What follows belongs to an exercise in optimizing a design on an open flow for small area, a short achievable clock period and few clock cycles per item; a production flow would make more cautious choices. The RTL was checked by simulation tests, not by an equivalence proof against the original design. Some runs may be left out. An edit can pass the tests and still lose a function that they never use.

run_1/pdn.png
(3 px per um) Pins as bars on the die edge. Tap cells in gray.
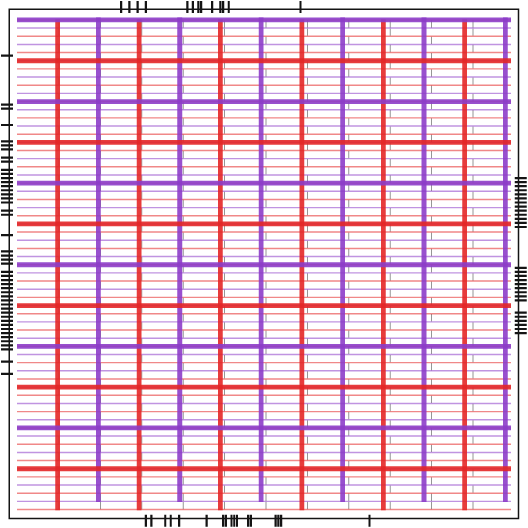
run_1/pins.png
(3 px per um) Pins as bars across the die edge, other pins in gray.
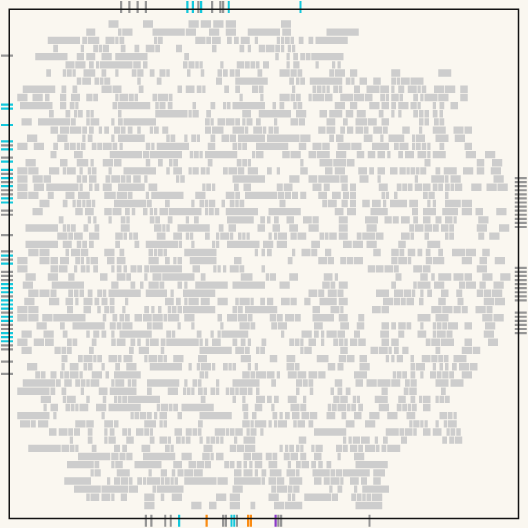
run_1/port_nets.png
(3 px per um)
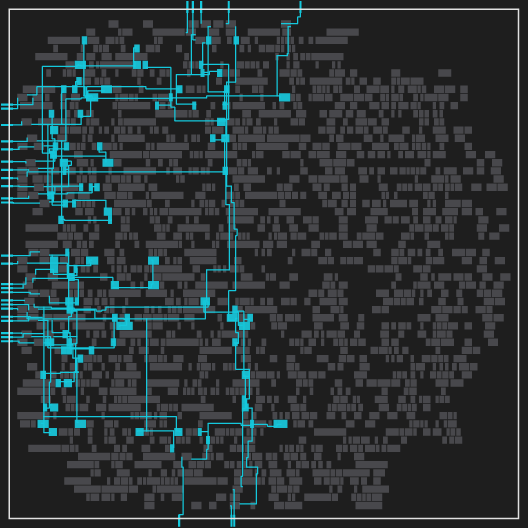
run_1/final_worst_path.png
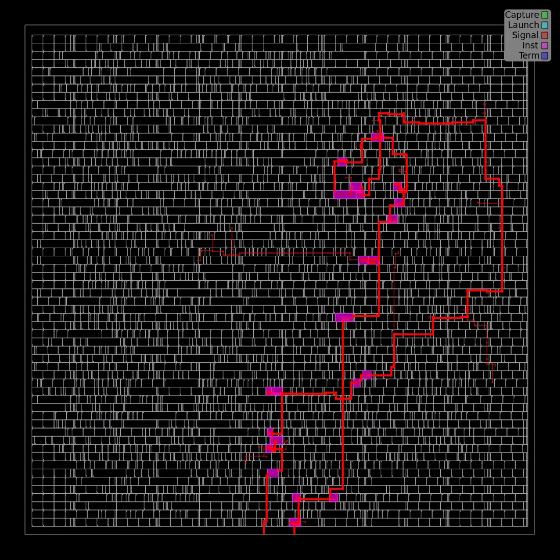
==> flow/design.v <==
module sirv_gnrl_dfflr # (
  parameter DW = 32
) (
  input               lden, 
  input      [DW-1:0] dnxt,
  output     [DW-1:0] qout,
  input               clk,
  input               rst_n
);
reg [DW-1:0] qout_r;
always @(posedge clk or negedge rst_n)
begin : DFFLR_PROC
  if (rst_n == 1'b0)
    qout_r <= {DW{1'b0}};
  else if (lden == 1'b1)
    qout_r <= dnxt;
end
assign qout = qout_r;
endmodule
module sirv_gnrl_dffl # (
  parameter DW = 32
) (
  input               lden, 
  input      [DW-1:0] dnxt,
  output     [DW-1:0] qout,
  input               clk 
);
reg [DW-1:0] qout_r;
always @(posedge clk)
begin : DFFL_PROC
  if (lden == 1'b1)
    qout_r <= dnxt;
end
assign qout = qout_r;
endmodule
module e203_exu_alu_muldiv(
  input  mdv_nob2b,
  input  muldiv_i_valid,  
  output muldiv_i_ready,  
  input  [32-1:0] muldiv_i_rs1,
  input  [32-1:0] muldiv_i_rs2,
  input  [32-1:0] muldiv_i_imm,
  input  [((((((((((((((((((((((0+3-1)+1)+1-1)+1)+1-1)+1)+1-1)+1)+1-1)+1)+1-1)+1)+1-1)+1)+1-1)+1)+1-1)+1)+1-1)+1)+1-1)+1)-1:0] muldiv_i_info,
  input  [1-1:0] muldiv_i_itag,
  output muldiv_i_longpipe,
  input  flush_pulse,
  output muldiv_o_valid,  
  input  muldiv_o_ready,  
  output [32-1:0] muldiv_o_wbck_wdat,
  output muldiv_o_wbck_err,   
  output [35-1:0] muldiv_req_alu_op1,
  output [35-1:0] muldiv_req_alu_op2,
  output                                muldiv_req_alu_add ,
  output                                muldiv_req_alu_sub ,
  input  [35-1:0] muldiv_req_alu_res,
  output          muldiv_sbf_0_ena,
  output [33-1:0] muldiv_sbf_0_nxt,
  input  [33-1:0] muldiv_sbf_0_r,
  output          muldiv_sbf_1_ena,
  output [33-1:0] muldiv_sbf_1_nxt,
  input  [33-1:0] muldiv_sbf_1_r,
  input  clk,
  input  rst_n
  );
  wire muldiv_i_hsked = muldiv_i_valid & muldiv_i_ready;
  wire muldiv_o_hsked = muldiv_o_valid & muldiv_o_ready;
  wire flushed_r;
  wire flushed_set = flush_pulse;
  wire flushed_clr = muldiv_o_hsked & (~flush_pulse);
  wire flushed_ena = flushed_set | flushed_clr;
  wire flushed_nxt = flushed_set | (~flushed_clr);
  sirv_gnrl_dfflr #(1) flushed_dfflr (flushed_ena, flushed_nxt, flushed_r, clk, rst_n);
  wire i_mul    = muldiv_i_info[(((((0+3-1)+1)+1-1)+1)+1-1):((((0+3-1)+1)+1-1)+1)   ]; 
  wire i_mulh   = muldiv_i_info[(((((((0+3-1)+1)+1-1)+1)+1-1)+1)+1-1):((((((0+3-1)+1)+1-1)+1)+1-1)+1)  ];
  wire i_mulhsu = muldiv_i_info[(((((((((0+3-1)+1)+1-1)+1)+1-1)+1)+1-1)+1)+1-1):((((((((0+3-1)+1)+1-1)+1)+1-1)+1)+1-1)+1)];
  wire i_mulhu  = muldiv_i_info[(((((((((((0+3-1)+1)+1-1)+1)+1-1)+1)+1-1)+1)+1-1)+1)+1-1):((((((((((0+3-1)+1)+1-1)+1)+1-1)+1)+1-1)+1)+1-1)+1) ];
  wire i_div    = muldiv_i_info[(((((((((((((0+3-1)+1)+1-1)+1)+1-1)+1)+1-1)+1)+1-1)+1)+1-1)+1)+1-1):((((((((((((0+3-1)+1)+1-1)+1)+1-1)+1)+1-1)+1)+1-1)+1)+1-1)+1)   ];
  wire i_divu   = muldiv_i_info[(((((((((((((((0+3-1)+1)+1-1)+1)+1-1)+1)+1-1)+1)+1-1)+1)+1-1)+1)+1-1)+1)+1-1):((((((((((((((0+3-1)+1)+1-1)+1)+1-1)+1)+1-1)+1)+1-1)+1)+1-1)+1)+1-1)+1)  ];
  wire i_rem    = muldiv_i_info[(((((((((((((((((0+3-1)+1)+1-1)+1)+1-1)+1)+1-1)+1)+1-1)+1)+1-1)+1)+1-1)+1)+1-1)+1)+1-1):((((((((((((((((0+3-1)+1)+1-1)+1)+1-1)+1)+1-1)+1)+1-1)+1)+1-1)+1)+1-1)+1)+1-1)+1)   ];
  wire i_remu   = muldiv_i_info[(((((((((((((((((((0+3-1)+1)+1-1)+1)+1-1)+1)+1-1)+1)+1-1)+1)+1-1)+1)+1-1)+1)+1-1)+1)+1-1)+1)+1-1):((((((((((((((((((0+3-1)+1)+1-1)+1)+1-1)+1)+1-1)+1)+1-1)+1)+1-1)+1)+1-1)+1)+1-1)+1)+1-1)+1)  ];
  wire i_b2b    = muldiv_i_info[(((((((((((((((((((((0+3-1)+1)+1-1)+1)+1-1)+1)+1-1)+1)+1-1)+1)+1-1)+1)+1-1)+1)+1-1)+1)+1-1)+1)+1-1)+1)+1-1):((((((((((((((((((((0+3-1)+1)+1-1)+1)+1-1)+1)+1-1)+1)+1-1)+1)+1-1)+1)+1-1)+1)+1-1)+1)+1-1)+1)+1-1)+1)   ] & (~flushed_r) & (~mdv_nob2b);
  wire back2back_seq = i_b2b;
  wire mul_rs1_sign = (i_mulhu)            ? 1'b0 : muldiv_i_rs1[32-1];
  wire mul_rs2_sign = (i_mulhsu | i_mulhu) ? 1'b0 : muldiv_i_rs2[32-1];
  wire [32:0] mul_op1 = {mul_rs1_sign, muldiv_i_rs1};
  wire [32:0] mul_op2 = {mul_rs2_sign, muldiv_i_rs2};
  wire i_op_mul = i_mul | i_mulh | i_mulhsu | i_mulhu;
  wire i_op_div = i_div | i_divu | i_rem    | i_remu;
  localparam MULDIV_STATE_WIDTH = 3;
  wire [MULDIV_STATE_WIDTH-1:0] muldiv_state_nxt;
  wire [MULDIV_STATE_WIDTH-1:0] muldiv_state_r;
  wire muldiv_state_ena;
  localparam MULDIV_STATE_0TH = 3'd0;
  localparam MULDIV_STATE_EXEC = 3'd1;
  localparam MULDIV_STATE_REMD_CHCK = 3'd2;
  localparam MULDIV_STATE_QUOT_CORR = 3'd3;
  localparam MULDIV_STATE_REMD_CORR = 3'd4;
  wire [MULDIV_STATE_WIDTH-1:0] state_0th_nxt;
  wire [MULDIV_STATE_WIDTH-1:0] state_exec_nxt;
  wire [MULDIV_STATE_WIDTH-1:0] state_remd_chck_nxt;
  wire [MULDIV_STATE_WIDTH-1:0] state_quot_corr_nxt;
  wire [MULDIV_STATE_WIDTH-1:0] state_remd_corr_nxt;
  wire state_0th_exit_ena;
  wire state_exec_exit_ena;
  wire state_remd_chck_exit_ena;
  wire state_quot_corr_exit_ena;
  wire state_remd_corr_exit_ena;
  wire special_cases;
  wire muldiv_i_valid_nb2b = muldiv_i_valid & (~back2back_seq) & (~special_cases);
  wire   muldiv_sta_is_0th       = (muldiv_state_r == MULDIV_STATE_0TH   );
  wire   muldiv_sta_is_exec      = (muldiv_state_r == MULDIV_STATE_EXEC   );
  wire   muldiv_sta_is_remd_chck  = (muldiv_state_r == MULDIV_STATE_REMD_CHCK   );
  wire   muldiv_sta_is_quot_corr = (muldiv_state_r == MULDIV_STATE_QUOT_CORR   );
  wire   muldiv_sta_is_remd_corr = (muldiv_state_r == MULDIV_STATE_REMD_CORR   );
  assign state_0th_exit_ena = muldiv_sta_is_0th & muldiv_i_valid_nb2b & (~flush_pulse);
  assign state_0th_nxt      = MULDIV_STATE_EXEC;
  wire div_need_corrct; 
  wire mul_exec_last_cycle; 
  wire div_exec_last_cycle; 
  wire exec_last_cycle; 
  assign state_exec_exit_ena =  muldiv_sta_is_exec & ((
                           exec_last_cycle 
                         & (i_op_div ? 1'b1
                                            : muldiv_o_hsked))
            | flush_pulse);
  assign state_exec_nxt      = 
                (
                         flush_pulse ? MULDIV_STATE_0TH :
                         i_op_div ? MULDIV_STATE_REMD_CHCK
                                         : MULDIV_STATE_0TH
                );
  assign state_remd_chck_exit_ena = (muldiv_sta_is_remd_chck & ( 
                                              (div_need_corrct ? 1'b1
                                                         : muldiv_o_hsked) 
                                              | flush_pulse )) ;
  assign state_remd_chck_nxt      = flush_pulse ? MULDIV_STATE_0TH :
                         div_need_corrct ? MULDIV_STATE_QUOT_CORR
                                         : MULDIV_STATE_0TH;
  assign state_quot_corr_exit_ena = (muldiv_sta_is_quot_corr & (flush_pulse | 1'b1));
  assign state_quot_corr_nxt      = flush_pulse ? MULDIV_STATE_0TH : MULDIV_STATE_REMD_CORR;
  assign state_remd_corr_exit_ena = (muldiv_sta_is_remd_corr & (flush_pulse | muldiv_o_hsked));
  assign state_remd_corr_nxt      = flush_pulse ? MULDIV_STATE_0TH : MULDIV_STATE_0TH;
  assign muldiv_state_ena = state_0th_exit_ena 
                          | state_exec_exit_ena  
                          | state_remd_chck_exit_ena  
                          | state_quot_corr_exit_ena  
                          | state_remd_corr_exit_ena;  
  assign muldiv_state_nxt = 
              ({MULDIV_STATE_WIDTH{state_0th_exit_ena      }} & state_0th_nxt      )
            | ({MULDIV_STATE_WIDTH{state_exec_exit_ena     }} & state_exec_nxt     )
            | ({MULDIV_STATE_WIDTH{state_remd_chck_exit_ena}} & state_remd_chck_nxt)
            | ({MULDIV_STATE_WIDTH{state_quot_corr_exit_ena}} & state_quot_corr_nxt)
            | ({MULDIV_STATE_WIDTH{state_remd_corr_exit_ena}} & state_remd_corr_nxt)
              ;
  sirv_gnrl_dfflr #(MULDIV_STATE_WIDTH) muldiv_state_dfflr (muldiv_state_ena, muldiv_state_nxt, muldiv_state_r, clk, rst_n);
  wire state_exec_enter_ena = muldiv_state_ena & (muldiv_state_nxt == MULDIV_STATE_EXEC);
  localparam EXEC_CNT_W  = 6;
  localparam EXEC_CNT_1  = 6'd1 ;
  localparam EXEC_CNT_16 = 6'd16;
  localparam EXEC_CNT_32 = 6'd32;
  wire[EXEC_CNT_W-1:0] exec_cnt_r;
  wire exec_cnt_set = state_exec_enter_ena;
  wire exec_cnt_inc = muldiv_sta_is_exec & (~exec_last_cycle); 
  wire exec_cnt_ena = exec_cnt_inc | exec_cnt_set; 
  wire[EXEC_CNT_W-1:0] exec_cnt_nxt = exec_cnt_set ? EXEC_CNT_1 : (exec_cnt_r + 1'b1);
  sirv_gnrl_dfflr #(EXEC_CNT_W) exec_cnt_dfflr (exec_cnt_ena, exec_cnt_nxt, exec_cnt_r, clk, rst_n);
  wire cycle_0th  = muldiv_sta_is_0th;
  wire cycle_16th = (exec_cnt_r == EXEC_CNT_16);
  wire cycle_32nd = (exec_cnt_r == EXEC_CNT_32);
  assign mul_exec_last_cycle = cycle_16th;
  assign div_exec_last_cycle = cycle_32nd;
  assign exec_last_cycle = i_op_mul ? mul_exec_last_cycle : div_exec_last_cycle;
  wire [32:0] part_prdt_hi_r;
  wire [32:0] part_prdt_lo_r;
  wire [32:0] part_prdt_hi_nxt;
  wire [32:0] part_prdt_lo_nxt;
  wire part_prdt_sft1_r;
  wire [2:0] booth_code = cycle_0th  ? {muldiv_i_rs1[1:0],1'b0}
                        : cycle_16th ? {mul_rs1_sign,part_prdt_lo_r[0],part_prdt_sft1_r}
                        : {part_prdt_lo_r[1:0],part_prdt_sft1_r};
  wire booth_sel_zero = (booth_code == 3'b000) | (booth_code == 3'b111);
  wire booth_sel_two  = (booth_code == 3'b011) | (booth_code == 3'b100);
  wire booth_sel_one  = (~booth_sel_zero) & (~booth_sel_two);
  wire booth_sel_sub  = booth_code[2];  
  wire [35-1:0] mul_exe_alu_res = muldiv_req_alu_res;
  wire [35-1:0] mul_exe_alu_op2 = 
      ({35{booth_sel_zero}} & 35'b0) 
    | ({35{booth_sel_one }} & {mul_rs2_sign,mul_rs2_sign,mul_rs2_sign,muldiv_i_rs2}) 
    | ({35{booth_sel_two }} & {mul_rs2_sign,mul_rs2_sign,muldiv_i_rs2,1'b0}) 
      ;
  wire [35-1:0] mul_exe_alu_op1 =
       cycle_0th ? 35'b0 : {part_prdt_hi_r[32],part_prdt_hi_r[32],part_prdt_hi_r};  
  wire mul_exe_alu_add = (~booth_sel_sub);
  wire mul_exe_alu_sub = booth_sel_sub;
  assign part_prdt_hi_nxt = mul_exe_alu_res[34:2];
  assign part_prdt_lo_nxt = {mul_exe_alu_res[1:0],
                         (cycle_0th ? {mul_rs1_sign,muldiv_i_rs1[31:2]} : part_prdt_lo_r[32:2])
                         };
  wire part_prdt_sft1_nxt = cycle_0th ? muldiv_i_rs1[1] : part_prdt_lo_r[1];
  wire mul_exe_cnt_set = exec_cnt_set & i_op_mul;
  wire mul_exe_cnt_inc = exec_cnt_inc & i_op_mul; 
  wire part_prdt_hi_ena = mul_exe_cnt_set | mul_exe_cnt_inc | state_exec_exit_ena;
  wire part_prdt_lo_ena = part_prdt_hi_ena;
  sirv_gnrl_dfflr #(1) part_prdt_sft1_dfflr (part_prdt_lo_ena, part_prdt_sft1_nxt, part_prdt_sft1_r, clk, rst_n);
  wire[32-1:0] mul_res = i_mul ? part_prdt_lo_r[32:1] : mul_exe_alu_res[31:0];
  wire [32:0] part_remd_r;
  wire [32:0] part_quot_r;
  wire div_rs1_sign = (i_divu | i_remu) ? 1'b0 : muldiv_i_rs1[32-1];
  wire div_rs2_sign = (i_divu | i_remu) ? 1'b0 : muldiv_i_rs2[32-1];
  wire [65:0] dividend = {{33{div_rs1_sign}}, div_rs1_sign, muldiv_i_rs1};
  wire [33:0] divisor  = {div_rs2_sign, div_rs2_sign, muldiv_i_rs2};
  wire quot_0cycl = (dividend[65] ^ divisor[33]) ? 1'b0 : 1'b1; 
  wire [66:0] dividend_lsft1 = {dividend[65:0],quot_0cycl};
  wire prev_quot = cycle_0th ? quot_0cycl : part_quot_r[0];
  wire part_remd_sft1_r;
  wire [33:0] div_exe_alu_res = muldiv_req_alu_res[33:0];
  wire [33:0] div_exe_alu_op1 = cycle_0th ? dividend_lsft1[66:33] : {part_remd_sft1_r, part_remd_r[32:0]};
  wire [33:0] div_exe_alu_op2 = divisor;
  wire div_exe_alu_add = (~prev_quot);
  wire div_exe_alu_sub =   prev_quot ;
  wire current_quot = (div_exe_alu_res[33] ^ divisor[33]) ? 1'b0 : 1'b1;
  wire [66:0] div_exe_part_remd;
  assign div_exe_part_remd[66:33] = div_exe_alu_res;
  assign div_exe_part_remd[32: 0] = cycle_0th ? dividend_lsft1[32:0] : part_quot_r[32:0];
  wire [67:0] div_exe_part_remd_lsft1 = {div_exe_part_remd[66:0],current_quot};
  wire part_remd_ena;
  sirv_gnrl_dfflr #(1) part_remd_sft1_dfflr (part_remd_ena, div_exe_alu_res[32], part_remd_sft1_r, clk, rst_n);
  wire div_exe_cnt_set = exec_cnt_set & i_op_div;
  wire div_exe_cnt_inc = exec_cnt_inc & i_op_div; 
  wire corrct_phase = muldiv_sta_is_remd_corr | muldiv_sta_is_quot_corr;
  wire check_phase  = muldiv_sta_is_remd_chck;
  wire [33:0] div_quot_corr_alu_res;
  wire [33:0] div_remd_corr_alu_res;
  wire [32:0] div_remd = check_phase  ? part_remd_r [32:0]:
                         corrct_phase ? div_remd_corr_alu_res[32:0] :
                                        div_exe_part_remd[65:33];
  wire [32:0] div_quot = check_phase  ? part_quot_r [32:0]:
                         corrct_phase ? part_quot_r [32:0]: 
                                        {div_exe_part_remd[31:0],1'b1};
  wire [32:0] part_remd_nxt = corrct_phase ? div_remd_corr_alu_res[32:0] :
                              (muldiv_sta_is_exec & div_exec_last_cycle) ? div_remd :
                                                          div_exe_part_remd_lsft1[65:33];
  wire [32:0] part_quot_nxt = corrct_phase ? div_quot_corr_alu_res[32:0] :
                              (muldiv_sta_is_exec & div_exec_last_cycle) ? div_quot :
                                                          div_exe_part_remd_lsft1[32: 0];
  wire [33:0] div_remd_chck_alu_res = muldiv_req_alu_res[33:0];
  wire [33:0] div_remd_chck_alu_op1 = {part_remd_r[32], part_remd_r};
  wire [33:0] div_remd_chck_alu_op2 = divisor;
  wire div_remd_chck_alu_add = 1'b1;
  wire div_remd_chck_alu_sub = 1'b0;
  wire remd_is_0 = ~(|part_remd_r);
  wire remd_is_neg_divs = ~(|div_remd_chck_alu_res); 
  wire remd_is_divs = (part_remd_r == divisor[32:0]);
  assign div_need_corrct = i_op_div & (
                                ((part_remd_r[32] ^ dividend[65]) & (~remd_is_0))
                              | remd_is_neg_divs
                              | remd_is_divs
                            );
  wire remd_inc_quot_dec = (part_remd_r[32] ^ divisor[33]);
  assign div_quot_corr_alu_res = muldiv_req_alu_res[33:0];
  wire [33:0] div_quot_corr_alu_op1 = {part_quot_r[32], part_quot_r};
  wire [33:0] div_quot_corr_alu_op2 = 34'b1;
  wire div_quot_corr_alu_add = (~remd_inc_quot_dec);
  wire div_quot_corr_alu_sub = remd_inc_quot_dec;
  assign div_remd_corr_alu_res = muldiv_req_alu_res[33:0];
  wire [33:0] div_remd_corr_alu_op1 = {part_remd_r[32], part_remd_r};
  wire [33:0] div_remd_corr_alu_op2 = divisor;
  wire div_remd_corr_alu_add = remd_inc_quot_dec;
  wire div_remd_corr_alu_sub = ~remd_inc_quot_dec;
  assign part_remd_ena = div_exe_cnt_set | div_exe_cnt_inc | state_exec_exit_ena | state_remd_corr_exit_ena;
  wire part_quot_ena = div_exe_cnt_set | div_exe_cnt_inc | state_exec_exit_ena | state_quot_corr_exit_ena;
  wire[32-1:0] div_res = (i_div | i_divu) ? div_quot[32-1:0] : div_remd[32-1:0];
  wire div_by_0 = ~(|muldiv_i_rs2); 
  wire div_ovf  = (i_div | i_rem) & (&muldiv_i_rs2)   
                & muldiv_i_rs1[32-1] & (~(|muldiv_i_rs1[32-2:0]));
  wire[32-1:0] div_by_0_res_quot = ~32'b0;
  wire[32-1:0] div_by_0_res_remd = dividend[32-1:0];
  wire[32-1:0] div_by_0_res = (i_div | i_divu) ? div_by_0_res_quot : div_by_0_res_remd;
  wire[32-1:0] div_ovf_res_quot  = {1'b1,{32-1{1'b0}}};
  wire[32-1:0] div_ovf_res_remd  = 32'b0;
  wire[32-1:0] div_ovf_res = (i_div | i_divu) ? div_ovf_res_quot : div_ovf_res_remd;
  wire div_special_cases = i_op_div & (div_by_0 | div_ovf);
  wire[32-1:0] div_special_res = div_by_0 ? div_by_0_res : div_ovf_res;
  assign special_cases = div_special_cases; 
  wire[32-1:0] special_res = div_special_res; 
  wire [32-1:0] back2back_mul_res = {part_prdt_lo_r[32-2:0],part_prdt_sft1_r}; 
  wire [32-1:0] back2back_mul_rem = part_remd_r[32-1:0];
  wire [32-1:0] back2back_mul_div = part_quot_r[32-1:0];
  wire [32-1:0] back2back_res = (
             ({32{i_mul         }} & back2back_mul_res)
           | ({32{i_rem | i_remu}} & back2back_mul_rem)
           | ({32{i_div | i_divu}} & back2back_mul_div)
     );
  wire wbck_condi = (back2back_seq | special_cases) ? 1'b1 : 
                       (
                           (muldiv_sta_is_exec & exec_last_cycle & (~i_op_div))
                         | (muldiv_sta_is_remd_chck & (~div_need_corrct)) 
                         | muldiv_sta_is_remd_corr 
                       );
  assign muldiv_o_valid = wbck_condi & muldiv_i_valid;
  assign muldiv_i_ready = wbck_condi & muldiv_o_ready;
  wire res_sel_spl = special_cases;
  wire res_sel_b2b  = back2back_seq & (~special_cases);
  wire res_sel_div  = (~back2back_seq) & (~special_cases) & i_op_div;
  wire res_sel_mul  = (~back2back_seq) & (~special_cases) & i_op_mul;
  assign muldiv_o_wbck_wdat = 
               ({32{res_sel_b2b}} & back2back_res)
             | ({32{res_sel_spl}} & special_res)
             | ({32{res_sel_div}} & div_res)
             | ({32{res_sel_mul}} & mul_res);
  assign muldiv_o_wbck_err = 1'b0;
  wire req_alu_sel1 = i_op_mul;
  wire req_alu_sel2 = i_op_div & (muldiv_sta_is_0th | muldiv_sta_is_exec);
  wire req_alu_sel3 = i_op_div & muldiv_sta_is_quot_corr;
  wire req_alu_sel4 = i_op_div & muldiv_sta_is_remd_corr;
  wire req_alu_sel5 = i_op_div & muldiv_sta_is_remd_chck;
  assign muldiv_req_alu_op1 = 
             ({35{req_alu_sel1}} & mul_exe_alu_op1      )
           | ({35{req_alu_sel2}} & {{35-34{1'b0}},div_exe_alu_op1      })
           | ({35{req_alu_sel3}} & {{35-34{1'b0}},div_quot_corr_alu_op1})
           | ({35{req_alu_sel4}} & {{35-34{1'b0}},div_remd_corr_alu_op1}) 
           | ({35{req_alu_sel5}} & {{35-34{1'b0}},div_remd_chck_alu_op1});
  assign muldiv_req_alu_op2 = 
             ({35{req_alu_sel1}} & mul_exe_alu_op2      )
           | ({35{req_alu_sel2}} & {{35-34{1'b0}},div_exe_alu_op2      })
           | ({35{req_alu_sel3}} & {{35-34{1'b0}},div_quot_corr_alu_op2})
           | ({35{req_alu_sel4}} & {{35-34{1'b0}},div_remd_corr_alu_op2}) 
           | ({35{req_alu_sel5}} & {{35-34{1'b0}},div_remd_chck_alu_op2});
  assign muldiv_req_alu_add  = 
             (req_alu_sel1 & mul_exe_alu_add      )
           | (req_alu_sel2 & div_exe_alu_add      )
           | (req_alu_sel3 & div_quot_corr_alu_add)
           | (req_alu_sel4 & div_remd_corr_alu_add) 
           | (req_alu_sel5 & div_remd_chck_alu_add);
  assign muldiv_req_alu_sub  = 
             (req_alu_sel1 & mul_exe_alu_sub      )
           | (req_alu_sel2 & div_exe_alu_sub      )
           | (req_alu_sel3 & div_quot_corr_alu_sub)
           | (req_alu_sel4 & div_remd_corr_alu_sub) 
           | (req_alu_sel5 & div_remd_chck_alu_sub);
  assign muldiv_sbf_0_ena = part_remd_ena | part_prdt_hi_ena;
  assign muldiv_sbf_0_nxt = i_op_mul ? part_prdt_hi_nxt : part_remd_nxt;
  assign muldiv_sbf_1_ena = part_quot_ena | part_prdt_lo_ena;
  assign muldiv_sbf_1_nxt = i_op_mul ? part_prdt_lo_nxt : part_quot_nxt;
  assign part_remd_r = muldiv_sbf_0_r;
  assign part_quot_r = muldiv_sbf_1_r;
  assign part_prdt_hi_r = muldiv_sbf_0_r;
  assign part_prdt_lo_r = muldiv_sbf_1_r;
  assign muldiv_i_longpipe = 1'b0;
endmodule                                      
module e203_muldiv (
  input         clk,
  input         rst_n,
  input         i_valid,
  output        i_ready,
  input  [2:0]  i_op,
  input  [31:0] i_rs1,
  input  [31:0] i_rs2,
  output        o_valid,
  input         o_ready,
  output [31:0] o_wdat
);
  wire [((((((((((((((((((((((0+3-1)+1)+1-1)+1)+1-1)+1)+1-1)+1)+1-1)+1)+1-1)+1)+1-1)+1)+1-1)+1)+1-1)+1)+1-1)+1)+1-1)+1)-1:0] info =
       {{((((((((((((((((((((((0+3-1)+1)+1-1)+1)+1-1)+1)+1-1)+1)+1-1)+1)+1-1)+1)+1-1)+1)+1-1)+1)+1-1)+1)+1-1)+1)+1-1)+1)-1{1'b0}}, 1'b1} << (((((0+3-1)+1)+1-1)+1) + i_op);
  wire [35-1:0] req_alu_op1;
  wire [35-1:0] req_alu_op2;
  wire                                req_alu_add;
  wire                                req_alu_sub;
  wire [35-1:0] req_alu_res;
  wire          sbf_0_ena;
  wire [33-1:0] sbf_0_nxt;
  wire [33-1:0] sbf_0_r;
  wire          sbf_1_ena;
  wire [33-1:0] sbf_1_nxt;
  wire [33-1:0] sbf_1_r;
  e203_exu_alu_muldiv u_muldiv (
    .mdv_nob2b          (1'b1),
    .muldiv_i_valid     (i_valid),
    .muldiv_i_ready     (i_ready),
    .muldiv_i_rs1       (i_rs1),
    .muldiv_i_rs2       (i_rs2),
    .muldiv_i_imm       (32'b0),
    .muldiv_i_info      (info),
    .muldiv_i_itag      ({1{1'b0}}),
    .muldiv_i_longpipe  (),
    .flush_pulse        (1'b0),
    .muldiv_o_valid     (o_valid),
    .muldiv_o_ready     (o_ready),
    .muldiv_o_wbck_wdat (o_wdat),
    .muldiv_o_wbck_err  (),
    .muldiv_req_alu_op1 (req_alu_op1),
    .muldiv_req_alu_op2 (req_alu_op2),
    .muldiv_req_alu_add (req_alu_add),
    .muldiv_req_alu_sub (req_alu_sub),
    .muldiv_req_alu_res (req_alu_res),
    .muldiv_sbf_0_ena   (sbf_0_ena),
    .muldiv_sbf_0_nxt   (sbf_0_nxt),
    .muldiv_sbf_0_r     (sbf_0_r),
    .muldiv_sbf_1_ena   (sbf_1_ena),
    .muldiv_sbf_1_nxt   (sbf_1_nxt),
    .muldiv_sbf_1_r     (sbf_1_r),
    .clk                (clk),
    .rst_n              (rst_n)
  );
  wire adder_addsub = req_alu_add | req_alu_sub;
  wire [35-1:0] adder_in1 = {35{adder_addsub}} & req_alu_op1;
  wire [35-1:0] adder_in2 = {35{adder_addsub}} & (req_alu_sub ? (~req_alu_op2) : req_alu_op2);
  wire adder_cin = adder_addsub & req_alu_sub;
  assign req_alu_res = adder_in1 + adder_in2 + {{35-1{1'b0}}, adder_cin};
  sirv_gnrl_dffl #(33) sbf_0_dffl (sbf_0_ena, sbf_0_nxt, sbf_0_r, clk);
  sirv_gnrl_dffl #(33) sbf_1_dffl (sbf_1_ena, sbf_1_nxt, sbf_1_r, clk);
endmodule
==> flow/run.sh <==
#!/bin/bash
# synth_recipe.tcl (not shown) runs the flow's synth.tcl, then flattens the netlist and writes it again
# the make line also repeats each setting of config.mk as NAME=value (left out here)
make -C /OpenROAD-flow-scripts/flow DESIGN_CONFIG=/design/flow/config.mk WORK_HOME=/design/flow/orfs CLKGATE_MAP_FILE= SYNTH_SCRIPT=/design/flow/synth_recipe.tcl finish
==> flow/config.mk <==
export PLATFORM = sky130hd
export DESIGN_NAME = e203_muldiv
export DESIGN_NICKNAME = e203_muldiv
export VERILOG_FILES = /design/flow/design.v
export SDC_FILE = /design/flow/constraint.sdc
export NUM_CORES = 8
export LEC_CHECK = 0
export CAP_MARGIN = 20
export CORE_MARGIN = 2
export CORE_UTILIZATION = 40
export SLEW_MARGIN = 20
==> flow/constraint.sdc <==
create_clock -name core_clock -period 11.0 [get_ports {clk}]
set_input_delay 2.2000 -clock core_clock [delete_from_list [all_inputs] [get_ports {clk}]]
set_output_delay 2.2000 -clock core_clock [all_outputs]
set_load 0.01 [all_outputs]
==> reports/qor.csv, run 1 <==
metric,value,unit
synthesis.nets,1644,
fin_crit_sh,96.8,%
worstPathMaxFanout,30,
timing.fmax,0.0939,GHz
slew_headroom,32.7,%
grt_pass1_vias,11900,
end_kind,output pin,
tightest_slew,1010,ps
wl,49800,um
grt_overflow_total,0,
yosys.area_share.simple,21.7,%
gr-usage-met1,49.8,%
status,finished clean,
crit_chain,clkdlybuf4s50_1 > a31oi_1 > mux2_2 > a21oi_1 > mux2i_1 > o21ai_0 > and2_1 > buf_4 > a22oi_1 > mux2i_1 > fa_1 > a21o_1 > a221o_2 > a211oi_1 > o41ai_1 > xnor2_1 > and4_1 > and4b_1 > nand4bb_2 > o211ai_1 > a21boi_1 > clkdlybuf4s50_1,
num_rows,60,
layout-drive-gt1-share,7.52,%
drtAntennaViolNets,0,
yosysWarnings,4,
slew_viol_final,0,
syn_area,10900,um2
seq_area_frac_synth,20.7,%
mostFrequentLayoutCells,"nand2_1, o21ai_0, a21oi_1, nor2_1, clkdlybuf4s50_1",
hold_viol_final,0,
firstDrtPassIters,8,
critPathArrivalTime,8440,ps
clockBufferDepth,2,
fin_nets,1699,
grt_setup_unrepaired,false,
avgSynthCellArea,7.11,um2
required,8800,ps
antenna_cells,0,
grtUsageMet3,8.49,%
start_util,40.6,%
cts_root_buffer,clkbuf_16,
grt_start_max_net_pins,96,
antenna_found_initial,0,
hp-class,reg2reg,
setup_violations,0,
vias_per_cell,6.75,
drt-initial-drc-count,1983,
cts_tree,done,
cts_resized,0,
synth_compound_area_share,35.2,%
vias,13100,
grt-busiest-layer,met1,
synth_top_family_by_area,compound AO/OA/AOI/OAI gates,
die_area,28600,um2
ff2ff_setup_slack,3310,ps
ys_types,77,
nFillCells,2793,
grt.total_usage,33.9,%
slowest_stage,clkdlybuf4s50_1,
drc_errors,0,
final_common_cell,nand2_1,
grt_pass1_wl,74500,um
crit_type,in2out,
synth-edff-count,66,
muxShareOfSynthArea,7.28,%
clock_latency,350,ps
met2_usage,48.8,%
ys.flop_type,edfxtp_1,
Testbench counts for the RTL of run 1, summed over its fixed seeds: cycles 547,702, ops 24,000.
About pdn.png:
Key: purple = VDD; red = VSS
341 tap cells. 61 met1 rails follow the rows. 12 straps on met5. 12 straps on met4. 105 signal pins sit on the boundary.
area of the core: 26900 um2
die width: 169 um

About pins.png:
Key: cyan = `i_rs1` [pins 32, direction input, edge 24 left, 5 top, 3 bottom]; purple = `o_valid` [pins 1, direction output, edge bottom]; orange = `i_op` [pins 3, direction input, edge bottom]
All pins by edge: 47 left, 28 right, 17 bottom, 13 top.
Die H: 169 um
Port Buffer Count: 104

About port_nets.png:
Key: cyan = `i_rs1` [bits 32, direction input, end cells 96, wire 2130 um]
I/O pin cnt: 105

About final_worst_path.png:
Post-Layout Cell Count: 1937
Post-Route Setup TNS: 0 ps
final core utilization: 47.6%

-- run 1: metal layers --
layer	vias up	part of all wire (%)	wire length (um)
met5	-	0	0
met4	0	3.0	1490
met3	93	13	6440
met2	864	41	20400
met1	6179	43	21500
li1	5934	-	-
-- run 1: final timing paths --
kind                                                                   start                                                to  depth (start not counted)
min in group asynchronous                                              rst_n     u_muldiv.exec_cnt_dfflr.qout_r[0]$_DFFE_PN0P_                          1
min                         u_muldiv.part_remd_sft1_dfflr.qout_r$_DFFE_PN0P_  u_muldiv.part_remd_sft1_dfflr.qout_r$_DFFE_PN0P_                          2
max reg2reg                u_muldiv.muldiv_state_dfflr.qout_r[1]$_DFFE_PN0P_                   sbf_1_dffl.qout_r[15]$_DFFE_PP_                         21
min reg2reg                 u_muldiv.part_remd_sft1_dfflr.qout_r$_DFFE_PN0P_  u_muldiv.part_remd_sft1_dfflr.qout_r$_DFFE_PN0P_                          2
max in group asynchronous                                              rst_n     u_muldiv.exec_cnt_dfflr.qout_r[1]$_DFFE_PN0P_                          1
max                                                                  i_op[0]                                           i_ready                         22
-- run 1: synth_stat cells (11+ instances only) --
| cell type | number | area [um2] |
|---|---|---|
| a22oi_1 | 35 | 263 |
| nand2_1 | 215 | 807 |
| and2_1 | 16 | 100 |
| xnor2_1 | 21 | 184 |
| o221ai_1 | 59 | 517 |
| nor4_1 | 32 | 200 |
| mux2i_1 | 67 | 671 |
| a21oi_1 | 178 | 891 |
| nand2b_1 | 11 | 68.8 |
| edfxtp_1 | 66 | 1980 |
| o22ai_1 | 17 | 106 |
| nand3_1 | 16 | 80.1 |
| nor3_1 | 18 | 90.1 |
| nor2_1 | 150 | 563 |
| mux2_2 | 11 | 124 |
| a21o_1 | 20 | 150 |
| nand4_1 | 30 | 188 |
| o21ai_0 | 183 | 916 |
| inv_1 | 15 | 56.3 |
| o211ai_1 | 25 | 188 |
| ha_1 | 35 | 438 |
| dfrtp_1 | 11 | 275 |
| clkbuf_1 | 106 | 398 |
| xor2_1 | 49 | 429 |
| a21boi_0 | 15 | 113 |
-- run 1: registers in the layout (all words and copies together) (netlist names) --
signal and count:
sbf_0_dffl.qout_r 33, sbf_1_dffl.qout_r 33, u_muldiv.exec_cnt_dfflr.qout_r 6, u_muldiv.muldiv_state_dfflr.qout_r 3, u_muldiv.part_prdt_sft1_dfflr.qout_r 1, u_muldiv.part_remd_sft1_dfflr.qout_r 1
-- run 1: worst min-delay path, cell delays in order (launching register included) --
cell     delay (ps)
dfrtp_1         390
a31oi_1         100
nand3_1          60
-- run 1: through the flow --
stage | area (um2) | util [%] | setup WS (ps) | hold slack (ps)
floorplan | 10900 | - | 1660 | 492
global placement | 12400 | 46.2 | 588 | 547
detailed placement | 12400 | 46.2 | 480 | 558
CTS | 12800 | 47.5 | 461 | 575
global route | 12800 | 47.6 | 14.0 | 630
finish | 12800 | 47.6 | 356 | 580
-- run 1: area by class of cell --
class                   instances  area, um2  share of cell area (%)
clock buffers                  10        229                    1.79
clock inverters                 6        111                   0.871
well taps                     341        427                    3.34
repair buffers                165       1500                    11.8
flip-flops and latches         77       2260                    17.7
multi-input cells            1321       8200                    64.1
inverters                      17       63.8                   0.499
-- run 1: cell families after synthesis --
family                   after synthesis
AO/OA/AOI/OAI                        612
AND/OR/NAND/NOR                      522
flip-flops                            77
multiplexers                          78
buffers and inverters                138
adder cells (fa/ha/maj)               37
XOR/XNOR                              72
run_1/registers.png
(3 px per um) Other sequential cells in the stronger gray, the rest of the logic in the fainter gray.
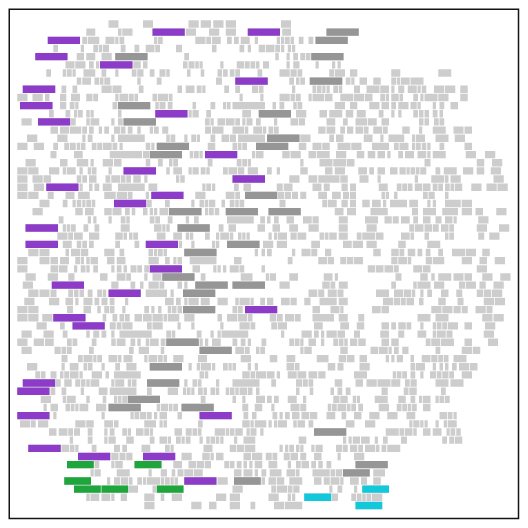

## Run 2: files that changed since run 1, shown whole
removed: flow/run.sh
==> flow/design.v <==
module e203_muldiv (
  input         clk,
  input         rst_n,
  input         i_valid,
  output        i_ready,
  input  [2:0]  i_op,
  input  [31:0] i_rs1,
  input  [31:0] i_rs2,
  output        o_valid,
  input         o_ready,
  output [31:0] o_wdat
);
  function [5:0] bitlen;
    input [31:0] v;
    integer i;
    begin
      bitlen = 0;
      for (i = 0; i < 32; i = i + 1)
        if (v[i]) bitlen = i + 1;
    end
  endfunction
  reg busy, done;
  wire start = i_valid & ~busy;
  assign o_valid = done;
  assign i_ready = done & o_ready;
  wire fin = done & o_ready;
  reg        isdiv, rlo, rop, c2, sqn, anr, bz, dneg;
  reg [5:0]  cnt;
  reg [1:0]  nsel;
  reg [34:0] mc;           
  reg [33:0] mp;           
  reg [33:0] acc;          
  reg [35:0] lo;           
  wire op_div = i_op[2];
  wire [32:0] xin = {(i_op[1:0] != 2'd3) & i_rs1[31], i_rs1};
  wire [32:0] yin = {(i_op[1] == 1'b0) & i_rs2[31], i_rs2};
  function [1:0] wcls;
    input [32:0] v;
    begin
      if (v[32:7] == {26{v[32]}}) wcls = 2'd0;
      else if (v[32:11] == {22{v[32]}}) wcls = 2'd1;
      else if (v[32:19] == {14{v[32]}}) wcls = 2'd2;
      else wcls = 2'd3;
    end
  endfunction
  wire [1:0] cx = wcls(xin);
  wire [1:0] cy = wcls(yin);
  wire swap = cx < cy;
  wire [1:0] cm = swap ? cx : cy;
  wire a_neg = ~i_op[0] & i_rs1[31];
  wire b_neg = ~i_op[0] & i_rs2[31];
  wire [5:0] ma = bitlen(i_rs1 ^ {32{a_neg}});
  wire [5:0] mb = bitlen(i_rs2 ^ {32{b_neg}});
  wire [6:0] qs = {1'b0, ma} + {6'd0, a_neg} - {1'b0, mb};
  wire bzero = (i_rs2 == 32'd0);
  wire dskip = qs[6] | bzero;
  wire [32:0] a_ext = {a_neg, i_rs1};
  wire [33:0] r_init = {a_ext[32], a_ext} - {33'd0, a_neg};
  wire [2:0] bc0 = isdiv ? {dneg, dneg, ~dneg} : mp[2:0];
  wire [2:0] bc1 = isdiv ? 3'b000 : mp[4:2];
  function [37:0] booth;
    input [2:0] b;
    input [34:0] x;
    reg one, two, neg;
    reg [37:0] xe, m;
    begin
      one = b[0] ^ b[1];
      two = (b[2] & ~b[1] & ~b[0]) | (~b[2] & b[1] & b[0]);
      neg = b[2];
      xe = {{3{x[34]}}, x};
      m = ({38{one}} & xe) | ({38{two}} & {xe[36:0], 1'b0});
      booth = m ^ {38{neg}};
    end
  endfunction
  wire [37:0] ra = {{4{acc[33]}}, acc};
  wire [37:0] rb = booth(bc0, mc);
  wire [37:0] rc = {booth(bc1, mc), {2{bc1[2]}}};    
  wire [37:0] s1 = ra ^ rb ^ rc;
  wire [37:0] c1 = {(ra[36:0] & rb[36:0]) | (ra[36:0] & rc[36:0]) | (rb[36:0] & rc[36:0]), bc0[2]};
  wire [37:0] sum = s1 + c1 + {37'd0, bc1[2]};
  wire acc_ok = (sum[37] == anr);       
  always @(posedge clk or negedge rst_n) begin
    if (!rst_n) begin
      busy <= 1'b0;
      done <= 1'b0;
    end else if (fin) begin
      busy <= 1'b0;
      done <= 1'b0;
    end else if (start) begin
      busy <= 1'b1;
      done <= op_div & dskip;
    end else if (busy & ~done) begin
      done <= ~c2 & (cnt == 6'd1);
    end
  end
  always @(posedge clk) begin
    if (start) begin
      isdiv <= op_div;
      rlo <= (i_op[1:0] == 2'd0);
      rop <= i_op[1];
      bz <= bzero;
      sqn <= a_neg ^ b_neg;
      anr <= a_neg;
      dneg <= ~(a_neg ^ b_neg);
      nsel <= cm;
      if (op_div) begin
        c2 <= 1'b1;
        cnt <= qs[5:0] + 6'd1;
        acc <= r_init;
        mc <= {{3{i_rs2[31] & ~i_op[0]}}, i_rs2};
        mp <= 34'd0;
        lo <= {30'd0, qs[5:0]};
      end else begin
        c2 <= 1'b0;
        cnt <= (cm == 2'd0) ? 6'd2 : (cm == 2'd1) ? 6'd3 : (cm == 2'd2) ? 6'd5 : 6'd9;
        acc <= 34'd0;
        mc <= swap ? {{2{yin[32]}}, yin} : {{2{xin[32]}}, xin};
        mp <= swap ? {xin, 1'b0} : {yin, 1'b0};
      end
    end else if (busy & ~done) begin
      if (isdiv) begin
        if (c2) begin
          c2 <= 1'b0;
          mc <= mc << lo[5:0];
        end else begin
          cnt <= cnt - 6'd1;
          mc <= {mc[34], mc[34:1]};
          if (acc_ok) acc <= sum[33:0];
          mp <= {mp[32:0], acc_ok};
        end
      end else begin
        cnt <= cnt - 6'd1;
        acc <= sum[37:4];
        mp <= {{4{mp[33]}}, mp[33:4]};
        lo <= {sum[3:0], lo[35:4]};
      end
    end
  end
  reg [63:0] prod;
  always @* begin
    case (nsel)
      2'd0: prod = {{30{acc[33]}}, acc, lo[35:28]};
      2'd1: prod = {{26{acc[33]}}, acc, lo[35:24]};
      2'd2: prod = {{18{acc[33]}}, acc, lo[35:16]};
      default: prod = {acc[27:0], lo};
    endcase
  end
  wire [31:0] mres = rlo ? prod[31:0] : prod[63:32];
  wire [31:0] dval = rop ? acc[31:0] : mp[31:0];
  wire dinv = ~rop & sqn;
  wire dinc = rop ? anr : sqn;
  wire [31:0] dres = (bz & ~rop) ? 32'hFFFFFFFF : (dval ^ {32{dinv}}) + {31'd0, dinc};
  assign o_wdat = isdiv ? dres : mres;
endmodule
==> flow/flow/run.sh <==
#!/bin/bash
# The standard layout (standard.sh, unchanged synthesis), with timing
# repair aimed at a tighter target than the design's clock: repair_timing
# works until every path has this much setup slack at the design's period.
set -euo pipefail
MARGIN=$(cat flow/margin.txt)
bash standard.sh SETUP_SLACK_MARGIN=$MARGIN finish > run_make.log 2>&1
==> flow/flow/margin.txt <==
6.2
==> flow/standard.sh <==
#!/bin/bash
# synth_recipe.tcl (not shown) runs the flow's synth.tcl, then flattens the netlist and writes it again
# the make line also repeats each setting of config.mk as NAME=value (left out here)
make -C /OpenROAD-flow-scripts/flow DESIGN_CONFIG=/design/flow/config.mk WORK_HOME=/design/flow/orfs CLKGATE_MAP_FILE= SYNTH_SCRIPT=/design/flow/synth_recipe.tcl "${@:-finish}"
==> flow/config.mk <==
export PLATFORM = sky130hd
export DESIGN_NAME = e203_muldiv
export DESIGN_NICKNAME = e203_muldiv
export VERILOG_FILES = /design/flow/design.v
export SDC_FILE = /design/flow/constraint.sdc
export NUM_CORES = 8
export LEC_CHECK = 0
export CAP_MARGIN = 20
export CORE_MARGIN = 2
export CORE_UTILIZATION = 60
export SLEW_MARGIN = 20
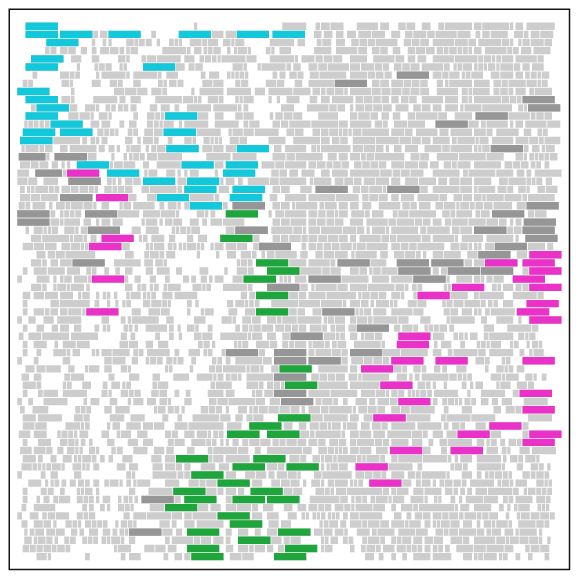
run_2/registers.png
(3 px per um) Other sequential cells in the stronger gray, the rest of the logic in the fainter gray.
Key: magenta = `lo` [sequential cells 36]; cyan = `mc` [sequential cells 35]; green = `mp` [sequential cells 34]
final core utilization: 77.3%
register area: 4700 um2
sequential cell area share: 18.7%

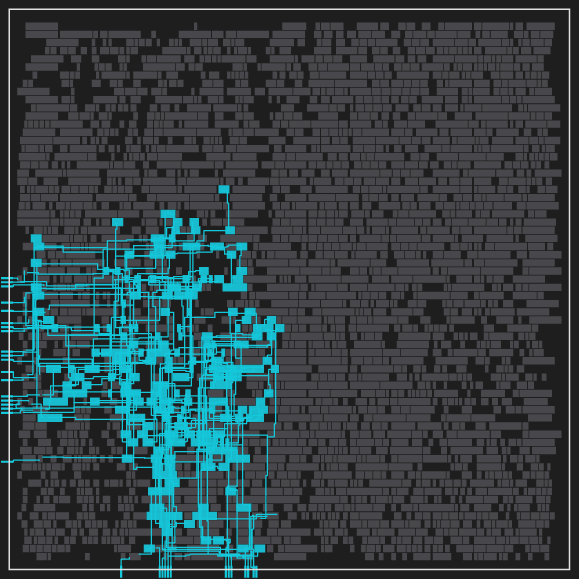
run_2/port_nets.png
(3 px per um)
Key: cyan = `i_rs1` [bits 32, direction input, end cells 221, wire 5060 um]

==> run 2 against run 1 <==
Effect of this change:
- synthesized cell count up 52%
- die area up 21%
- non-clock buffer count up 136
==> reports/qor.csv, run 2 <==
metric,value,unit,change
clockBufferDepth,2,,unchanged
fin_crit_sh,55.4,%,was 96.8%
critPathArrivalTime,6450,ps,was 8440 ps
r2r_cells,20,,was 21
final_common_cell,nand2_1,,unchanged
seq_area_frac_synth,23.6,%,was 20.7%
clock_latency,480,ps,was 350 ps
required,11360,ps,was 8800 ps
grt_overflow_total,0,,unchanged
num_rows,66,,was 60
crit_type,in2reg,,was in2out
hp-class,reg2reg,,unchanged
yosys.area.top_type,edfxtp_1,,unchanged
start_util,61.1,%,was 40.6%
nFillCells,2092,,was 2793
synth_top_area_share,23.3,%,was 18.1%
vias,22200,,was 13100
synth-edff-count,155,,was 66
status,finished clean,,unchanged
drc_errors,0,,unchanged
muxShareOfSynthArea,14.6,%,was 7.28%
reg_top3,"lo x36, mc x35",,"was sbf_0_dffl.qout_r x33, sbf_1_dffl.qout_r x33, u_muldiv.exec_cnt_dfflr.qout_r x6"
die_area,34700,um2,was 28600 um2
ys_types,92,,was 77
slowest_stage,or3_1,,was clkdlybuf4s50_1
grt_pass1_wl,124000,um,was 74500 um
drtAntennaViolNets,0,,unchanged
holdWs,569,ps,was 580 ps
syn_area,19900,um2,was 10900 um2
cts_root_buffer,clkbuf_16,,unchanged
slew_headroom,23.6,%,was 32.7%
grtUsageMet3,13.7,%,was 8.49%
avgSynthCellArea,8.52,um2,was 7.11 um2
dpl-instance-area,21300,um2,was 12400 um2
ys.flop_type,edfxtp_1,,unchanged
hold_viol_final,0,,unchanged
grt_start_max_net_pins,84,,was 96
end_kind,flip-flop,,was output pin
yosysWarnings,1,,was 4
vias_per_cell,7.60,,was 6.75
hold_path_depth,1,,was 2
wl,90500,um,was 49800 um
fin_area,25200,um2,was 12800 um2
timing.fmax,0.164,GHz,was 0.0939 GHz
yosysMostFrequentCell,nand2_1,,unchanged
tightest_slew,1140,ps,was 1010 ps
setup-tns-final,0,ps,unchanged
yosys.area_share.simple,16.1,%,was 21.7%
layout-drive-gt1-share,28.1,%,was 7.52%
synth_top_family_by_area,compound AO/OA/AOI/OAI gates,,unchanged
slew_viol_final,0,,unchanged
firstDrtPassIters,7,,was 8
ioPinCount,105,,unchanged
grt.total_usage,48.6,%,was 33.9%
largest-register,lo,,
mostFrequentLayoutCells,"nand2_1, nor2_1, edfxtp_1, mux2i_1, a21oi_1",,"was nand2_1, o21ai_0, a21oi_1, nor2_1, clkdlybuf4s50_1"
grt_setup_unrepaired,true,,was false
grt_pass1_vias,19600,,was 11900
synthesis.nets,2510,,was 1644
Testbench counts for the RTL of run 2, summed over its fixed seeds: cycles 170,925, ops 24,000.
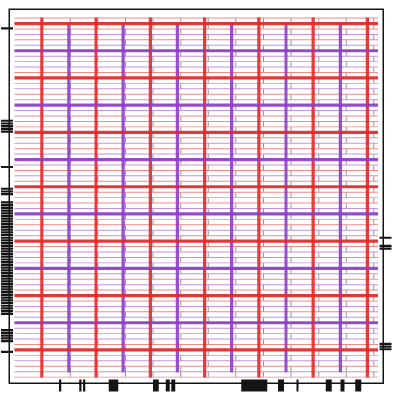
run_2/pdn.png
(2 px per um) Pins as bars on the die edge. Tap cells in gray.
Key: purple = VDD; red = VSS
67 met1 rails follow the rows. 105 signal pins sit on the boundary. The core has 66 rows.
die width: 186 um
area of the core: 32600 um2
Die H: 186 um

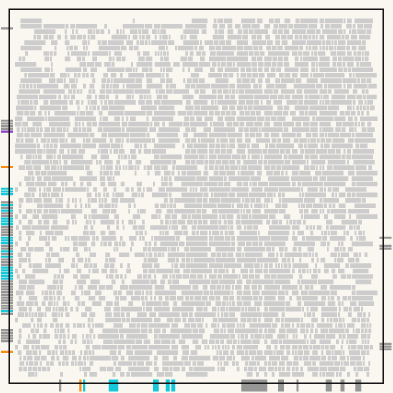
run_2/pins.png
(2 px per um) Pins as bars across the die edge, other pins in gray.
Key: cyan = `i_rs1` [pins 32, direction input, edge 19 left, 13 bottom]; purple = `o_valid` [pins 1, direction output, edge left]; orange = `i_op` [pins 3, direction input, edge 2 left, 1 bottom]

-- run 2: repair_timing --
action                                  4_1_cts  5_1_grt
gates resized for setup                     496      265
pin swaps                                   120      132
buffers inserted                            101       58
cloned                                       19        0
endpoints found under the setup margin      239      211
-- run 2: routing by layer --
layer  vias up  wire [um]
met5         -        101
li1       8915          -
met1     10400      30100
met3       676      14200
met4         6       8940
met2      2220      37100
-- run 2: path summary, 6_finish.rpt --
path | slack, ps | end | start
setup / recovery | 4910 | done$_DFFE_PN0P_ | i_op[0]
hold / removal | 570 | lo[9]$_SDFFCE_PP0P_ | lo[13]$_SDFFCE_PP0P_
setup reg to reg | 4920 | acc[4]$_DFFE_PP_ | mp[2]$_DFFE_PP_
hold reg to reg | 570 | lo[9]$_SDFFCE_PP0P_ | lo[13]$_SDFFCE_PP0P_
max in group asynchronous | 8980 | busy$_DFFE_PN0P_ | rst_n
min in group asynchronous | 1880 | done$_DFFE_PN0P_ | rst_n
-- run 2: layout make-up --
cell class	instances	area, um2	share of cell area (%)
antenna	5	12.5	0.0496
clock buffer	18	439	1.74
clock inverter	14	123	0.486
inverter	88	345	1.37
multi-input combinational	1891	16100	64.0
sequential	157	4700	18.7
tap	442	553	2.19
timing repair buffer	301	2900	11.5
timing repair inverter	1	6.26	0.0248
-- run 2: worst max-delay path, delay by kind of cell --
family	cells	cell delay (ps)
and+or+nand+nor	8	1080
adders and majority gates	4	980
xor gates and xnor gates	1	90
buffers and inverters	3	210
AOI/OAI and AO/OA	14	1890
-- run 2: cell families after synthesis --
family,Yosys count
compound gates,683
xor+xnor,215
fa+ha+maj,98
buf+inv,301
flops,157
mux,224
simple gates,663
-- run 2: through the flow --
stage,std cells,setup slack (ps)
after floorplan,2341,4450
after global placement,2702,3100
after detailed placement,2702,3060
after CTS,2854,4810
after global routing,2912,4590
final,2917,4910
run_2/final_worst_path.png
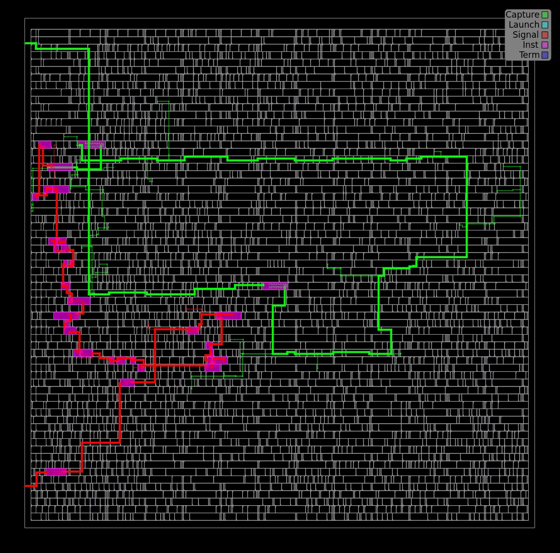

==> run 3: changes to the inputs <==
==> flow/run.sh (new file) <==
#!/bin/bash
# synth_recipe.tcl (not shown) runs the flow's synth.tcl, then flattens the netlist and writes it again
# the make line also repeats each setting of config.mk as NAME=value (left out here)
make -C /OpenROAD-flow-scripts/flow DESIGN_CONFIG=/design/flow/config.mk WORK_HOME=/design/flow/orfs CLKGATE_MAP_FILE= SYNTH_SCRIPT=/design/flow/synth_recipe.tcl finish
--- a/flow/config.mk
+++ b/flow/config.mk
@@ -8,4 +8,5 @@
 export CAP_MARGIN = 20
 export CORE_MARGIN = 2
 export CORE_UTILIZATION = 60
+export SETUP_SLACK_MARGIN = 5
 export SLEW_MARGIN = 20
removed: flow/flow/run.sh
removed: flow/flow/margin.txt
removed: flow/standard.sh
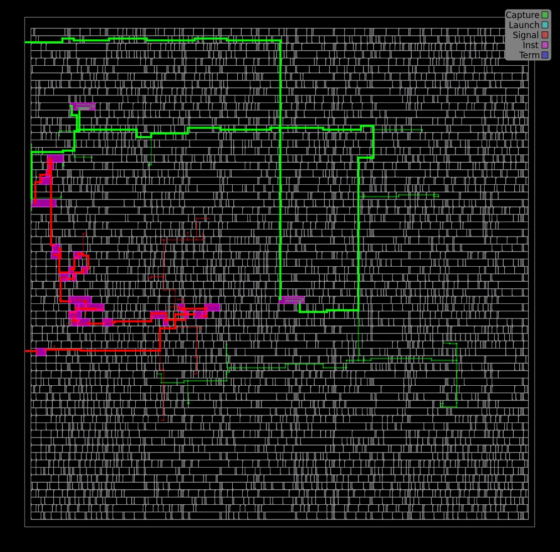
run_3/final_worst_path.png
Post-Layout Cell Count: 2782
Final min period: 6190 ps
setup slack after layout: 4810 ps
final core utilization: 68.1%

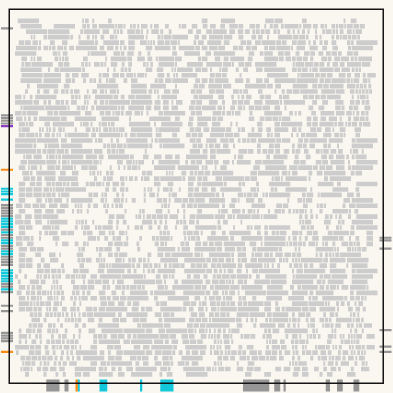
run_3/pins.png
(2 px per um) Pins as bars across the die edge, other pins in gray.
Key: purple = `o_valid` [pins 1, direction output, edge left]; cyan = `i_rs1` [pins 32, direction input, edge 19 left, 13 bottom]; orange = `i_op` [pins 3, direction input, edge 2 left, 1 bottom]
All pins by edge: 50 left, 49 bottom, 6 right.

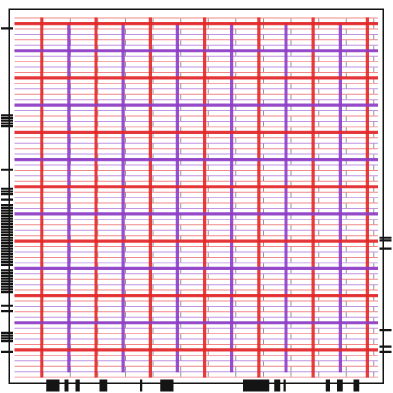
run_3/pdn.png
(2 px per um) Pins as bars on the die edge. Tap cells in gray.
Key: purple = VDD; red = VSS
The core has 66 rows. 13 straps on met4. 442 tap cells.

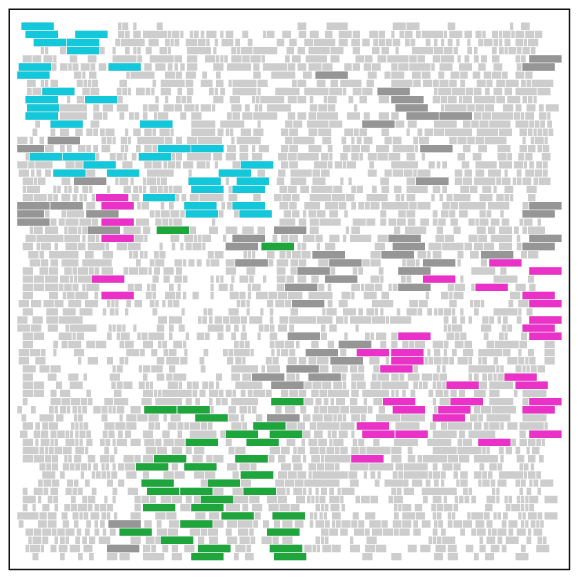
run_3/registers.png
(3 px per um) Other sequential cells in the stronger gray, the rest of the logic in the fainter gray.
Key: cyan = `mc` [sequential cells 35, where top left]; green = `mp` [sequential cells 34]; magenta = `lo` [sequential cells 36]
sequential cell area share: 21.2%

==> run 3 against run 2 <==
Effect of this change:
- critical path depth decreased by 4
- worst hold slack got worse by 18 ps
- via count decreased by 10%
- critical endpoint unchanged
- count of clock-buffer cells in the layout unchanged
- die area unchanged
- sequential share of layout area increased by 2.5 points
- synthesized cell count unchanged
- wire length decreased by 14%
- flip-flop and latch count unchanged
- synthesized area unchanged
- critical path type unchanged
==> reports/qor.csv, run 3 <==
metric,value,unit,change
end_kind,flip-flop,,unchanged
cts_inserted_buffers,17,,unchanged
tightest_slew,1100,ps,was 1140 ps
fin_crit_sh,56.3,%,was 55.4%
die_w,186,um,unchanged
drc_errors,0,,unchanged
fin_nets,2494,,was 2626
yosys-top-cells-count,"nand2_1, a21oi_1, nor2_1",,unchanged
drt-initial-drc-count,3406,,was 3906
clock_latency,470,ps,was 480 ps
grt_pass1_vias,18200,,was 19600
area_delta_synth_final,11.4,%,was 26.5%
slew_viol_final,0,,unchanged
r2r_cells,20,,unchanged
syn_area,19900,um2,unchanged
fp.dieH,186,um,unchanged
antenna_found_initial,4,,unchanged
wl,77500,um,was 90500 um
start_util,61.1,%,unchanged
ys_types,92,,unchanged
gp_congestion,0.988,,was 1.02
critical-path-top-delay-family,compound AO/OA/AOI/OAI gates,,unchanged
grt.total_usage,44.5,%,was 48.6%
cts_tree,done,,unchanged
path_buf_inv,3,,unchanged
grt_overflow_total,0,,unchanged
largest_register_ffs,36,,unchanged
hold_viol_final,0,,unchanged
vias,19900,,was 22200
synthesis.nets,2510,,unchanged
critPathArrivalTime,6540,ps,was 6450 ps
ioPinCount,105,,unchanged
fin_skew,14.2,ps,was 16.6 ps
cts.htree.levels,4,,unchanged
grt_pass1_wl,114000,um,was 124000 um
coreArea,32600,um2,unchanged
clockBufferDepth,2,,unchanged
vias_per_cell,7.17,,was 7.60
nFillCells,2670,,was 2092
cts.sinks,157,,unchanged
slowest_delay,580,ps,was 360 ps
cts_root_buffer,clkbuf_16,,unchanged
synthTopCellsByArea,"edfxtp_1, mux2i_1, xnor2_1",,unchanged
path_depth,26,,was 30
yosysWarnings,1,,unchanged
avgSynthCellArea,8.52,um2,unchanged
seq_area,4700,um2,unchanged
worstPathMaxFanout,13,,was 3
ys.flop_type,edfxtp_1,,unchanged
ctsHoldBuffers,0,,unchanged
largest-register,lo,,unchanged
seq_area_frac_synth,23.6,%,unchanged
synth-edff-count,155,,unchanged
maxCapViolations,0,,unchanged
worstSetupStartpointType,primary input,,unchanged
grt_start_max_net_pins,83,,was 84
die_area,34700,um2,unchanged
hpwl,56700,um,was 57200 um
hp-class,reg2reg,,unchanged
yosysMostFrequentCell,nand2_1,,unchanged
setup-tns-final,0,ps,unchanged
wl_per_cell,27.9,um,was 31.0 um
setup_violations,0,,unchanged
slowest_stage,clkdlybuf4s15_1,,was or3_1
postSynthCellCount,2341,,unchanged
firstDrtPassIters,7,,unchanged
required,11350,ps,was 11360 ps
synth_top_area_share,23.3,%,unchanged
status,finished clean,,unchanged
crit_type,in2reg,,unchanged
num_rows,66,,unchanged
layout-drive-gt1-share,12.5,%,was 28.1%
multi_input_area,14400,um2,was 16100 um2
reg_top3,"lo x36, mc x35",,unchanged
yosys.area.top_type,edfxtp_1,,unchanged
hold_path_depth,2,,was 1
synthArstFlopShare,1.27,%,unchanged
drtAntennaViolNets,0,,unchanged
io_buffers,104,,unchanged
grt_setup_unrepaired,true,,unchanged
ys_ff_latch,157,,unchanged
mostFrequentLayoutCells,"nand2_1, nor2_1, a21oi_1, mux2i_1, edfxtp_1",,"was nand2_1, nor2_1, edfxtp_1, mux2i_1, a21oi_1"
slew_headroom,26.1,%,was 23.6%
timing.fmax,0.161,GHz,was 0.164 GHz
cts.clk_slew.worst_paths,70,ps,about the same
final_common_cell,nand2_1,,unchanged
-- run 3: cell counts after synthesis --
No cell type changed its count.
-- run 3: final timing paths --
kind                                  startpoint           endpoint  slack, ps
worst max register to register   mp[3]$_DFFE_PP_  acc[27]$_DFFE_PP_       5220
min in group asynchronous                  rst_n   done$_DFFE_PN0P_       1910
max in group asynchronous                  rst_n   busy$_DFFE_PN0P_       8960
worst min-delay path            busy$_DFFE_PN0P_   busy$_DFFE_PN0P_        550
worst max-delay path                   i_rs1[19]   done$_DFFE_PN0P_       4810
worst min register to register  busy$_DFFE_PN0P_   busy$_DFFE_PN0P_        550
-- run 3: through the flow --
step	util [%]	hold slack [ps]	cells	area [um2]	setup slack [ps]
6_report	68.1	550	2782	22200	4810
3_3_place_gp	64.4	527	2706	21000	3130
3_5_place_dp	64.4	539	2706	21000	3040
5_1_grt	68.1	591	2780	22200	4610
2_1_floorplan	-	485	2341	20000	4450
4_1_cts	67.3	554	2764	21900	4770
-- run 3: repair_timing --
action                                  4_1_cts  5_1_grt
endpoints found under the setup margin       75       81
resized for setup                           118      100
gates cloned                                  6        0
pin swaps                                    29       34
setup buffers                                20       15
-- run 3: layout make-up --
class,instances,area share [%]
Tap cell,442,2.49
Inverter,88,1.52
Timing Repair Buffer,175,7.42
Sequential cell,157,21.2
Clock buffer,18,1.93
Timing Repair inverter,1,0.0282
Multi-Input combinational cell,1885,64.8
Antenna cell,2,0.0225
Clock inverter,14,0.586
-- run 3: cell families (layout without fill, tap and decap cells) --
group	after synthesis	in the layout	synth area share, %
AOI/OAI and AO/OA	683	683	22.6
xor gates and xnor gates	215	215	9.51
adders and majority gates	98	98	7.62
buffers and inverters	301	296	6.02
DFF	157	157	23.6
muxes	224	224	14.6
other	0	2	0
and+or+nand+nor	663	665	16.1
-- run 3: worst register-to-register path, delay by kind of cell, from the launching register on --
family,cells,cell delay (ps)
AOI/OAI and AO/OA,6,1370
adders and majority gates,2,890
DFF,1,440
buffers and inverters,4,830
and+or+nand+nor,6,1330
xor gates and xnor gates,2,680
-- run 3: per-layer routing --
metal	vias up	wire [um]	track usage (%)
met4	0	5180	25.2
met3	263	10200	12.7
li1	8641	-	-
met2	1522	33200	65.3
met1	9521	29000	59.0
met5	-	0	0
run_3/port_nets.png
(3 px per um)
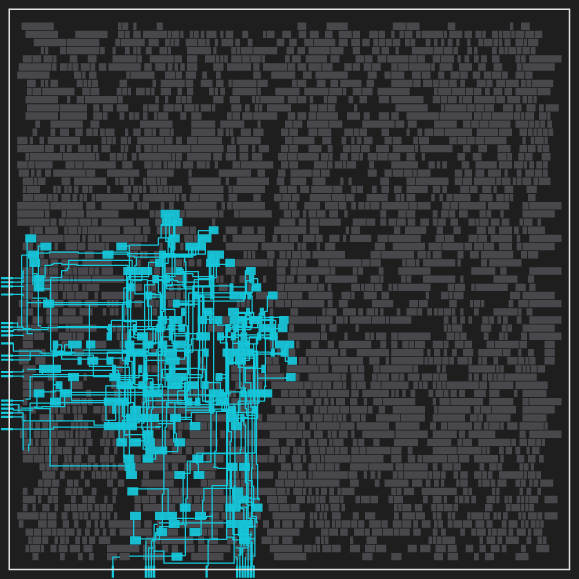

==> run 4: changes to the inputs <==
==> flow/flow/run.sh (new file) <==
#!/bin/bash
# The standard layout (standard.sh, unchanged synthesis) with three
# changes to how it is made:
#  - ports are buffered with a plain buffer (not a delay cell),
#  - the resizer may change a cell's drive strength even when that changes
#    the cell's width (MATCH_CELL_FOOTPRINT 0),
#  - timing repair aims for more setup slack than the design's clock needs.
set -euo pipefail
MARGIN=$(cat flow/margin.txt)
bash standard.sh SETUP_SLACK_MARGIN=$MARGIN MATCH_CELL_FOOTPRINT=0 \
  "BUFFER_PORTS_ARGS=-buffer_cell sky130_fd_sc_hd__buf_4" finish > run_make.log 2>&1
==> flow/flow/margin.txt (new file) <==
5.8
==> flow/standard.sh (new file) <==
#!/bin/bash
# synth_recipe.tcl (not shown) runs the flow's synth.tcl, then flattens the netlist and writes it again
# the make line also repeats each setting of config.mk as NAME=value (left out here)
make -C /OpenROAD-flow-scripts/flow DESIGN_CONFIG=/design/flow/config.mk WORK_HOME=/design/flow/orfs CLKGATE_MAP_FILE= SYNTH_SCRIPT=/design/flow/synth_recipe.tcl "${@:-finish}"
--- a/flow/config.mk
+++ b/flow/config.mk
@@ -8,5 +8,4 @@
 export CAP_MARGIN = 20
 export CORE_MARGIN = 2
 export CORE_UTILIZATION = 60
-export SETUP_SLACK_MARGIN = 5
 export SLEW_MARGIN = 20
removed: flow/run.sh
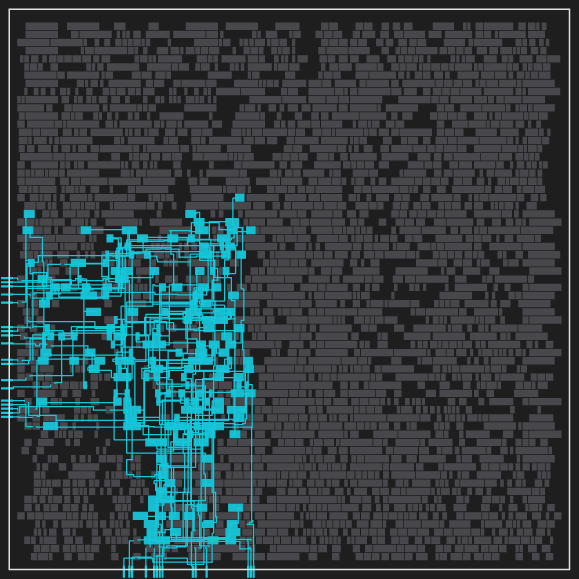
run_4/port_nets.png
(3 px per um)
Key: cyan = `i_rs1` [bits 32, direction input, end cells 221, wire 5010 um]

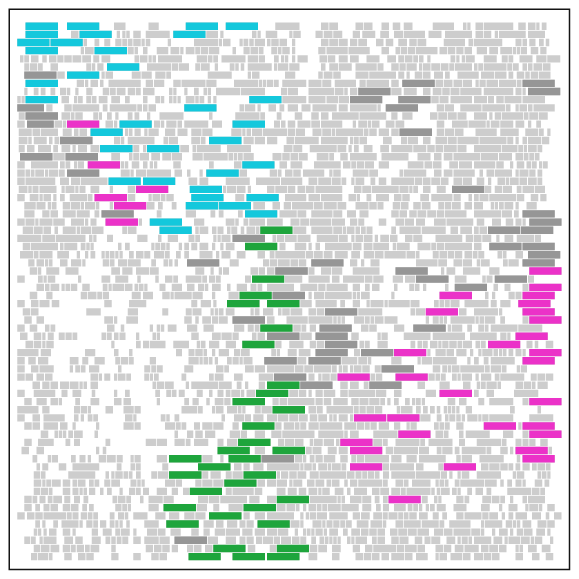
run_4/registers.png
(3 px per um) Other sequential cells in the stronger gray, the rest of the logic in the fainter gray.
Key: green = `mp` [sequential cells 34]; cyan = `mc` [sequential cells 35]; magenta = `lo` [sequential cells 36]
sequential cell area share: 19.7%
final core utilization: 73.2%

==> run 4 against run 3 <==
Effect of this change:
- still clean on timing, DRC and antenna
- flip-flop and latch count unchanged
- maximum frequency down 1.1%
- cell area up 7.6%
- register-to-register slack better by 320 ps
- cell count up 3.1%
- worst hold slack better by 13 ps
- setup slack worse by 67 ps
==> reports/qor.csv, run 4 <==
metric,value,unit,change
fin_nets,2582,,was 2494
firstDrtPassIters,6,,was 7
routed.top_layer,met5,,was met4
timing.fmax,0.160,GHz,was 0.161 GHz
num_rows,66,,unchanged
crit_type,in2reg,,unchanged
fin_crit_sh,56.9,%,was 56.3%
yosys.area.top_type,edfxtp_1,,unchanged
fin_area,23900,um2,was 22200 um2
dpl-instance-area,20900,um2,was 21000 um2
drc_errors,0,,unchanged
clock_latency,470,ps,about the same
vias,21100,,was 19900
status,finished clean,,unchanged
cts_tree,done,,unchanged
antenna_found_initial,3,,was 4
coreArea,32600,um2,unchanged
grt_pass1_wl,119000,um,was 114000 um
reg_top3,"lo x36, mc x35",,unchanged
yosysMostFrequentCell,nand2_1,,unchanged
ioPinCount,105,,unchanged
seq_area,4700,um2,unchanged
yosys-top-cells-count,"nand2_1, a21oi_1, nor2_1",,unchanged
final_common_cell,buf_4,,was nand2_1
worstSetupStartpointType,primary input,,unchanged
clockBufferDepth,2,,unchanged
r2r_cells,21,,was 20
maxCapViolations,0,,unchanged
grt_start_max_net_pins,70,,was 83
end_kind,flip-flop,,unchanged
nFillCells,2354,,was 2670
cts.htree.levels,4,,unchanged
setup_violations,0,,unchanged
seq_area_frac_synth,23.6,%,unchanged
ys_types,92,,unchanged
wl_met2,35500,um,was 33200 um
period_needed,6260,ps,was 6190 ps
hold_viol_final,0,,unchanged
area_delta_synth_final,19.8,%,was 11.4%
die_area,34700,um2,unchanged
grt_pass1_vias,18800,,was 18200
yosysWarnings,1,,unchanged
synthesis.nets,2510,,unchanged
drtAntennaViolNets,0,,unchanged
hp-start,busy$_DFFE_PN0P_,,unchanged
io_buffers,104,,unchanged
die_w,186,um,unchanged
hold_path_depth,2,,unchanged
slew_headroom,21.2,%,was 26.1%
synth-edff-count,155,,unchanged
largest-register,lo,,unchanged
critical-path-top-delay-family,compound AO/OA/AOI/OAI gates,,unchanged
wl_per_cell,29.6,um,was 27.9 um
cts.clk_slew.worst_paths,60,ps,was 70 ps
avgSynthCellArea,8.52,um2,unchanged
start_util,61.1,%,unchanged
reg2reg_to,acc[1]$_DFFE_PP_,,was acc[27]$_DFFE_PP_
synth_top_area_share,23.3,%,unchanged
ys.flop_type,edfxtp_1,,unchanged
synthArstFlopShare,1.27,%,unchanged
slowest_stage,fa_2,,was clkdlybuf4s15_1
hpwl,57600,um,was 56700 um
drt-initial-drc-count,3537,,was 3406
mostFrequentLayoutCells,"buf_4, nand2_1, nor2_1, edfxtp_1, mux2i_1",,"was nand2_1, nor2_1, a21oi_1, mux2i_1, edfxtp_1"
multi_input_area,15300,um2,was 14400 um2
tightest_slew,1180,ps,was 1100 ps
slowest_delay,350,ps,was 580 ps
largest_register_ffs,36,,unchanged
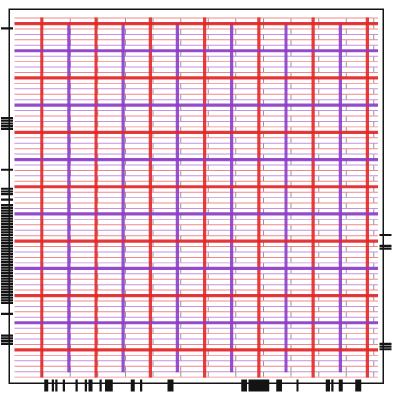
run_4/pdn.png
(2 px per um) Pins as bars on the die edge. Tap cells in gray.
Key: purple = VDD; red = VSS
The core has 66 rows. 105 signal pins sit on the boundary. 442 tap cells. 13 straps on met5.

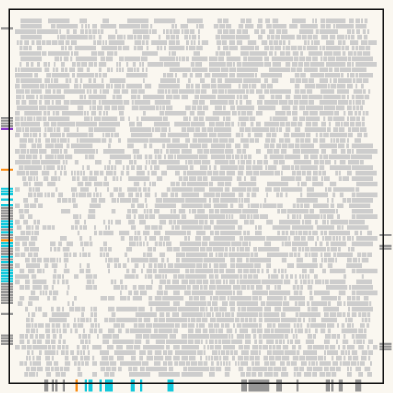
run_4/pins.png
(2 px per um) Pins as bars across the die edge, other pins in gray.
Key: orange = `i_op` [pins 3, direction input, edge 2 left, 1 bottom]; cyan = `i_rs1` [pins 32, direction input, edge 18 left, 14 bottom]; purple = `o_valid` [pins 1, direction output, edge left]

run 4: cell count changes in the layout (fill, tap and decap cells not counted), moves of 17 or more:
cell	before	now
a21oi_1	169	146
buf_6	8	27
clkdlybuf4s50_1	50	0
buf_4	55	210
a21oi_2	8	28
ha_1	55	37
ha_4	3	20
clkbuf_2	17	0
run 4: worst register-to-register path: stages, from the launching register on:
cell	delay (ps)
edfxtp_1	480
buf_4	180
buf_6	120
or3b_4	390
a21oi_4	280
clkbuf_16	220
a22oi_1	100
xor2_1	290
fa_1	520
ha_4	260
a21o_1	200
a221o_1	370
a31oi_1	240
o21ai_2	130
nor3_4	190
o31ai_4	80
buf_6	140
a31oi_4	160
xnor3_2	320
buf_6	150
o21a_4	230
clkbuf_16	180
run 4: worst max-delay path by stage:
stage	end	slack, ps	depth (start not counted)
after global routing	done$_DFFE_PN0P_	4540	28
after floorplan	done$_DFFE_PN0P_	4490	32
after global placement	done$_DFFE_PN0P_	3790	30
after CTS	done$_DFFE_PN0P_	4830	30
final	done$_DFFE_PN0P_	4740	28
after detailed placement	done$_DFFE_PN0P_	3700	30
run 4: routing by layer:
layer,GRT usage [%],vias to the layer above
met5,1.14,-
met4,28.2,8
met3,13.7,411
met2,68.6,1845
met1,60.7,10000
li1,-,8821
run 4: kinds of logic after synthesis:
kind of cell	Yosys count	share of synthesized area, %
xor+xnor	215	9.51
buf+inv	301	6.02
mux	224	14.6
simple gates	663	16.1
flops	157	23.6
compound gates	683	22.6
fa+ha+maj	98	7.62
run 4: what timing repair did:
action / in CTS / in global routing
cloned: 10 / 7
gates resized for setup: 104 / 139
setup buffers: 61 / 50
endpoints found under the setup margin: 111 / 111
pin swaps: 71 / 100
run 4: final cells by class:
| class | count | area share [%] |
|---|---|---|
| inverter | 88 | 1.44 |
| timing repair buffer | 260 | 9.97 |
| multi-input combinational | 1888 | 63.9 |
| sequential | 157 | 19.7 |
| timing repair inverter | 1 | 0.0367 |
| clock buffer | 20 | 1.87 |
| tap | 442 | 2.32 |
| clock inverter | 12 | 0.775 |
run 4: metrics by stage:
stage / hold slack [ps] / instances / worst slack, ps
5_1_grt: 586 / 2868 / 4540
4_1_cts: 551 / 2811 / 4830
6_report: 563 / 2868 / 4740
3_5_place_dp: 537 / 2708 / 3700
3_3_place_gp: 516 / 2708 / 3790
2_1_floorplan: 485 / 2341 / 4490
run_4/final_worst_path.png
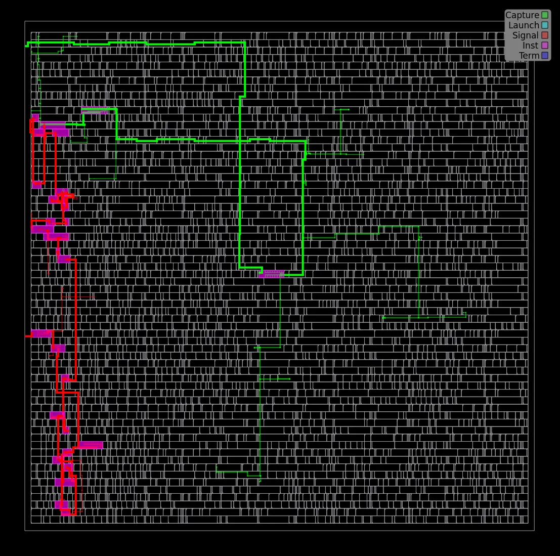

## Run 5: files that changed since run 4, shown whole
==> flow/design.v <==
module e203_muldiv (
  input         clk,
  input         rst_n,
  input         i_valid,
  output        i_ready,
  input  [2:0]  i_op,
  input  [31:0] i_rs1,
  input  [31:0] i_rs2,
  output        o_valid,
  input         o_ready,
  output [31:0] o_wdat
);
  function [5:0] bitlen;
    input [31:0] v;
    integer i;
    begin
      bitlen = 0;
      for (i = 0; i < 32; i = i + 1)
        if (v[i]) bitlen = i + 1;
    end
  endfunction
  function [2:0] bsel;
    input [2:0] b;
    begin
      bsel[2] = b[0] ^ b[1];
      bsel[1] = (b[2] & ~b[1] & ~b[0]) | (~b[2] & b[1] & b[0]);
      bsel[0] = b[2];
    end
  endfunction
  reg busy, done;
  wire start = i_valid & ~busy;
  assign o_valid = done;
  assign i_ready = done & o_ready;
  wire fin = done & o_ready;
  reg        isdiv, rlo, rop, sqn, anr, bz, dsub;
  reg        dnorm, dfix;     
  reg [5:0]  cnt;
  reg [1:0]  nsel;
  reg [5:0]  ma, mb;
  reg [34:0] mc;           
  reg [33:0] mp;           
  reg [33:0] acc;          
  reg [35:0] lo;           
  reg [2:0]  s0, s1;       
  reg        p0, p1;       
  wire op_div = i_op[2];
  wire [32:0] xin = {(i_op[1:0] != 2'd3) & i_rs1[31], i_rs1};
  wire [32:0] yin = {(i_op[1] == 1'b0) & i_rs2[31], i_rs2};
  function [1:0] wcls;
    input [32:0] v;
    begin
      if (v[32:7] == {26{v[32]}}) wcls = 2'd0;
      else if (v[32:11] == {22{v[32]}}) wcls = 2'd1;
      else if (v[32:19] == {14{v[32]}}) wcls = 2'd2;
      else wcls = 2'd3;
    end
  endfunction
  wire [1:0] cx = wcls(xin);
  wire [1:0] cy = wcls(yin);
  wire swap = cx < cy;
  wire [1:0] cm = swap ? cx : cy;
  wire [32:0] mpl = swap ? xin : yin;
  wire a_neg = ~i_op[0] & i_rs1[31];
  wire b_neg = ~i_op[0] & i_rs2[31];
  wire [5:0] ma_c = bitlen(i_rs1 ^ {32{a_neg}});
  wire [5:0] mb_c = bitlen(i_rs2 ^ {32{b_neg}});
  wire bzero = (i_rs2 == 32'd0);
  wire dskip = bzero | ((ma_c < mb_c) & ~(a_neg & (ma_c + 6'd1 == mb_c)));
  wire [5:0] qs = ma + {5'd0, anr} - mb;
  function [37:0] pp;
    input [2:0] s;
    input [34:0] x;
    reg [37:0] xe;
    begin
      xe = {{3{x[34]}}, x};
      pp = (({38{s[2]}} & xe) | ({38{s[1]}} & {xe[36:0], 1'b0})) ^ {38{s[0]}};
    end
  endfunction
  wire [37:0] ra = {{4{acc[33]}}, acc};
  wire [37:0] rb = pp(s0, mc);
  wire [37:0] rc = {pp(s1, mc), {2{s1[0]}}};    
  wire [37:0] sx = ra ^ rb ^ rc;
  wire [37:0] cx1 = {(ra[36:0] & rb[36:0]) | (ra[36:0] & rc[36:0]) | (rb[36:0] & rc[36:0]), p0};
  wire [37:0] sum = sx + cx1 + {37'd0, p1};
  wire acc_ok = (sum[37] == anr);       
  always @(posedge clk or negedge rst_n) begin
    if (!rst_n) begin
      busy <= 1'b0;
      done <= 1'b0;
    end else if (fin) begin
      busy <= 1'b0;
      done <= 1'b0;
    end else if (start) begin
      busy <= 1'b1;
      done <= op_div & dskip;
    end else if (busy & ~done) begin
      done <= isdiv ? (dfix ? 1'b1 : dnorm ? 1'b0 : (cnt == 6'd1) & ~(rop & anr))
                    : (cnt == 6'd1);
    end
  end
  wire [4:0] mnext = mp[8:4];
  always @(posedge clk) begin
    if (start) begin
      isdiv <= op_div;
      rlo <= (i_op[1:0] == 2'd0);
      rop <= i_op[1];
      bz <= bzero;
      sqn <= a_neg ^ b_neg;
      anr <= a_neg;
      dsub <= ~(a_neg ^ b_neg);
      nsel <= cm;
      ma <= ma_c;
      mb <= mb_c;
      if (op_div) begin
        dnorm <= ~dskip;
        dfix <= 1'b0;
        acc <= {{2{a_neg}}, i_rs1};
        mc <= {{3{b_neg}}, i_rs2};
        mp <= 34'd0;
        lo <= {36{1'b1}};
        s0 <= {2'b00, a_neg};
        s1 <= 3'b000;
        p0 <= 1'b0;
        p1 <= 1'b0;
      end else begin
        dnorm <= 1'b0;
        dfix <= 1'b0;
        cnt <= (cm == 2'd0) ? 6'd2 : (cm == 2'd1) ? 6'd3 : (cm == 2'd2) ? 6'd5 : 6'd9;
        acc <= 34'd0;
        mc <= swap ? {{2{yin[32]}}, yin} : {{2{xin[32]}}, xin};
        mp <= {mpl, 1'b0};
        s0 <= bsel({mpl[1:0], 1'b0});
        s1 <= bsel(mpl[3:1]);
        p0 <= mpl[1];
        p1 <= mpl[3];
      end
    end else if (busy & ~done) begin
      if (isdiv) begin
        if (dnorm) begin
          dnorm <= 1'b0;
          cnt <= qs + 6'd1;
          mc <= mc << qs;
          acc <= sum[33:0];
          s0 <= {2'b10, dsub};
          p0 <= dsub;
          p1 <= 1'b0;
        end else if (dfix) begin
          acc <= sum[33:0];
        end else begin
          cnt <= cnt - 6'd1;
          mc <= {mc[34], mc[34:1]};
          if (acc_ok) acc <= sum[33:0];
          mp <= {mp[32:0], acc_ok};
          lo <= acc_ok ? {lo[35:32], mp[31:0]} << 1 : {lo[34:0], 1'b1};
          if (cnt == 6'd1) begin
            dfix <= rop & anr;
            s0 <= 3'b000;
            p0 <= 1'b0;
            p1 <= 1'b1;
          end
        end
      end else begin
        cnt <= cnt - 6'd1;
        acc <= sum[37:4];
        mp <= {{4{mp[33]}}, mp[33:4]};
        lo <= {sum[3:0], lo[35:4]};
        s0 <= bsel(mnext[2:0]);
        s1 <= bsel(mnext[4:2]);
        p0 <= mnext[2];
        p1 <= mnext[4];
      end
    end
  end
  reg [63:0] prod;
  always @* begin
    case (nsel)
      2'd0: prod = {{30{acc[33]}}, acc, lo[35:28]};
      2'd1: prod = {{26{acc[33]}}, acc, lo[35:24]};
      2'd2: prod = {{18{acc[33]}}, acc, lo[35:16]};
      default: prod = {acc[27:0], lo};
    endcase
  end
  wire [31:0] mres = rlo ? prod[31:0] : prod[63:32];
  wire [31:0] dres = rop ? acc[31:0] : (bz ? 32'hFFFFFFFF : sqn ? ~lo[31:0] : mp[31:0]);
  assign o_wdat = isdiv ? dres : mres;
endmodule
==> flow/flow/margin.txt <==
6.4
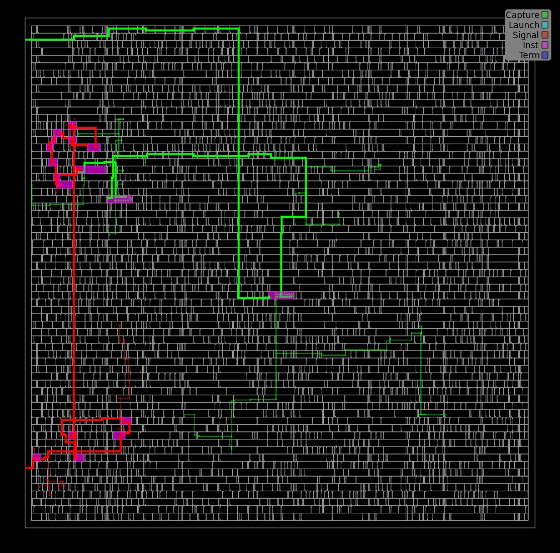
run_5/final_worst_path.png
final core utilization: 71.7%
Final min period: 5280 ps

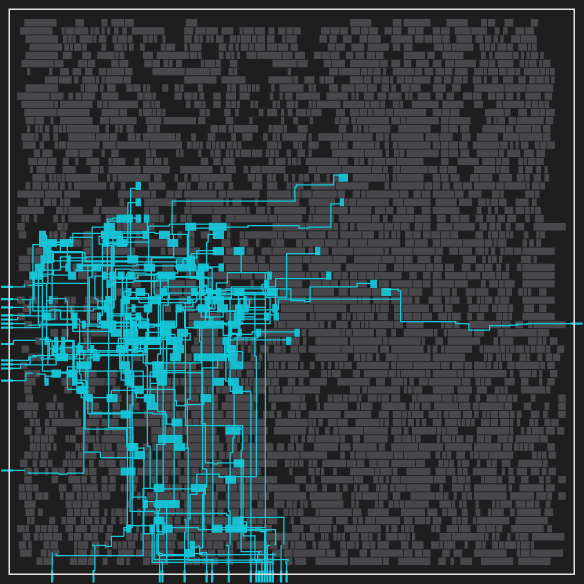
run_5/port_nets.png
(3 px per um)
Key: cyan = `i_rs1` [bits 32, direction input, end cells 196, wire 5670 um]

==> run 5 against run 4 <==
Effect of this change:
- setup slack better by 980 ps
- worst hold slack gained 29 ps
- critical path depth is 13 lower
- count of clock-buffer cells in the layout fell by 3
- die area increased by 1.7%
- non-clock buffer count down 10
- sequential share of layout area rose by 2.6 points
- cell area grew 0.12%
- critical path type unchanged
==> reports/qor.csv, run 5 <==
metric,value,unit,change
timing.fmax,0.189,GHz,was 0.160 GHz
ctsHoldBuffers,0,,unchanged
reg2reg_to,acc[21]$_DFFE_PP_,,was acc[1]$_DFFE_PP_
critPathArrivalTime,5490,ps,was 6600 ps
hp-class,reg2reg,,unchanged
status,finished clean,,unchanged
routed.top_layer,met4,,was met5
gp_congestion,1.03,,was 1.04
hpwl,56400,um,was 57600 um
clock_latency,460,ps,was 470 ps
final_common_cell,nand2_1,,was buf_4
ioPinCount,105,,unchanged
placed_cells,2709,,was 2708
r2r_cells,19,,was 21
synth_top_area_share,25.9,%,was 23.3%
vias,21300,,was 21100
mostFrequentLayoutCells,"nand2_1, buf_4, nor2_1, edfxtp_1, o21ai_0",,"was buf_4, nand2_1, nor2_1, edfxtp_1, mux2i_1"
yosysMostFrequentCell,nand2_1,,unchanged
io_buffers,104,,unchanged
crit_chain,buf_4 > or4_4 > mux2i_1 > o221ai_1 > a31oi_1 > nor2_1 > inv_1 > ha_1 > o21a_1 > o21a_1 > o21ai_1 > nand2b_1 > a21oi_2 > o32ai_2 > and3_1,,
ys_ff_latch,178,,was 157
grt.total_usage,45.8,%,was 46.7%
worstPathMaxFanout,12,,was 5
cts_tree,done,,unchanged
fin_skew,14.7,ps,was 23.2 ps
ys_types,85,,was 92
grt_overflow_total,0,,unchanged
drc_errors,0,,unchanged
slowest_delay,580,ps,was 350 ps
slew_viol_final,0,,unchanged
layout-drive-gt1-share,23.0,%,was 23.5%
worstSetupStartpointType,primary input,,unchanged
ff2ff_setup_slack,6300,ps,was 5540 ps
layout.cells.non_filler,2860,,was 2868
cts_root_buffer,clkbuf_16,,unchanged
vias_per_cell,7.46,,was 7.36
crit_type,in2reg,,unchanged
cts.sinks,178,,was 157
seq_area,5330,um2,was 4700 um2
hold_end,busy$_DFFE_PN0P_,,unchanged
antenna_cells,0,,unchanged
largest_register_ffs,36,,unchanged
largest-register,lo,,unchanged
hold_path_depth,2,,unchanged
yosysWarnings,1,,unchanged
reg_top3,"lo x36, mc x35",,unchanged
slowest_stage,a31oi_1,,was fa_2
firstDrtPassIters,11,,was 6
Testbench counts for the RTL of run 5, summed over its fixed seeds: cycles 171,308, ops 24,000.
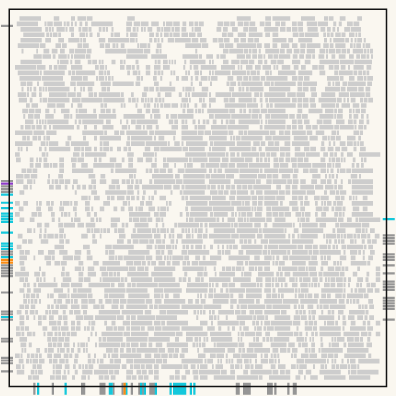
run_5/pins.png
(2 px per um) Pins as bars across the die edge, other pins in gray.
Key: orange = `i_op` [pins 3, direction input, edge 2 left, 1 bottom]; purple = `o_valid` [pins 1, direction output, edge left]; cyan = `i_rs1` [pins 32, direction input, edge 18 bottom, 13 left, 1 right]
die width: 188 um
Die H: 188 um

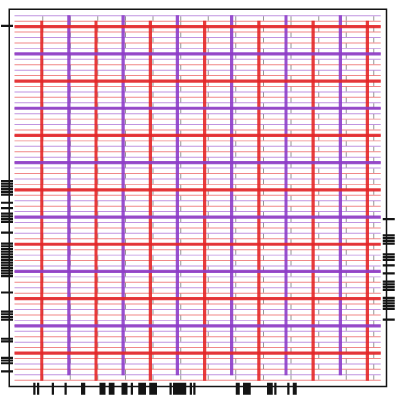
run_5/pdn.png
(2 px per um) Pins as bars on the die edge. Tap cells in gray.
Key: purple = VDD; red = VSS
13 straps on met4. The core has 67 rows. 105 signal pins sit on the boundary. 68 met1 rails follow the rows.
area of the core: 33400 um2

-- run 5: worst max-delay path by stage --
| stage | from | slack, ps | end |
|---|---|---|---|
| after CTS | i_rs2[11] | 5700 | dnorm$_SDFFCE_PN0P_ |
| after floorplan | i_rs2[17] | 5820 | dnorm$_SDFFCE_PN0P_ |
| after detailed placement | i_rs1[19] | 4780 | mc[11]$_DFFE_PP_ |
| after global routing | i_rs2[11] | 5620 | dnorm$_SDFFCE_PN0P_ |
| final | i_rs2[22] | 5720 | dnorm$_SDFFCE_PN0P_ |
| after global placement | i_rs1[31] | 4820 | mc[12]$_DFFE_PP_ |
-- run 5: layout make-up --
class	instances	area share, %
Clock buffer	17	1.78
Timing Repair inverter	1	0.0314
Timing Repair Buffer	250	10.3
Inverter	59	0.984
Multi-Input combinational cell	1894	61.7
Clock inverter	13	0.534
Sequential cell	178	22.3
Tap cell	448	2.34
-- run 5: stage by stage --
step,instance area [um2],hold slack (ps),worst slack [ps]
after floorplan,20500,507,5820
after global placement,21000,565,4820
after detailed placement,21000,573,4780
after CTS,22800,589,5700
after global routing,23900,619,5620
final,23900,592,5720
-- run 5: repair_timing --
item,4_1_cts,5_1_grt
gates resized for setup,112,159
setup buffers,54,44
gates cloned,16,7
pin swaps,28,64
endpoints found under the setup margin,202,195
-- run 5: metal layers --
layer	global-route usage, %	up-vias
met3	12.9	533
met1	59.2	9929
met4	31.8	0
li1	-	8922
met5	0	-
met2	66.5	1957
-- run 5: worst max-delay path, delay by kind of cell --
family          cells  cell delay [ps]
buf+inv             2              260
compound gates      7             1390
fa+ha+maj           1              230
simple gates        4             1030
mux                 1              380
-- run 5: cells by family (layout without fill, tap and decap cells) --
kind of cell,after synthesis,count (layout),share of synthesized area [%]
adder cells (fa/ha/maj),99,99,7.59
flip-flops,178,178,26.3
AND/OR/NAND/NOR,676,679,15.7
AO/OA/AOI/OAI,749,750,23.7
buffers and inverters,298,340,6.04
multiplexers,228,228,14.7
XOR/XNOR,138,138,6.00
run_5/registers.png
(3 px per um) Other sequential cells in the stronger gray, the rest of the logic in the fainter gray.
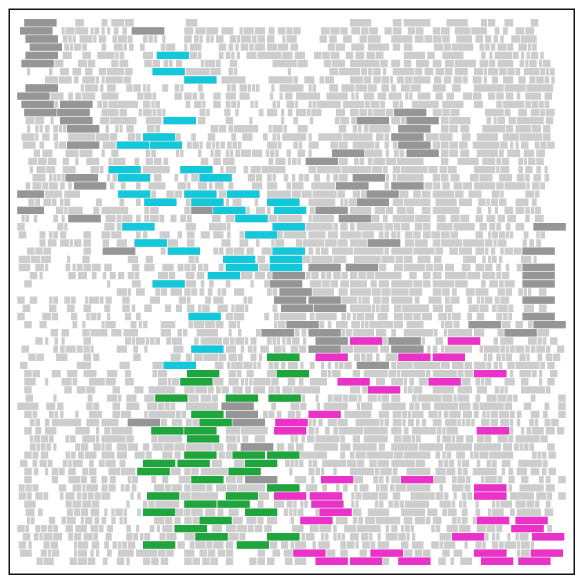

==> run 6: changes to the inputs <==
==> flow/flow/margin.txt (replaced) <==
6.0
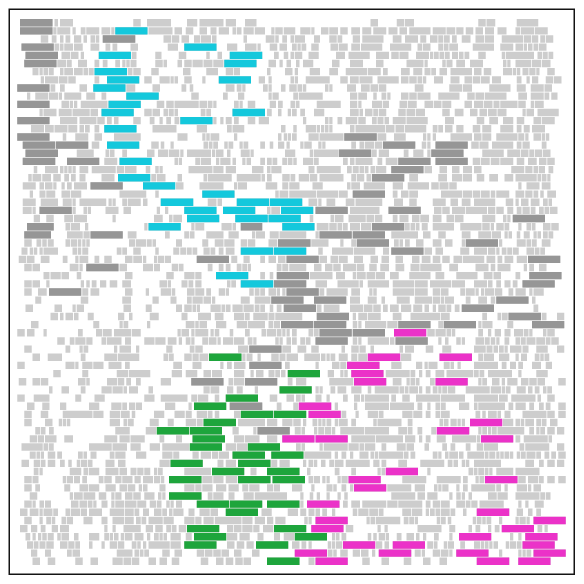
run_6/registers.png
(3 px per um) Other sequential cells in the stronger gray, the rest of the logic in the fainter gray.
Key: magenta = `lo` [sequential cells 36]; cyan = `mc` [sequential cells 35]; green = `mp` [sequential cells 34, where bottom middle]
Another 73 sequential cells are not colored.
sequential cell area share: 23.9%
final core utilization: 66.9%
register area: 5330 um2

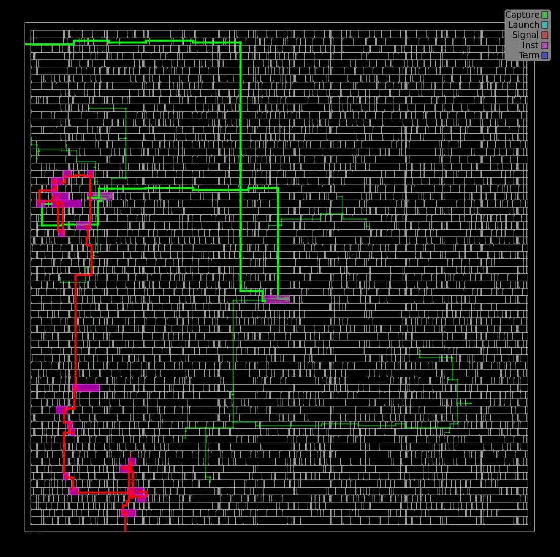
run_6/final_worst_path.png
Final min period: 5170 ps
Post-Layout Cell Count: 2779
setup slack after layout: 5830 ps

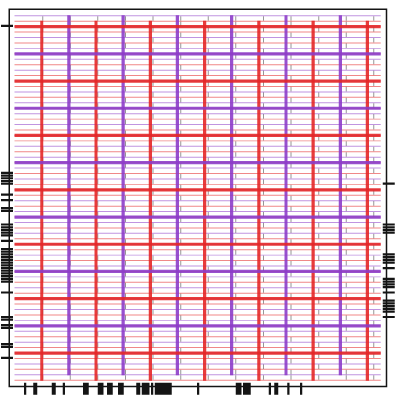
run_6/pdn.png
(2 px per um) Pins as bars on the die edge. Tap cells in gray.
Key: red = VSS; purple = VDD
105 signal pins sit on the boundary. 448 tap cells.

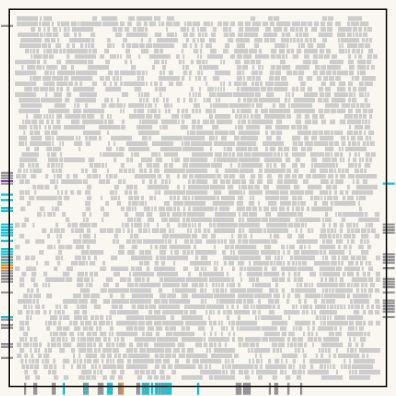
run_6/pins.png
(2 px per um) Pins as bars across the die edge, other pins in gray.
Key: purple = `o_valid` [pins 1, direction output, edge left]; cyan = `i_rs1` [pins 32, direction input, edge 16 bottom, 15 left, 1 right]; orange = `i_op` [pins 3, direction input, edge 2 left, 1 bottom]

==> run 6 against run 5 <==
Effect of this change:
- still clean on timing, DRC and antenna
- utilization shrank 4.8 points
- first-iteration DRC count shrank 2.0%
- flip-flop and latch count is the same
- die area is the same
- worst hold slack gained 66 ps
- sequential share of layout area grew 1.6 points
- critical path depth grew 5
- count of clock-buffer cells in the layout is the same
- critical path type unchanged
- critical endpoint unchanged
- highest routed layer is now met5
==> reports/qor.csv, run 6 <==
metric,value,unit,change
synthesis.nets,2536,,unchanged
grt_pass1_wl,116000,um,was 122000 um
yosys.area_share.simple,15.7,%,unchanged
yosys-top-cells-count,"nand2_1, o21ai_0, clkbuf_1",,unchanged
reg_top3,"lo x36, mc x35",,unchanged
cts_inserted_buffers,17,,unchanged
cts.htree.levels,4,,unchanged
vias_per_cell,7.31,,was 7.46
vias,20300,,was 21300
yosysWarnings,1,,unchanged
drtAntennaViolNets,0,,unchanged
mostFrequentLayoutCells,"nand2_1, o21ai_0, nor2_1, edfxtp_1, a21oi_1",,"was nand2_1, buf_4, nor2_1, edfxtp_1, o21ai_0"
coreArea,33400,um2,unchanged
drc_errors,0,,unchanged
grt_setup_unrepaired,true,,unchanged
syn_area,20300,um2,unchanged
firstDrtPassIters,7,,was 11
area_delta_synth_final,10.1,%,was 18.0%
fin_skew,21.7,ps,was 14.7 ps
synth_top_family_by_area,compound AO/OA/AOI/OAI gates,,unchanged
avgSynthCellArea,8.57,um2,unchanged
synth-edff-count,175,,unchanged
crit_type,in2reg,,unchanged
setup_violations,0,,unchanged
worstSetupStartpointType,primary input,,unchanged
final_common_cell,nand2_1,,unchanged
yosysMostFrequentCell,nand2_1,,unchanged
synthArstFlopShare,1.12,%,unchanged
maxCapViolations,0,,unchanged
required,11220,ps,was 11210 ps
dpl-instance-area,21000,um2,about the same
tightest_slew,1120,ps,was 1150 ps
timing.fmax,0.193,GHz,was 0.189 GHz
fin_nets,2488,,was 2571
worstPathMaxFanout,4,,was 12
slew_viol_final,0,,unchanged
hp-class,reg2reg,,unchanged
end_kind,flip-flop,,unchanged
ys.flop_type,edfxtp_1,,unchanged
fin_area,22300,um2,was 23900 um2
setup-tns-final,0,ps,unchanged
grt_pass1_vias,18500,,was 19600
grt_start_max_net_pins,101,,was 111
io_buffers,104,,unchanged
die_area,35300,um2,unchanged
antenna_cells,0,,unchanged
cts_root_buffer,clkbuf_16,,unchanged
seq_area_frac_synth,26.3,%,unchanged
muxShareOfSynthArea,14.7,%,unchanged
grt_overflow_total,0,,unchanged
ys_ff_latch,178,,unchanged
critPathArrivalTime,5390,ps,was 5490 ps
ys_types,85,,unchanged
largest-register,lo,,unchanged
status,finished clean,,unchanged
ioPinCount,105,,unchanged
gp_congestion,1.01,,was 1.03
antenna_found_initial,2,,was 0
clock_latency,470,ps,was 460 ps
synth_top_area_share,25.9,%,unchanged
cts.clk_slew.worst_paths,80,ps,was 70 ps
postSynthCellCount,2366,,unchanged
nFillCells,2840,,was 2583
fp.dieH,188,um,unchanged
wl_per_cell,28.3,um,was 29.7 um
routed.top_layer,met5,,was met4
wl,78800,um,was 85000 um
num_rows,67,,unchanged
synthAdderAreaFrac,7.59,%,unchanged
hpwl,56000,um,was 56400 um
clockBufferDepth,2,,unchanged
yosys.area.top_type,edfxtp_1,,unchanged
cts.sinks,178,,unchanged
synthTopCellsByArea,"edfxtp_1, mux2i_1, mux4_2",,unchanged
grt.total_usage,43.5,%,was 45.8%
synth_compound_area_share,23.7,%,unchanged
drt-initial-drc-count,3357,,was 3427
dr_wl_met3,10500,um,was 12700 um
hold_viol_final,0,,unchanged
synth_xor_area_share,6.00,%,unchanged
wl_met1,29100,um,about the same
wl_met2,33800,um,was 35100 um
die_w,188,um,unchanged
largest_register_ffs,36,,unchanged
layout-drive-gt1-share,15.1,%,was 23.0%
start_util,60.8,%,unchanged
fin_crit_sh,47.0,%,was 48.0%
cts_tree,done,,unchanged
slew_headroom,25.0,%,was 22.8%
## run 6: per-stage QoR
step | hold slack (ps) | util [%] | cells | setup WS (ps)
after global placement | 599 | 62.9 | 2709 | 4880
after detailed placement | 621 | 62.9 | 2709 | 4860
after CTS | 638 | 65.8 | 2761 | 5750
final | 658 | 66.9 | 2779 | 5830
after global routing | 674 | 66.9 | 2779 | 5690
after floorplan | 501 | - | 2366 | 5810
## run 6: layout make-up
| cell class | count | area (um2) | share of cell area, % |
|---|---|---|---|
| clock buffer | 17 | 425 | 1.91 |
| tap | 448 | 561 | 2.51 |
| clock inverter | 15 | 191 | 0.858 |
| multi-input combinational | 1894 | 14100 | 63.1 |
| inverter | 59 | 231 | 1.04 |
| sequential | 178 | 5330 | 23.9 |
| timing repair buffer | 168 | 1490 | 6.68 |
## run 6: cells by family (layout without fill, tap and decap cells)
group / count (synthesis) / in the layout
AO/OA/AOI/OAI: 749 / 751
AND/OR/NAND/NOR: 676 / 678
buffers and inverters: 298 / 259
multiplexers: 228 / 228
flip-flops: 178 / 178
XOR/XNOR: 138 / 138
adder cells (fa/ha/maj): 99 / 99
## run 6: path summary, 6_finish.rpt
path                             startpoint             endpoint  slack [ps]  depth (start not counted)
max                               i_rs2[11]  dnorm$_SDFFCE_PN0P_        5830                         20
min                        busy$_DFFE_PN0P_     busy$_DFFE_PN0P_         660                          2
max reg2reg                 s0[0]$_DFFE_PP_     acc[8]$_DFFE_PP_        6130                         18
min reg2reg                busy$_DFFE_PN0P_     busy$_DFFE_PN0P_         660                          2
max in group asynchronous             rst_n     done$_DFFE_PN0P_        9410                          1
min in group asynchronous             rst_n     busy$_DFFE_PN0P_        1500                          1
## run 6: timing repair
| action | CTS | global route |
|---|---|---|
| hold buffers | 0 | 0 |
| cloned | 5 | 2 |
| pin swaps | 16 | 18 |
| setup buffers | 15 | 15 |
| hold endpoints to repair | 0 | 0 |
| setup endpoints to repair | 117 | 107 |
| resized for setup | 34 | 43 |
## run 6: worst max-delay path, stage by stage
cell and delay [ps]:
buf_8 100, or2_4 240, a21o_1 170, a21oi_2 130, a32oi_2 120, o221ai_1 210
nand3_1 130, a21oi_1 140, o21ai_1 70, o221a_2 320, a2111oi_4 310, ha_2 250
nor2b_1 50, o21a_1 160, o21a_1 160, o21ai_1 110, nand2b_1 80, a21oi_2 130
o32ai_2 90, and3_1 210
## run 6: per-layer routing
layer  up-vias  GRT usage [%]
li1       8757              -
met1      9619           59.0
met2      1648           64.2
met3       291           9.10
met4         4           26.0
met5         -              0
run_6/port_nets.png
(3 px per um)
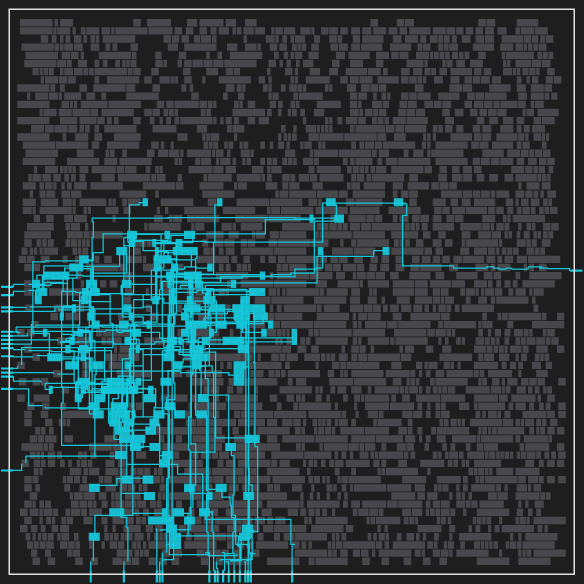

==> run 7: changes to the inputs <==
--- a/flow/config.mk
+++ b/flow/config.mk
@@ -7,5 +7,5 @@
 export LEC_CHECK = 0
 export CAP_MARGIN = 20
 export CORE_MARGIN = 2
-export CORE_UTILIZATION = 60
+export CORE_UTILIZATION = 70
 export SLEW_MARGIN = 20
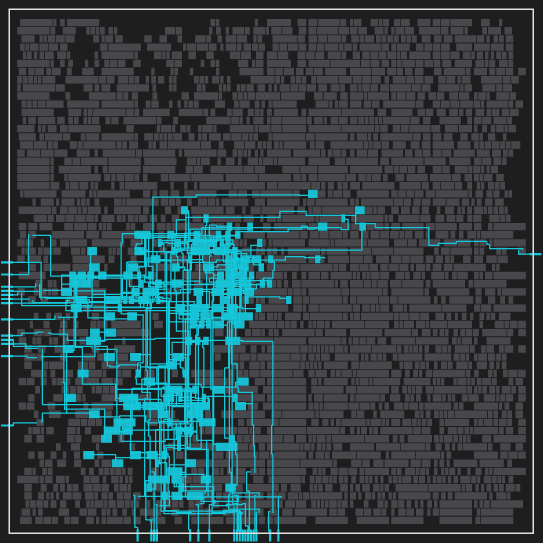
run_7/port_nets.png
(3 px per um)
Key: cyan = `i_rs1` [bits 32, direction input, end cells 196, wire 5490 um]

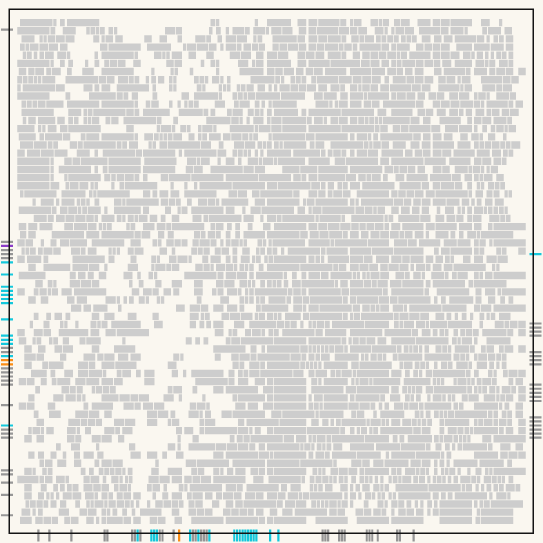
run_7/pins.png
(3 px per um) Pins as bars across the die edge, other pins in gray.
Key: cyan = `i_rs1` [pins 32, direction input, edge 18 bottom, 13 left, 1 right]; purple = `o_valid` [pins 1, direction output, edge left]; orange = `i_op` [pins 3, direction input, edge 2 left, 1 bottom]
All pins by edge: 48 bottom, 37 left, 20 right.
die width: 174 um
Die H: 174 um

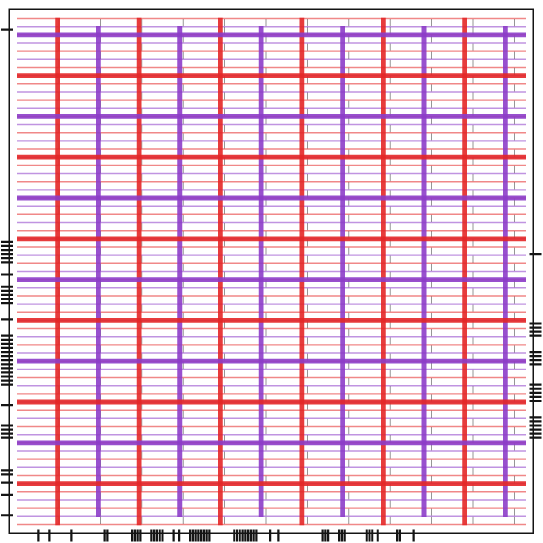
run_7/pdn.png
(3 px per um) Pins as bars on the die edge. Tap cells in gray.
Key: purple = VDD; red = VSS
12 straps on met4. 105 signal pins sit on the boundary. 63 met1 rails follow the rows. The core has 62 rows. 12 straps on met5.
area of the core: 28600 um2

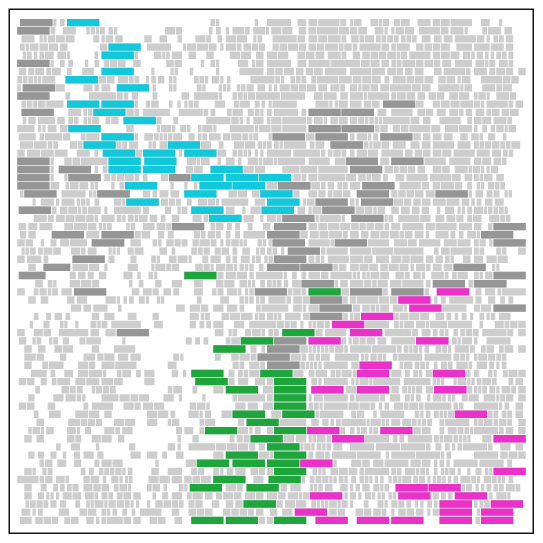
run_7/registers.png
(3 px per um) Other sequential cells in the stronger gray, the rest of the logic in the fainter gray.
Key: cyan = `mc` [sequential cells 35]; magenta = `lo` [sequential cells 36, where bottom right]; green = `mp` [sequential cells 34, where bottom middle]
final core utilization: 77.3%
sequential cell area share: 24.1%

==> run 7 against run 6 <==
Effect of this change:
- setup slack better by 9.6 ps
- register-to-register slack lost 270 ps
- highest routed layer is now met4
- critical path depth did not move
- still clean
- cell area is 0.90% lower
- maximum frequency increased by 0.18%
- critical endpoint unchanged
- synthesized cell count unchanged
- sequential share of layout area rose by 0.22 points
- utilization is 10 points higher
- flip-flop and latch count stayed put
- die area shrank 14%
- largest cell class unchanged
==> reports/qor.csv, run 7 <==
metric,value,unit,change
status,finished clean,,unchanged
end_kind,flip-flop,,unchanged
largest-register,lo,,unchanged
maxCapViolations,0,,unchanged
cts_tree,done,,unchanged
fin_skew,17.0,ps,was 21.7 ps
cts.sinks,178,,unchanged
vias_per_cell,7.89,,was 7.31
io_buffers,104,,unchanged
antenna_found_initial,3,,was 2
gp_congestion,1.04,,was 1.01
cts_root_buffer,clkbuf_16,,unchanged
setup_violations,0,,unchanged
required,11210,ps,was 11220 ps
ff2ff_setup_slack,5860,ps,was 6130 ps
clockBufferDepth,2,,unchanged
wl_per_cell,30.1,um,was 28.3 um
yosys.area.top_type,edfxtp_1,,unchanged
seq_area_frac_synth,26.3,%,unchanged
slowest_stage,o221a_2,,unchanged
final_common_cell,nand2_1,,unchanged
r2r-start,s0[2]$_DFFE_PP_,,was s0[0]$_DFFE_PP_
crit_type,in2reg,,unchanged
ys_ff_latch,178,,unchanged
grt_pass1_wl,119000,um,was 116000 um
crit_chain,buf_8 > or2_4 > a21o_1 > a21oi_2 > a32oi_1 > o221ai_1 > nand3_1 > a21oi_2 > o21ai_1 > o221a_2 > a2111oi_4 > ha_2 > nor2b_2 > o21a_1 > o21a_1 > o21ai_1 > nand2b_1 > a21oi_2 > o32ai_2 > and3_1,,was buf_8 > or2_4 > a21o_1 > a21oi_2 > a32oi_2 > o221ai_1 > nand3_1 > a21oi_1 > o21ai_1 > o221a_2 > a2111oi_4 > ha_2 > nor2b_1 > o21a_1 > o21a_1 > o21ai_1 > nand2b_1 > a21oi_2 > o32ai_2 > and3_1
yosysMostFrequentCell,nand2_1,,unchanged
drt-initial-drc-count,4195,,was 3357
ioPinCount,105,,unchanged
hp-class,reg2reg,,unchanged
cts.htree.levels,4,,unchanged
synthesis.nets,2536,,unchanged
grt_overflow_total,0,,unchanged
synth_top_area_share,25.9,%,unchanged
clock_latency,450,ps,was 470 ps
cts.clk_slew.worst_paths,70,ps,was 80 ps
cp-endpoint,dnorm$_SDFFCE_PN0P_,,unchanged
ys_types,85,,unchanged
period_needed,5170,ps,about the same
synthArstFlopShare,1.12,%,unchanged
worstPathMaxFanout,2,,was 4
grt_start_max_net_pins,113,,was 101
postSynthCellCount,2366,,unchanged
tightest_slew,1160,ps,was 1120 ps
startpoint,i_rs2[11],,unchanged
firstDrtPassIters,12,,was 7
num_rows,62,,was 67
critPathArrivalTime,5380,ps,was 5390 ps
hpwl,56100,um,was 56000 um
wl,81800,um,was 78800 um
yosys-top-cells-count,"nand2_1, o21ai_0, clkbuf_1",,unchanged
fin_nets,2485,,was 2488
grt_setup_unrepaired,true,,unchanged
slew_headroom,22.7,%,was 25.0%
==> run 7: cell counts after synthesis <==
No cell type changed its count.
==> run 7: cells by family after synthesis <==
kind of cell | after synthesis | synth area share, %
AND/OR/NAND/NOR | 676 | 15.7
adder cells (fa/ha/maj) | 99 | 7.59
multiplexers | 228 | 14.7
flip-flops | 178 | 26.3
XOR/XNOR | 138 | 6.00
AO/OA/AOI/OAI | 749 | 23.7
buffers and inverters | 298 | 6.04
==> run 7: how the worst min path moves through the flow <==
stage | startpoint | endpoint | slack (ps)
floorplan | dfix$_SDFFE_PP0P_ | dfix$_SDFFE_PP0P_ | 500
global placement | mp[32]$_DFFE_PP_ | mp[33]$_DFFE_PP_ | 580
detailed placement | mp[32]$_DFFE_PP_ | mp[33]$_DFFE_PP_ | 600
CTS | mp[32]$_DFFE_PP_ | mp[33]$_DFFE_PP_ | 620
global route | mp[32]$_DFFE_PP_ | mp[33]$_DFFE_PP_ | 630
finish | mp[32]$_DFFE_PP_ | mp[33]$_DFFE_PP_ | 620
==> run 7: area by class of cell <==
cell class	count	area, um2	area share [%]
Multi-Input combinational cell	1892	14000	63.3
Sequential cell	178	5330	24.1
Timing Repair Buffer	167	1540	6.95
Tap cell	384	480	2.17
Clock buffer	18	429	1.94
Inverter	59	228	1.03
Clock inverter	14	101	0.458
Antenna cell	4	10.0	0.0453
==> run 7: per-stage QoR <==
| step | cell area (um2) | hold WS (ps) | worst slack [ps] | cells |
|---|---|---|---|---|
| floorplan | 20300 | 501 | 5810 | 2366 |
| global placement | 20900 | 578 | 4940 | 2646 |
| detailed placement | 20900 | 596 | 4920 | 2647 |
| CTS | 21800 | 615 | 5820 | 2696 |
| global route | 22100 | 627 | 5640 | 2712 |
| finish | 22100 | 617 | 5830 | 2716 |
==> run 7: routing by layer <==
metal  wire length [um]  part of all wire [%]  GRT usage, %
met1              26700                    33          64.5
met2              34200                    42          76.3
met3              13100                    16          16.6
met4               7720                   9.4          34.2
met5                  0                     0             0
==> run 7: critical path: cells and delay by family <==
family                   cells  cell delay, ps
adder cells (fa/ha/maj)      1             250
buffers and inverters        1              90
AO/OA/AOI/OAI               13            2120
AND/OR/NAND/NOR              5             740
==> run 7: what timing repair did <==
item / 4_1_cts / 5_1_grt
hold endpoints to repair: 0 / 0
pin swaps: 18 / 17
buffers inserted: 15 / 13
cloned: 2 / 3
resized for setup: 34 / 38
hold buffers: 0 / 0
setup endpoints to repair: 95 / 142
run_7/final_worst_path.png
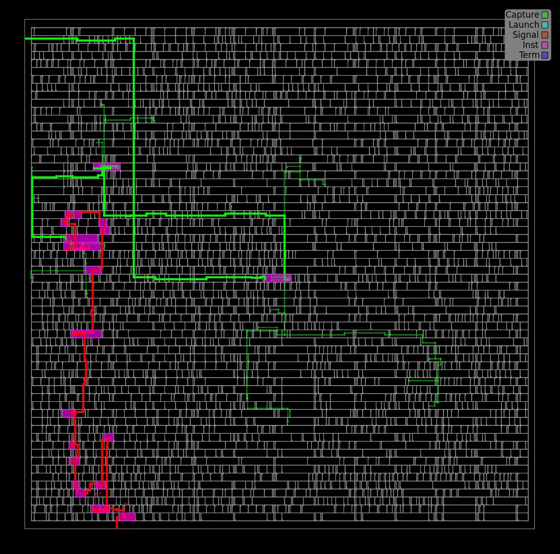

==> run 8: changes to the inputs <==
--- a/flow/flow/run.sh
+++ b/flow/flow/run.sh
@@ -8,4 +8,4 @@
 set -euo pipefail
 MARGIN=$(cat flow/margin.txt)
 bash standard.sh SETUP_SLACK_MARGIN=$MARGIN MATCH_CELL_FOOTPRINT=0 \
-  "BUFFER_PORTS_ARGS=-buffer_cell sky130_fd_sc_hd__buf_4" finish > run_make.log 2>&1
+  "BUFFER_PORTS_ARGS=-buffer_cell sky130_fd_sc_hd__buf_2" finish > run_make.log 2>&1
--- a/flow/config.mk
+++ b/flow/config.mk
@@ -7,5 +7,6 @@
 export LEC_CHECK = 0
 export CAP_MARGIN = 20
 export CORE_MARGIN = 2
-export CORE_UTILIZATION = 70
+export CORE_UTILIZATION = 60
+export CTS_BUF_LIST = sky130_fd_sc_hd__clkbuf_4 sky130_fd_sc_hd__clkbuf_8
 export SLEW_MARGIN = 20
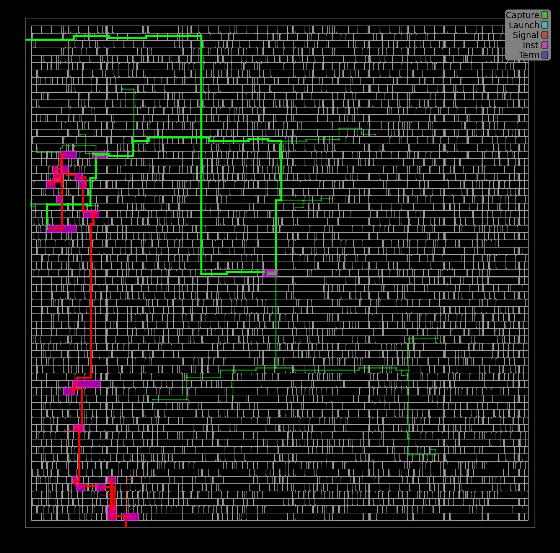
run_8/final_worst_path.png
Final min period: 5160 ps
final core utilization: 65.3%
setup slack after layout: 5840 ps

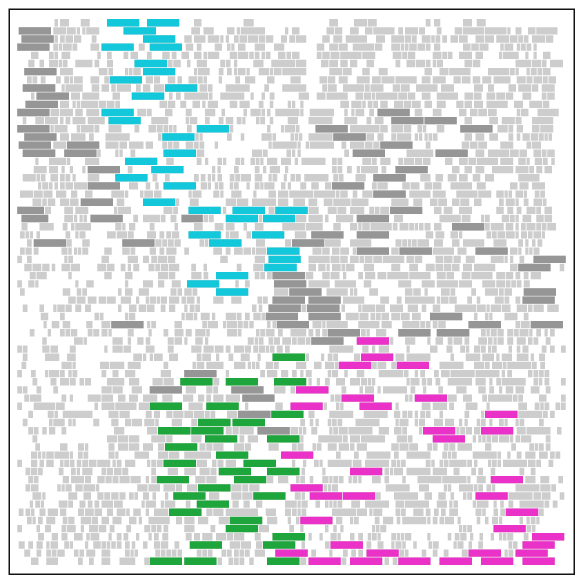
run_8/registers.png
(3 px per um) Other sequential cells in the stronger gray, the rest of the logic in the fainter gray.
Key: cyan = `mc` [sequential cells 35]; magenta = `lo` [sequential cells 36]; green = `mp` [sequential cells 34, where bottom middle]
Another 73 sequential cells are not colored.
sequential cell area share: 24.5%

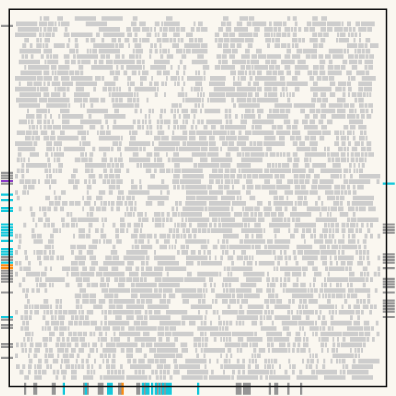
run_8/pins.png
(2 px per um) Pins as bars across the die edge, other pins in gray.
Key: cyan = `i_rs1` [pins 32, direction input, edge 16 bottom, 15 left, 1 right]; purple = `o_valid` [pins 1, direction output, edge left]; orange = `i_op` [pins 3, direction input, edge 2 left, 1 bottom]
die width: 188 um
Die H: 188 um

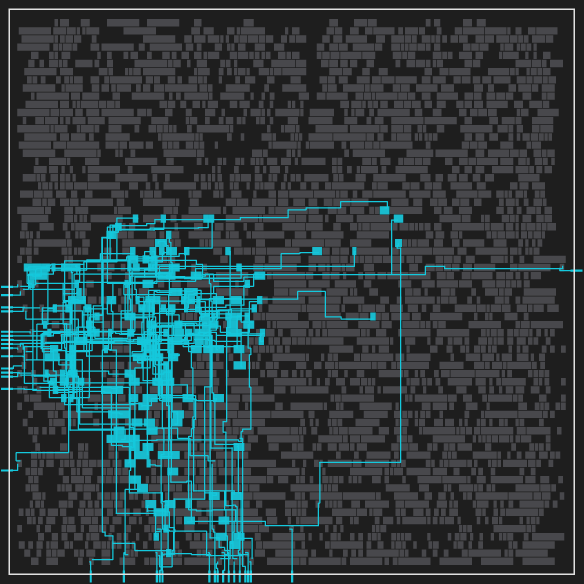
run_8/port_nets.png
(3 px per um)
Key: cyan = `i_rs1` [bits 32, direction input, end cells 196, wire 5860 um]

==> run 8 against run 7 <==
Effect of this change:
- cell count grew 2.3%
- critical path type unchanged
- non-clock buffer count grew 1
- maximum frequency is essentially flat
- still clean on timing, DRC and antenna
- worst hold slack gained 7.0 ps
- flip-flop and latch count is the same
- highest routed layer is now met5
- critical endpoint unchanged
- count of clock-buffer cells in the layout shrank 1
==> reports/qor.csv, run 8 <==
metric,value,unit,change
largest_register_ffs,36,,unchanged
postSynthCellCount,2366,,unchanged
synthArstFlopShare,1.12,%,unchanged
synthTopCellsByArea,"edfxtp_1, mux2i_1, mux4_2",,unchanged
ys.flop_type,edfxtp_1,,unchanged
cts.clk_slew.worst_paths,100,ps,was 70 ps
grt_start_max_net_pins,111,,was 113
grt_pass1_wl,117000,um,was 119000 um
reg2reg_to,acc[7]$_DFFE_PP_,,was acc[2]$_DFFE_PP_
critical-path-top-delay-family,compound AO/OA/AOI/OAI gates,,unchanged
cts.htree.levels,4,,unchanged
fin_skew,26.3,ps,was 17.0 ps
maxCapViolations,0,,unchanged
critPathArrivalTime,5430,ps,was 5380 ps
gp_congestion,1.02,,was 1.04
timing.fmax,0.194,GHz,about the same
antenna_found_initial,3,,unchanged
grt.total_usage,43.7,%,was 51.5%
setup-tns-final,0,ps,unchanged
drt-initial-drc-count,3121,,was 4195
status,finished clean,,unchanged
clock_latency,530,ps,was 450 ps
wl_per_cell,28.1,um,was 30.1 um
drtAntennaViolNets,0,,unchanged
fin_nets,2487,,was 2485
startpoint,i_rs2[11],,unchanged
worstSetupStartpointType,primary input,,unchanged
drc_errors,0,,unchanged
layout-drive-gt1-share,14.7,%,was 14.6%
ys_ff_latch,178,,unchanged
syn_area,20300,um2,unchanged
grt_pass1_vias,18800,,was 19700
vias_per_cell,7.26,,was 7.89
synth-edff-count,175,,unchanged
io_buffers,104,,unchanged
mostFrequentLayoutCells,"nand2_1, o21ai_0, nor2_1, edfxtp_1, a21oi_1",,"was nand2_1, o21ai_0, nor2_1, edfxtp_1, mux2i_1"
start_util,60.8,%,was 70.8%
yosys.area.top_type,edfxtp_1,,unchanged
final_common_cell,nand2_1,,unchanged
yosysWarnings,1,,unchanged
synth_top_area_share,25.9,%,unchanged
hpwl,56100,um,about the same
tightest_slew,1120,ps,was 1160 ps
grt_setup_unrepaired,true,,unchanged
end_kind,flip-flop,,unchanged
yosys-top-cells-count,"nand2_1, o21ai_0, clkbuf_1",,unchanged
vias,20200,,was 21400
largest-register,lo,,unchanged
slowest_delay,320,ps,was 340 ps
wl,78000,um,was 81800 um
die_area,35300,um2,was 30300 um2
slew_viol_final,0,,unchanged
synthesis.nets,2536,,unchanged
coreArea,33400,um2,was 28600 um2
firstDrtPassIters,6,,was 12
hp-class,reg2reg,,unchanged
cts.sinks,178,,unchanged
setup_violations,0,,unchanged
ioPinCount,105,,unchanged
hold_path_depth,1,,unchanged
num_rows,67,,was 62
reg_top3,"lo x36, mc x35",,unchanged
hold_viol_final,0,,unchanged
slowest_stage,o221a_2,,unchanged
pre_cts_ws,4820,ps,was 4920 ps
cts_inserted_buffers,17,,unchanged
path_buf_inv,1,,unchanged
cts_tree,done,,unchanged
crit_type,in2reg,,unchanged
hold_end,mp[33]$_DFFE_PP_,,unchanged
required,11270,ps,was 11210 ps
slew_headroom,24.6,%,was 22.7%
grt_overflow_total,0,,unchanged
seq_area_frac_synth,26.3,%,unchanged
yosysMostFrequentCell,nand2_1,,unchanged
hp-start,mp[32]$_DFFE_PP_,,unchanged
fin_crit_sh,46.9,%,was 47.0%
ys_types,85,,unchanged
nFillCells,2936,,was 1928
-- run 8: kinds of logic (layout without fill, tap and decap cells) --
group,after synthesis,count (layout),synth area share (%)
AOI/OAI and AO/OA,749,751,23.7
and+or+nand+nor,676,677,15.7
buffers and inverters,298,259,6.04
muxes,228,228,14.7
DFF,178,178,26.3
xor gates and xnor gates,138,138,6.00
adders and majority gates,99,99,7.59
other,0,1,0
-- run 8: worst max path at each step --
stage,endpoint,slack [ps],cells past startpoint
global placement,dnorm$_SDFFCE_PN0P_,4880,14
floorplan,dnorm$_SDFFCE_PN0P_,5810,19
detailed placement,dnorm$_SDFFCE_PN0P_,4820,14
global route,dnorm$_SDFFCE_PN0P_,5750,20
finish,dnorm$_SDFFCE_PN0P_,5840,20
CTS,dnorm$_SDFFCE_PN0P_,5800,20
-- run 8: stage by stage --
step | utilization [%] | area, um2 | instances
final | 65.3 | 21800 | 2779
after global routing | 65.2 | 21800 | 2778
after CTS | 64.4 | 21500 | 2761
after detailed placement | 62.1 | 20700 | 2708
after global placement | 62.1 | 20700 | 2708
after floorplan | - | 20300 | 2366
-- run 8: layout make-up --
cell class | instances | area, um2 | share of cell area [%]
tap | 448 | 561 | 2.57
clock buffer | 17 | 234 | 1.07
multi-input combinational | 1893 | 14000 | 64.4
timing repair buffer | 168 | 1220 | 5.59
sequential | 178 | 5330 | 24.5
antenna | 1 | 2.50 | 0.0115
clock inverter | 15 | 191 | 0.879
inverter | 59 | 231 | 1.06
-- run 8: timing repair --
action	CTS	global route
pin swaps	15	14
resized for setup	52	36
cloned	3	2
hold buffers	0	0
setup buffers	18	15
endpoints found under the setup margin	126	146
-- run 8: layer usage --
layer	wire, um	GRT usage [%]	up-vias	share of wire (%)
met4	5580	26.7	6	7.2
met2	33100	63.7	1599	42
met1	29000	57.8	9519	37
li1	-	-	8769	-
met5	33	0	-	0.042
met3	10300	11.9	278	13

[port drivers added, routing unchanged]
Ports are ideal in the flow. The routed layouts listed here were re-timed in OpenROAD.
Step 1 sets driving cells, clkbuf_16 on the clock port and buf_2 on the other inputs (assumed; they add their load-dependent delay and slew).
Step 2 also shifts input and output timing later by t, the mid clock arrival at the registers, as if the neighbouring blocks saw the same clock.
Three values: ideal, step 1, step 2; two values: the first two.
| run | t (ns) | setup WS [ns] | latest minus earliest clock arrival (ns) | worst register clock-pin slew, ns | worst data-port slew with drivers (ns) |
|---|---|---|---|---|---|
| run 1 | 0.393 | 0.356 / 0.320 / 0.320 | 0.015 / 0.015 | 0.07 / 0.07 | 0.04 |
| run 2 | 0.525 | 4.910 / 4.916 / 4.393 | 0.017 / 0.016 | 0.08 / 0.08 | 0.06 |
| run 3 | 0.522 | 4.808 / 4.843 / 4.322 | 0.015 / 0.015 | 0.08 / 0.08 | 0.08 |
| run 4 | 0.514 | 4.741 / 4.733 / 4.219 | 0.024 / 0.023 | 0.08 / 0.08 | 0.06 |
| run 5 | 0.512 | 5.717 / 5.753 / 5.241 | 0.014 / 0.015 | 0.08 / 0.08 | 0.06 |
| run 6 | 0.520 | 5.825 / 5.835 / 5.315 | 0.022 / 0.022 | 0.09 / 0.09 | 0.07 |
| run 7 | 0.499 | 5.835 / 5.850 / 5.350 | 0.018 / 0.017 | 0.08 / 0.08 | 0.06 |
| run 8 | 0.565 | 5.839 / 5.849 / 5.284 | 0.027 / 0.026 | 0.12 / 0.12 | 0.07 |
After both steps setup and hold are still met in every run listed. The setup slack of run 8, which loses most, moves by +0.010 ns with the drivers and by -0.555 ns with both steps.
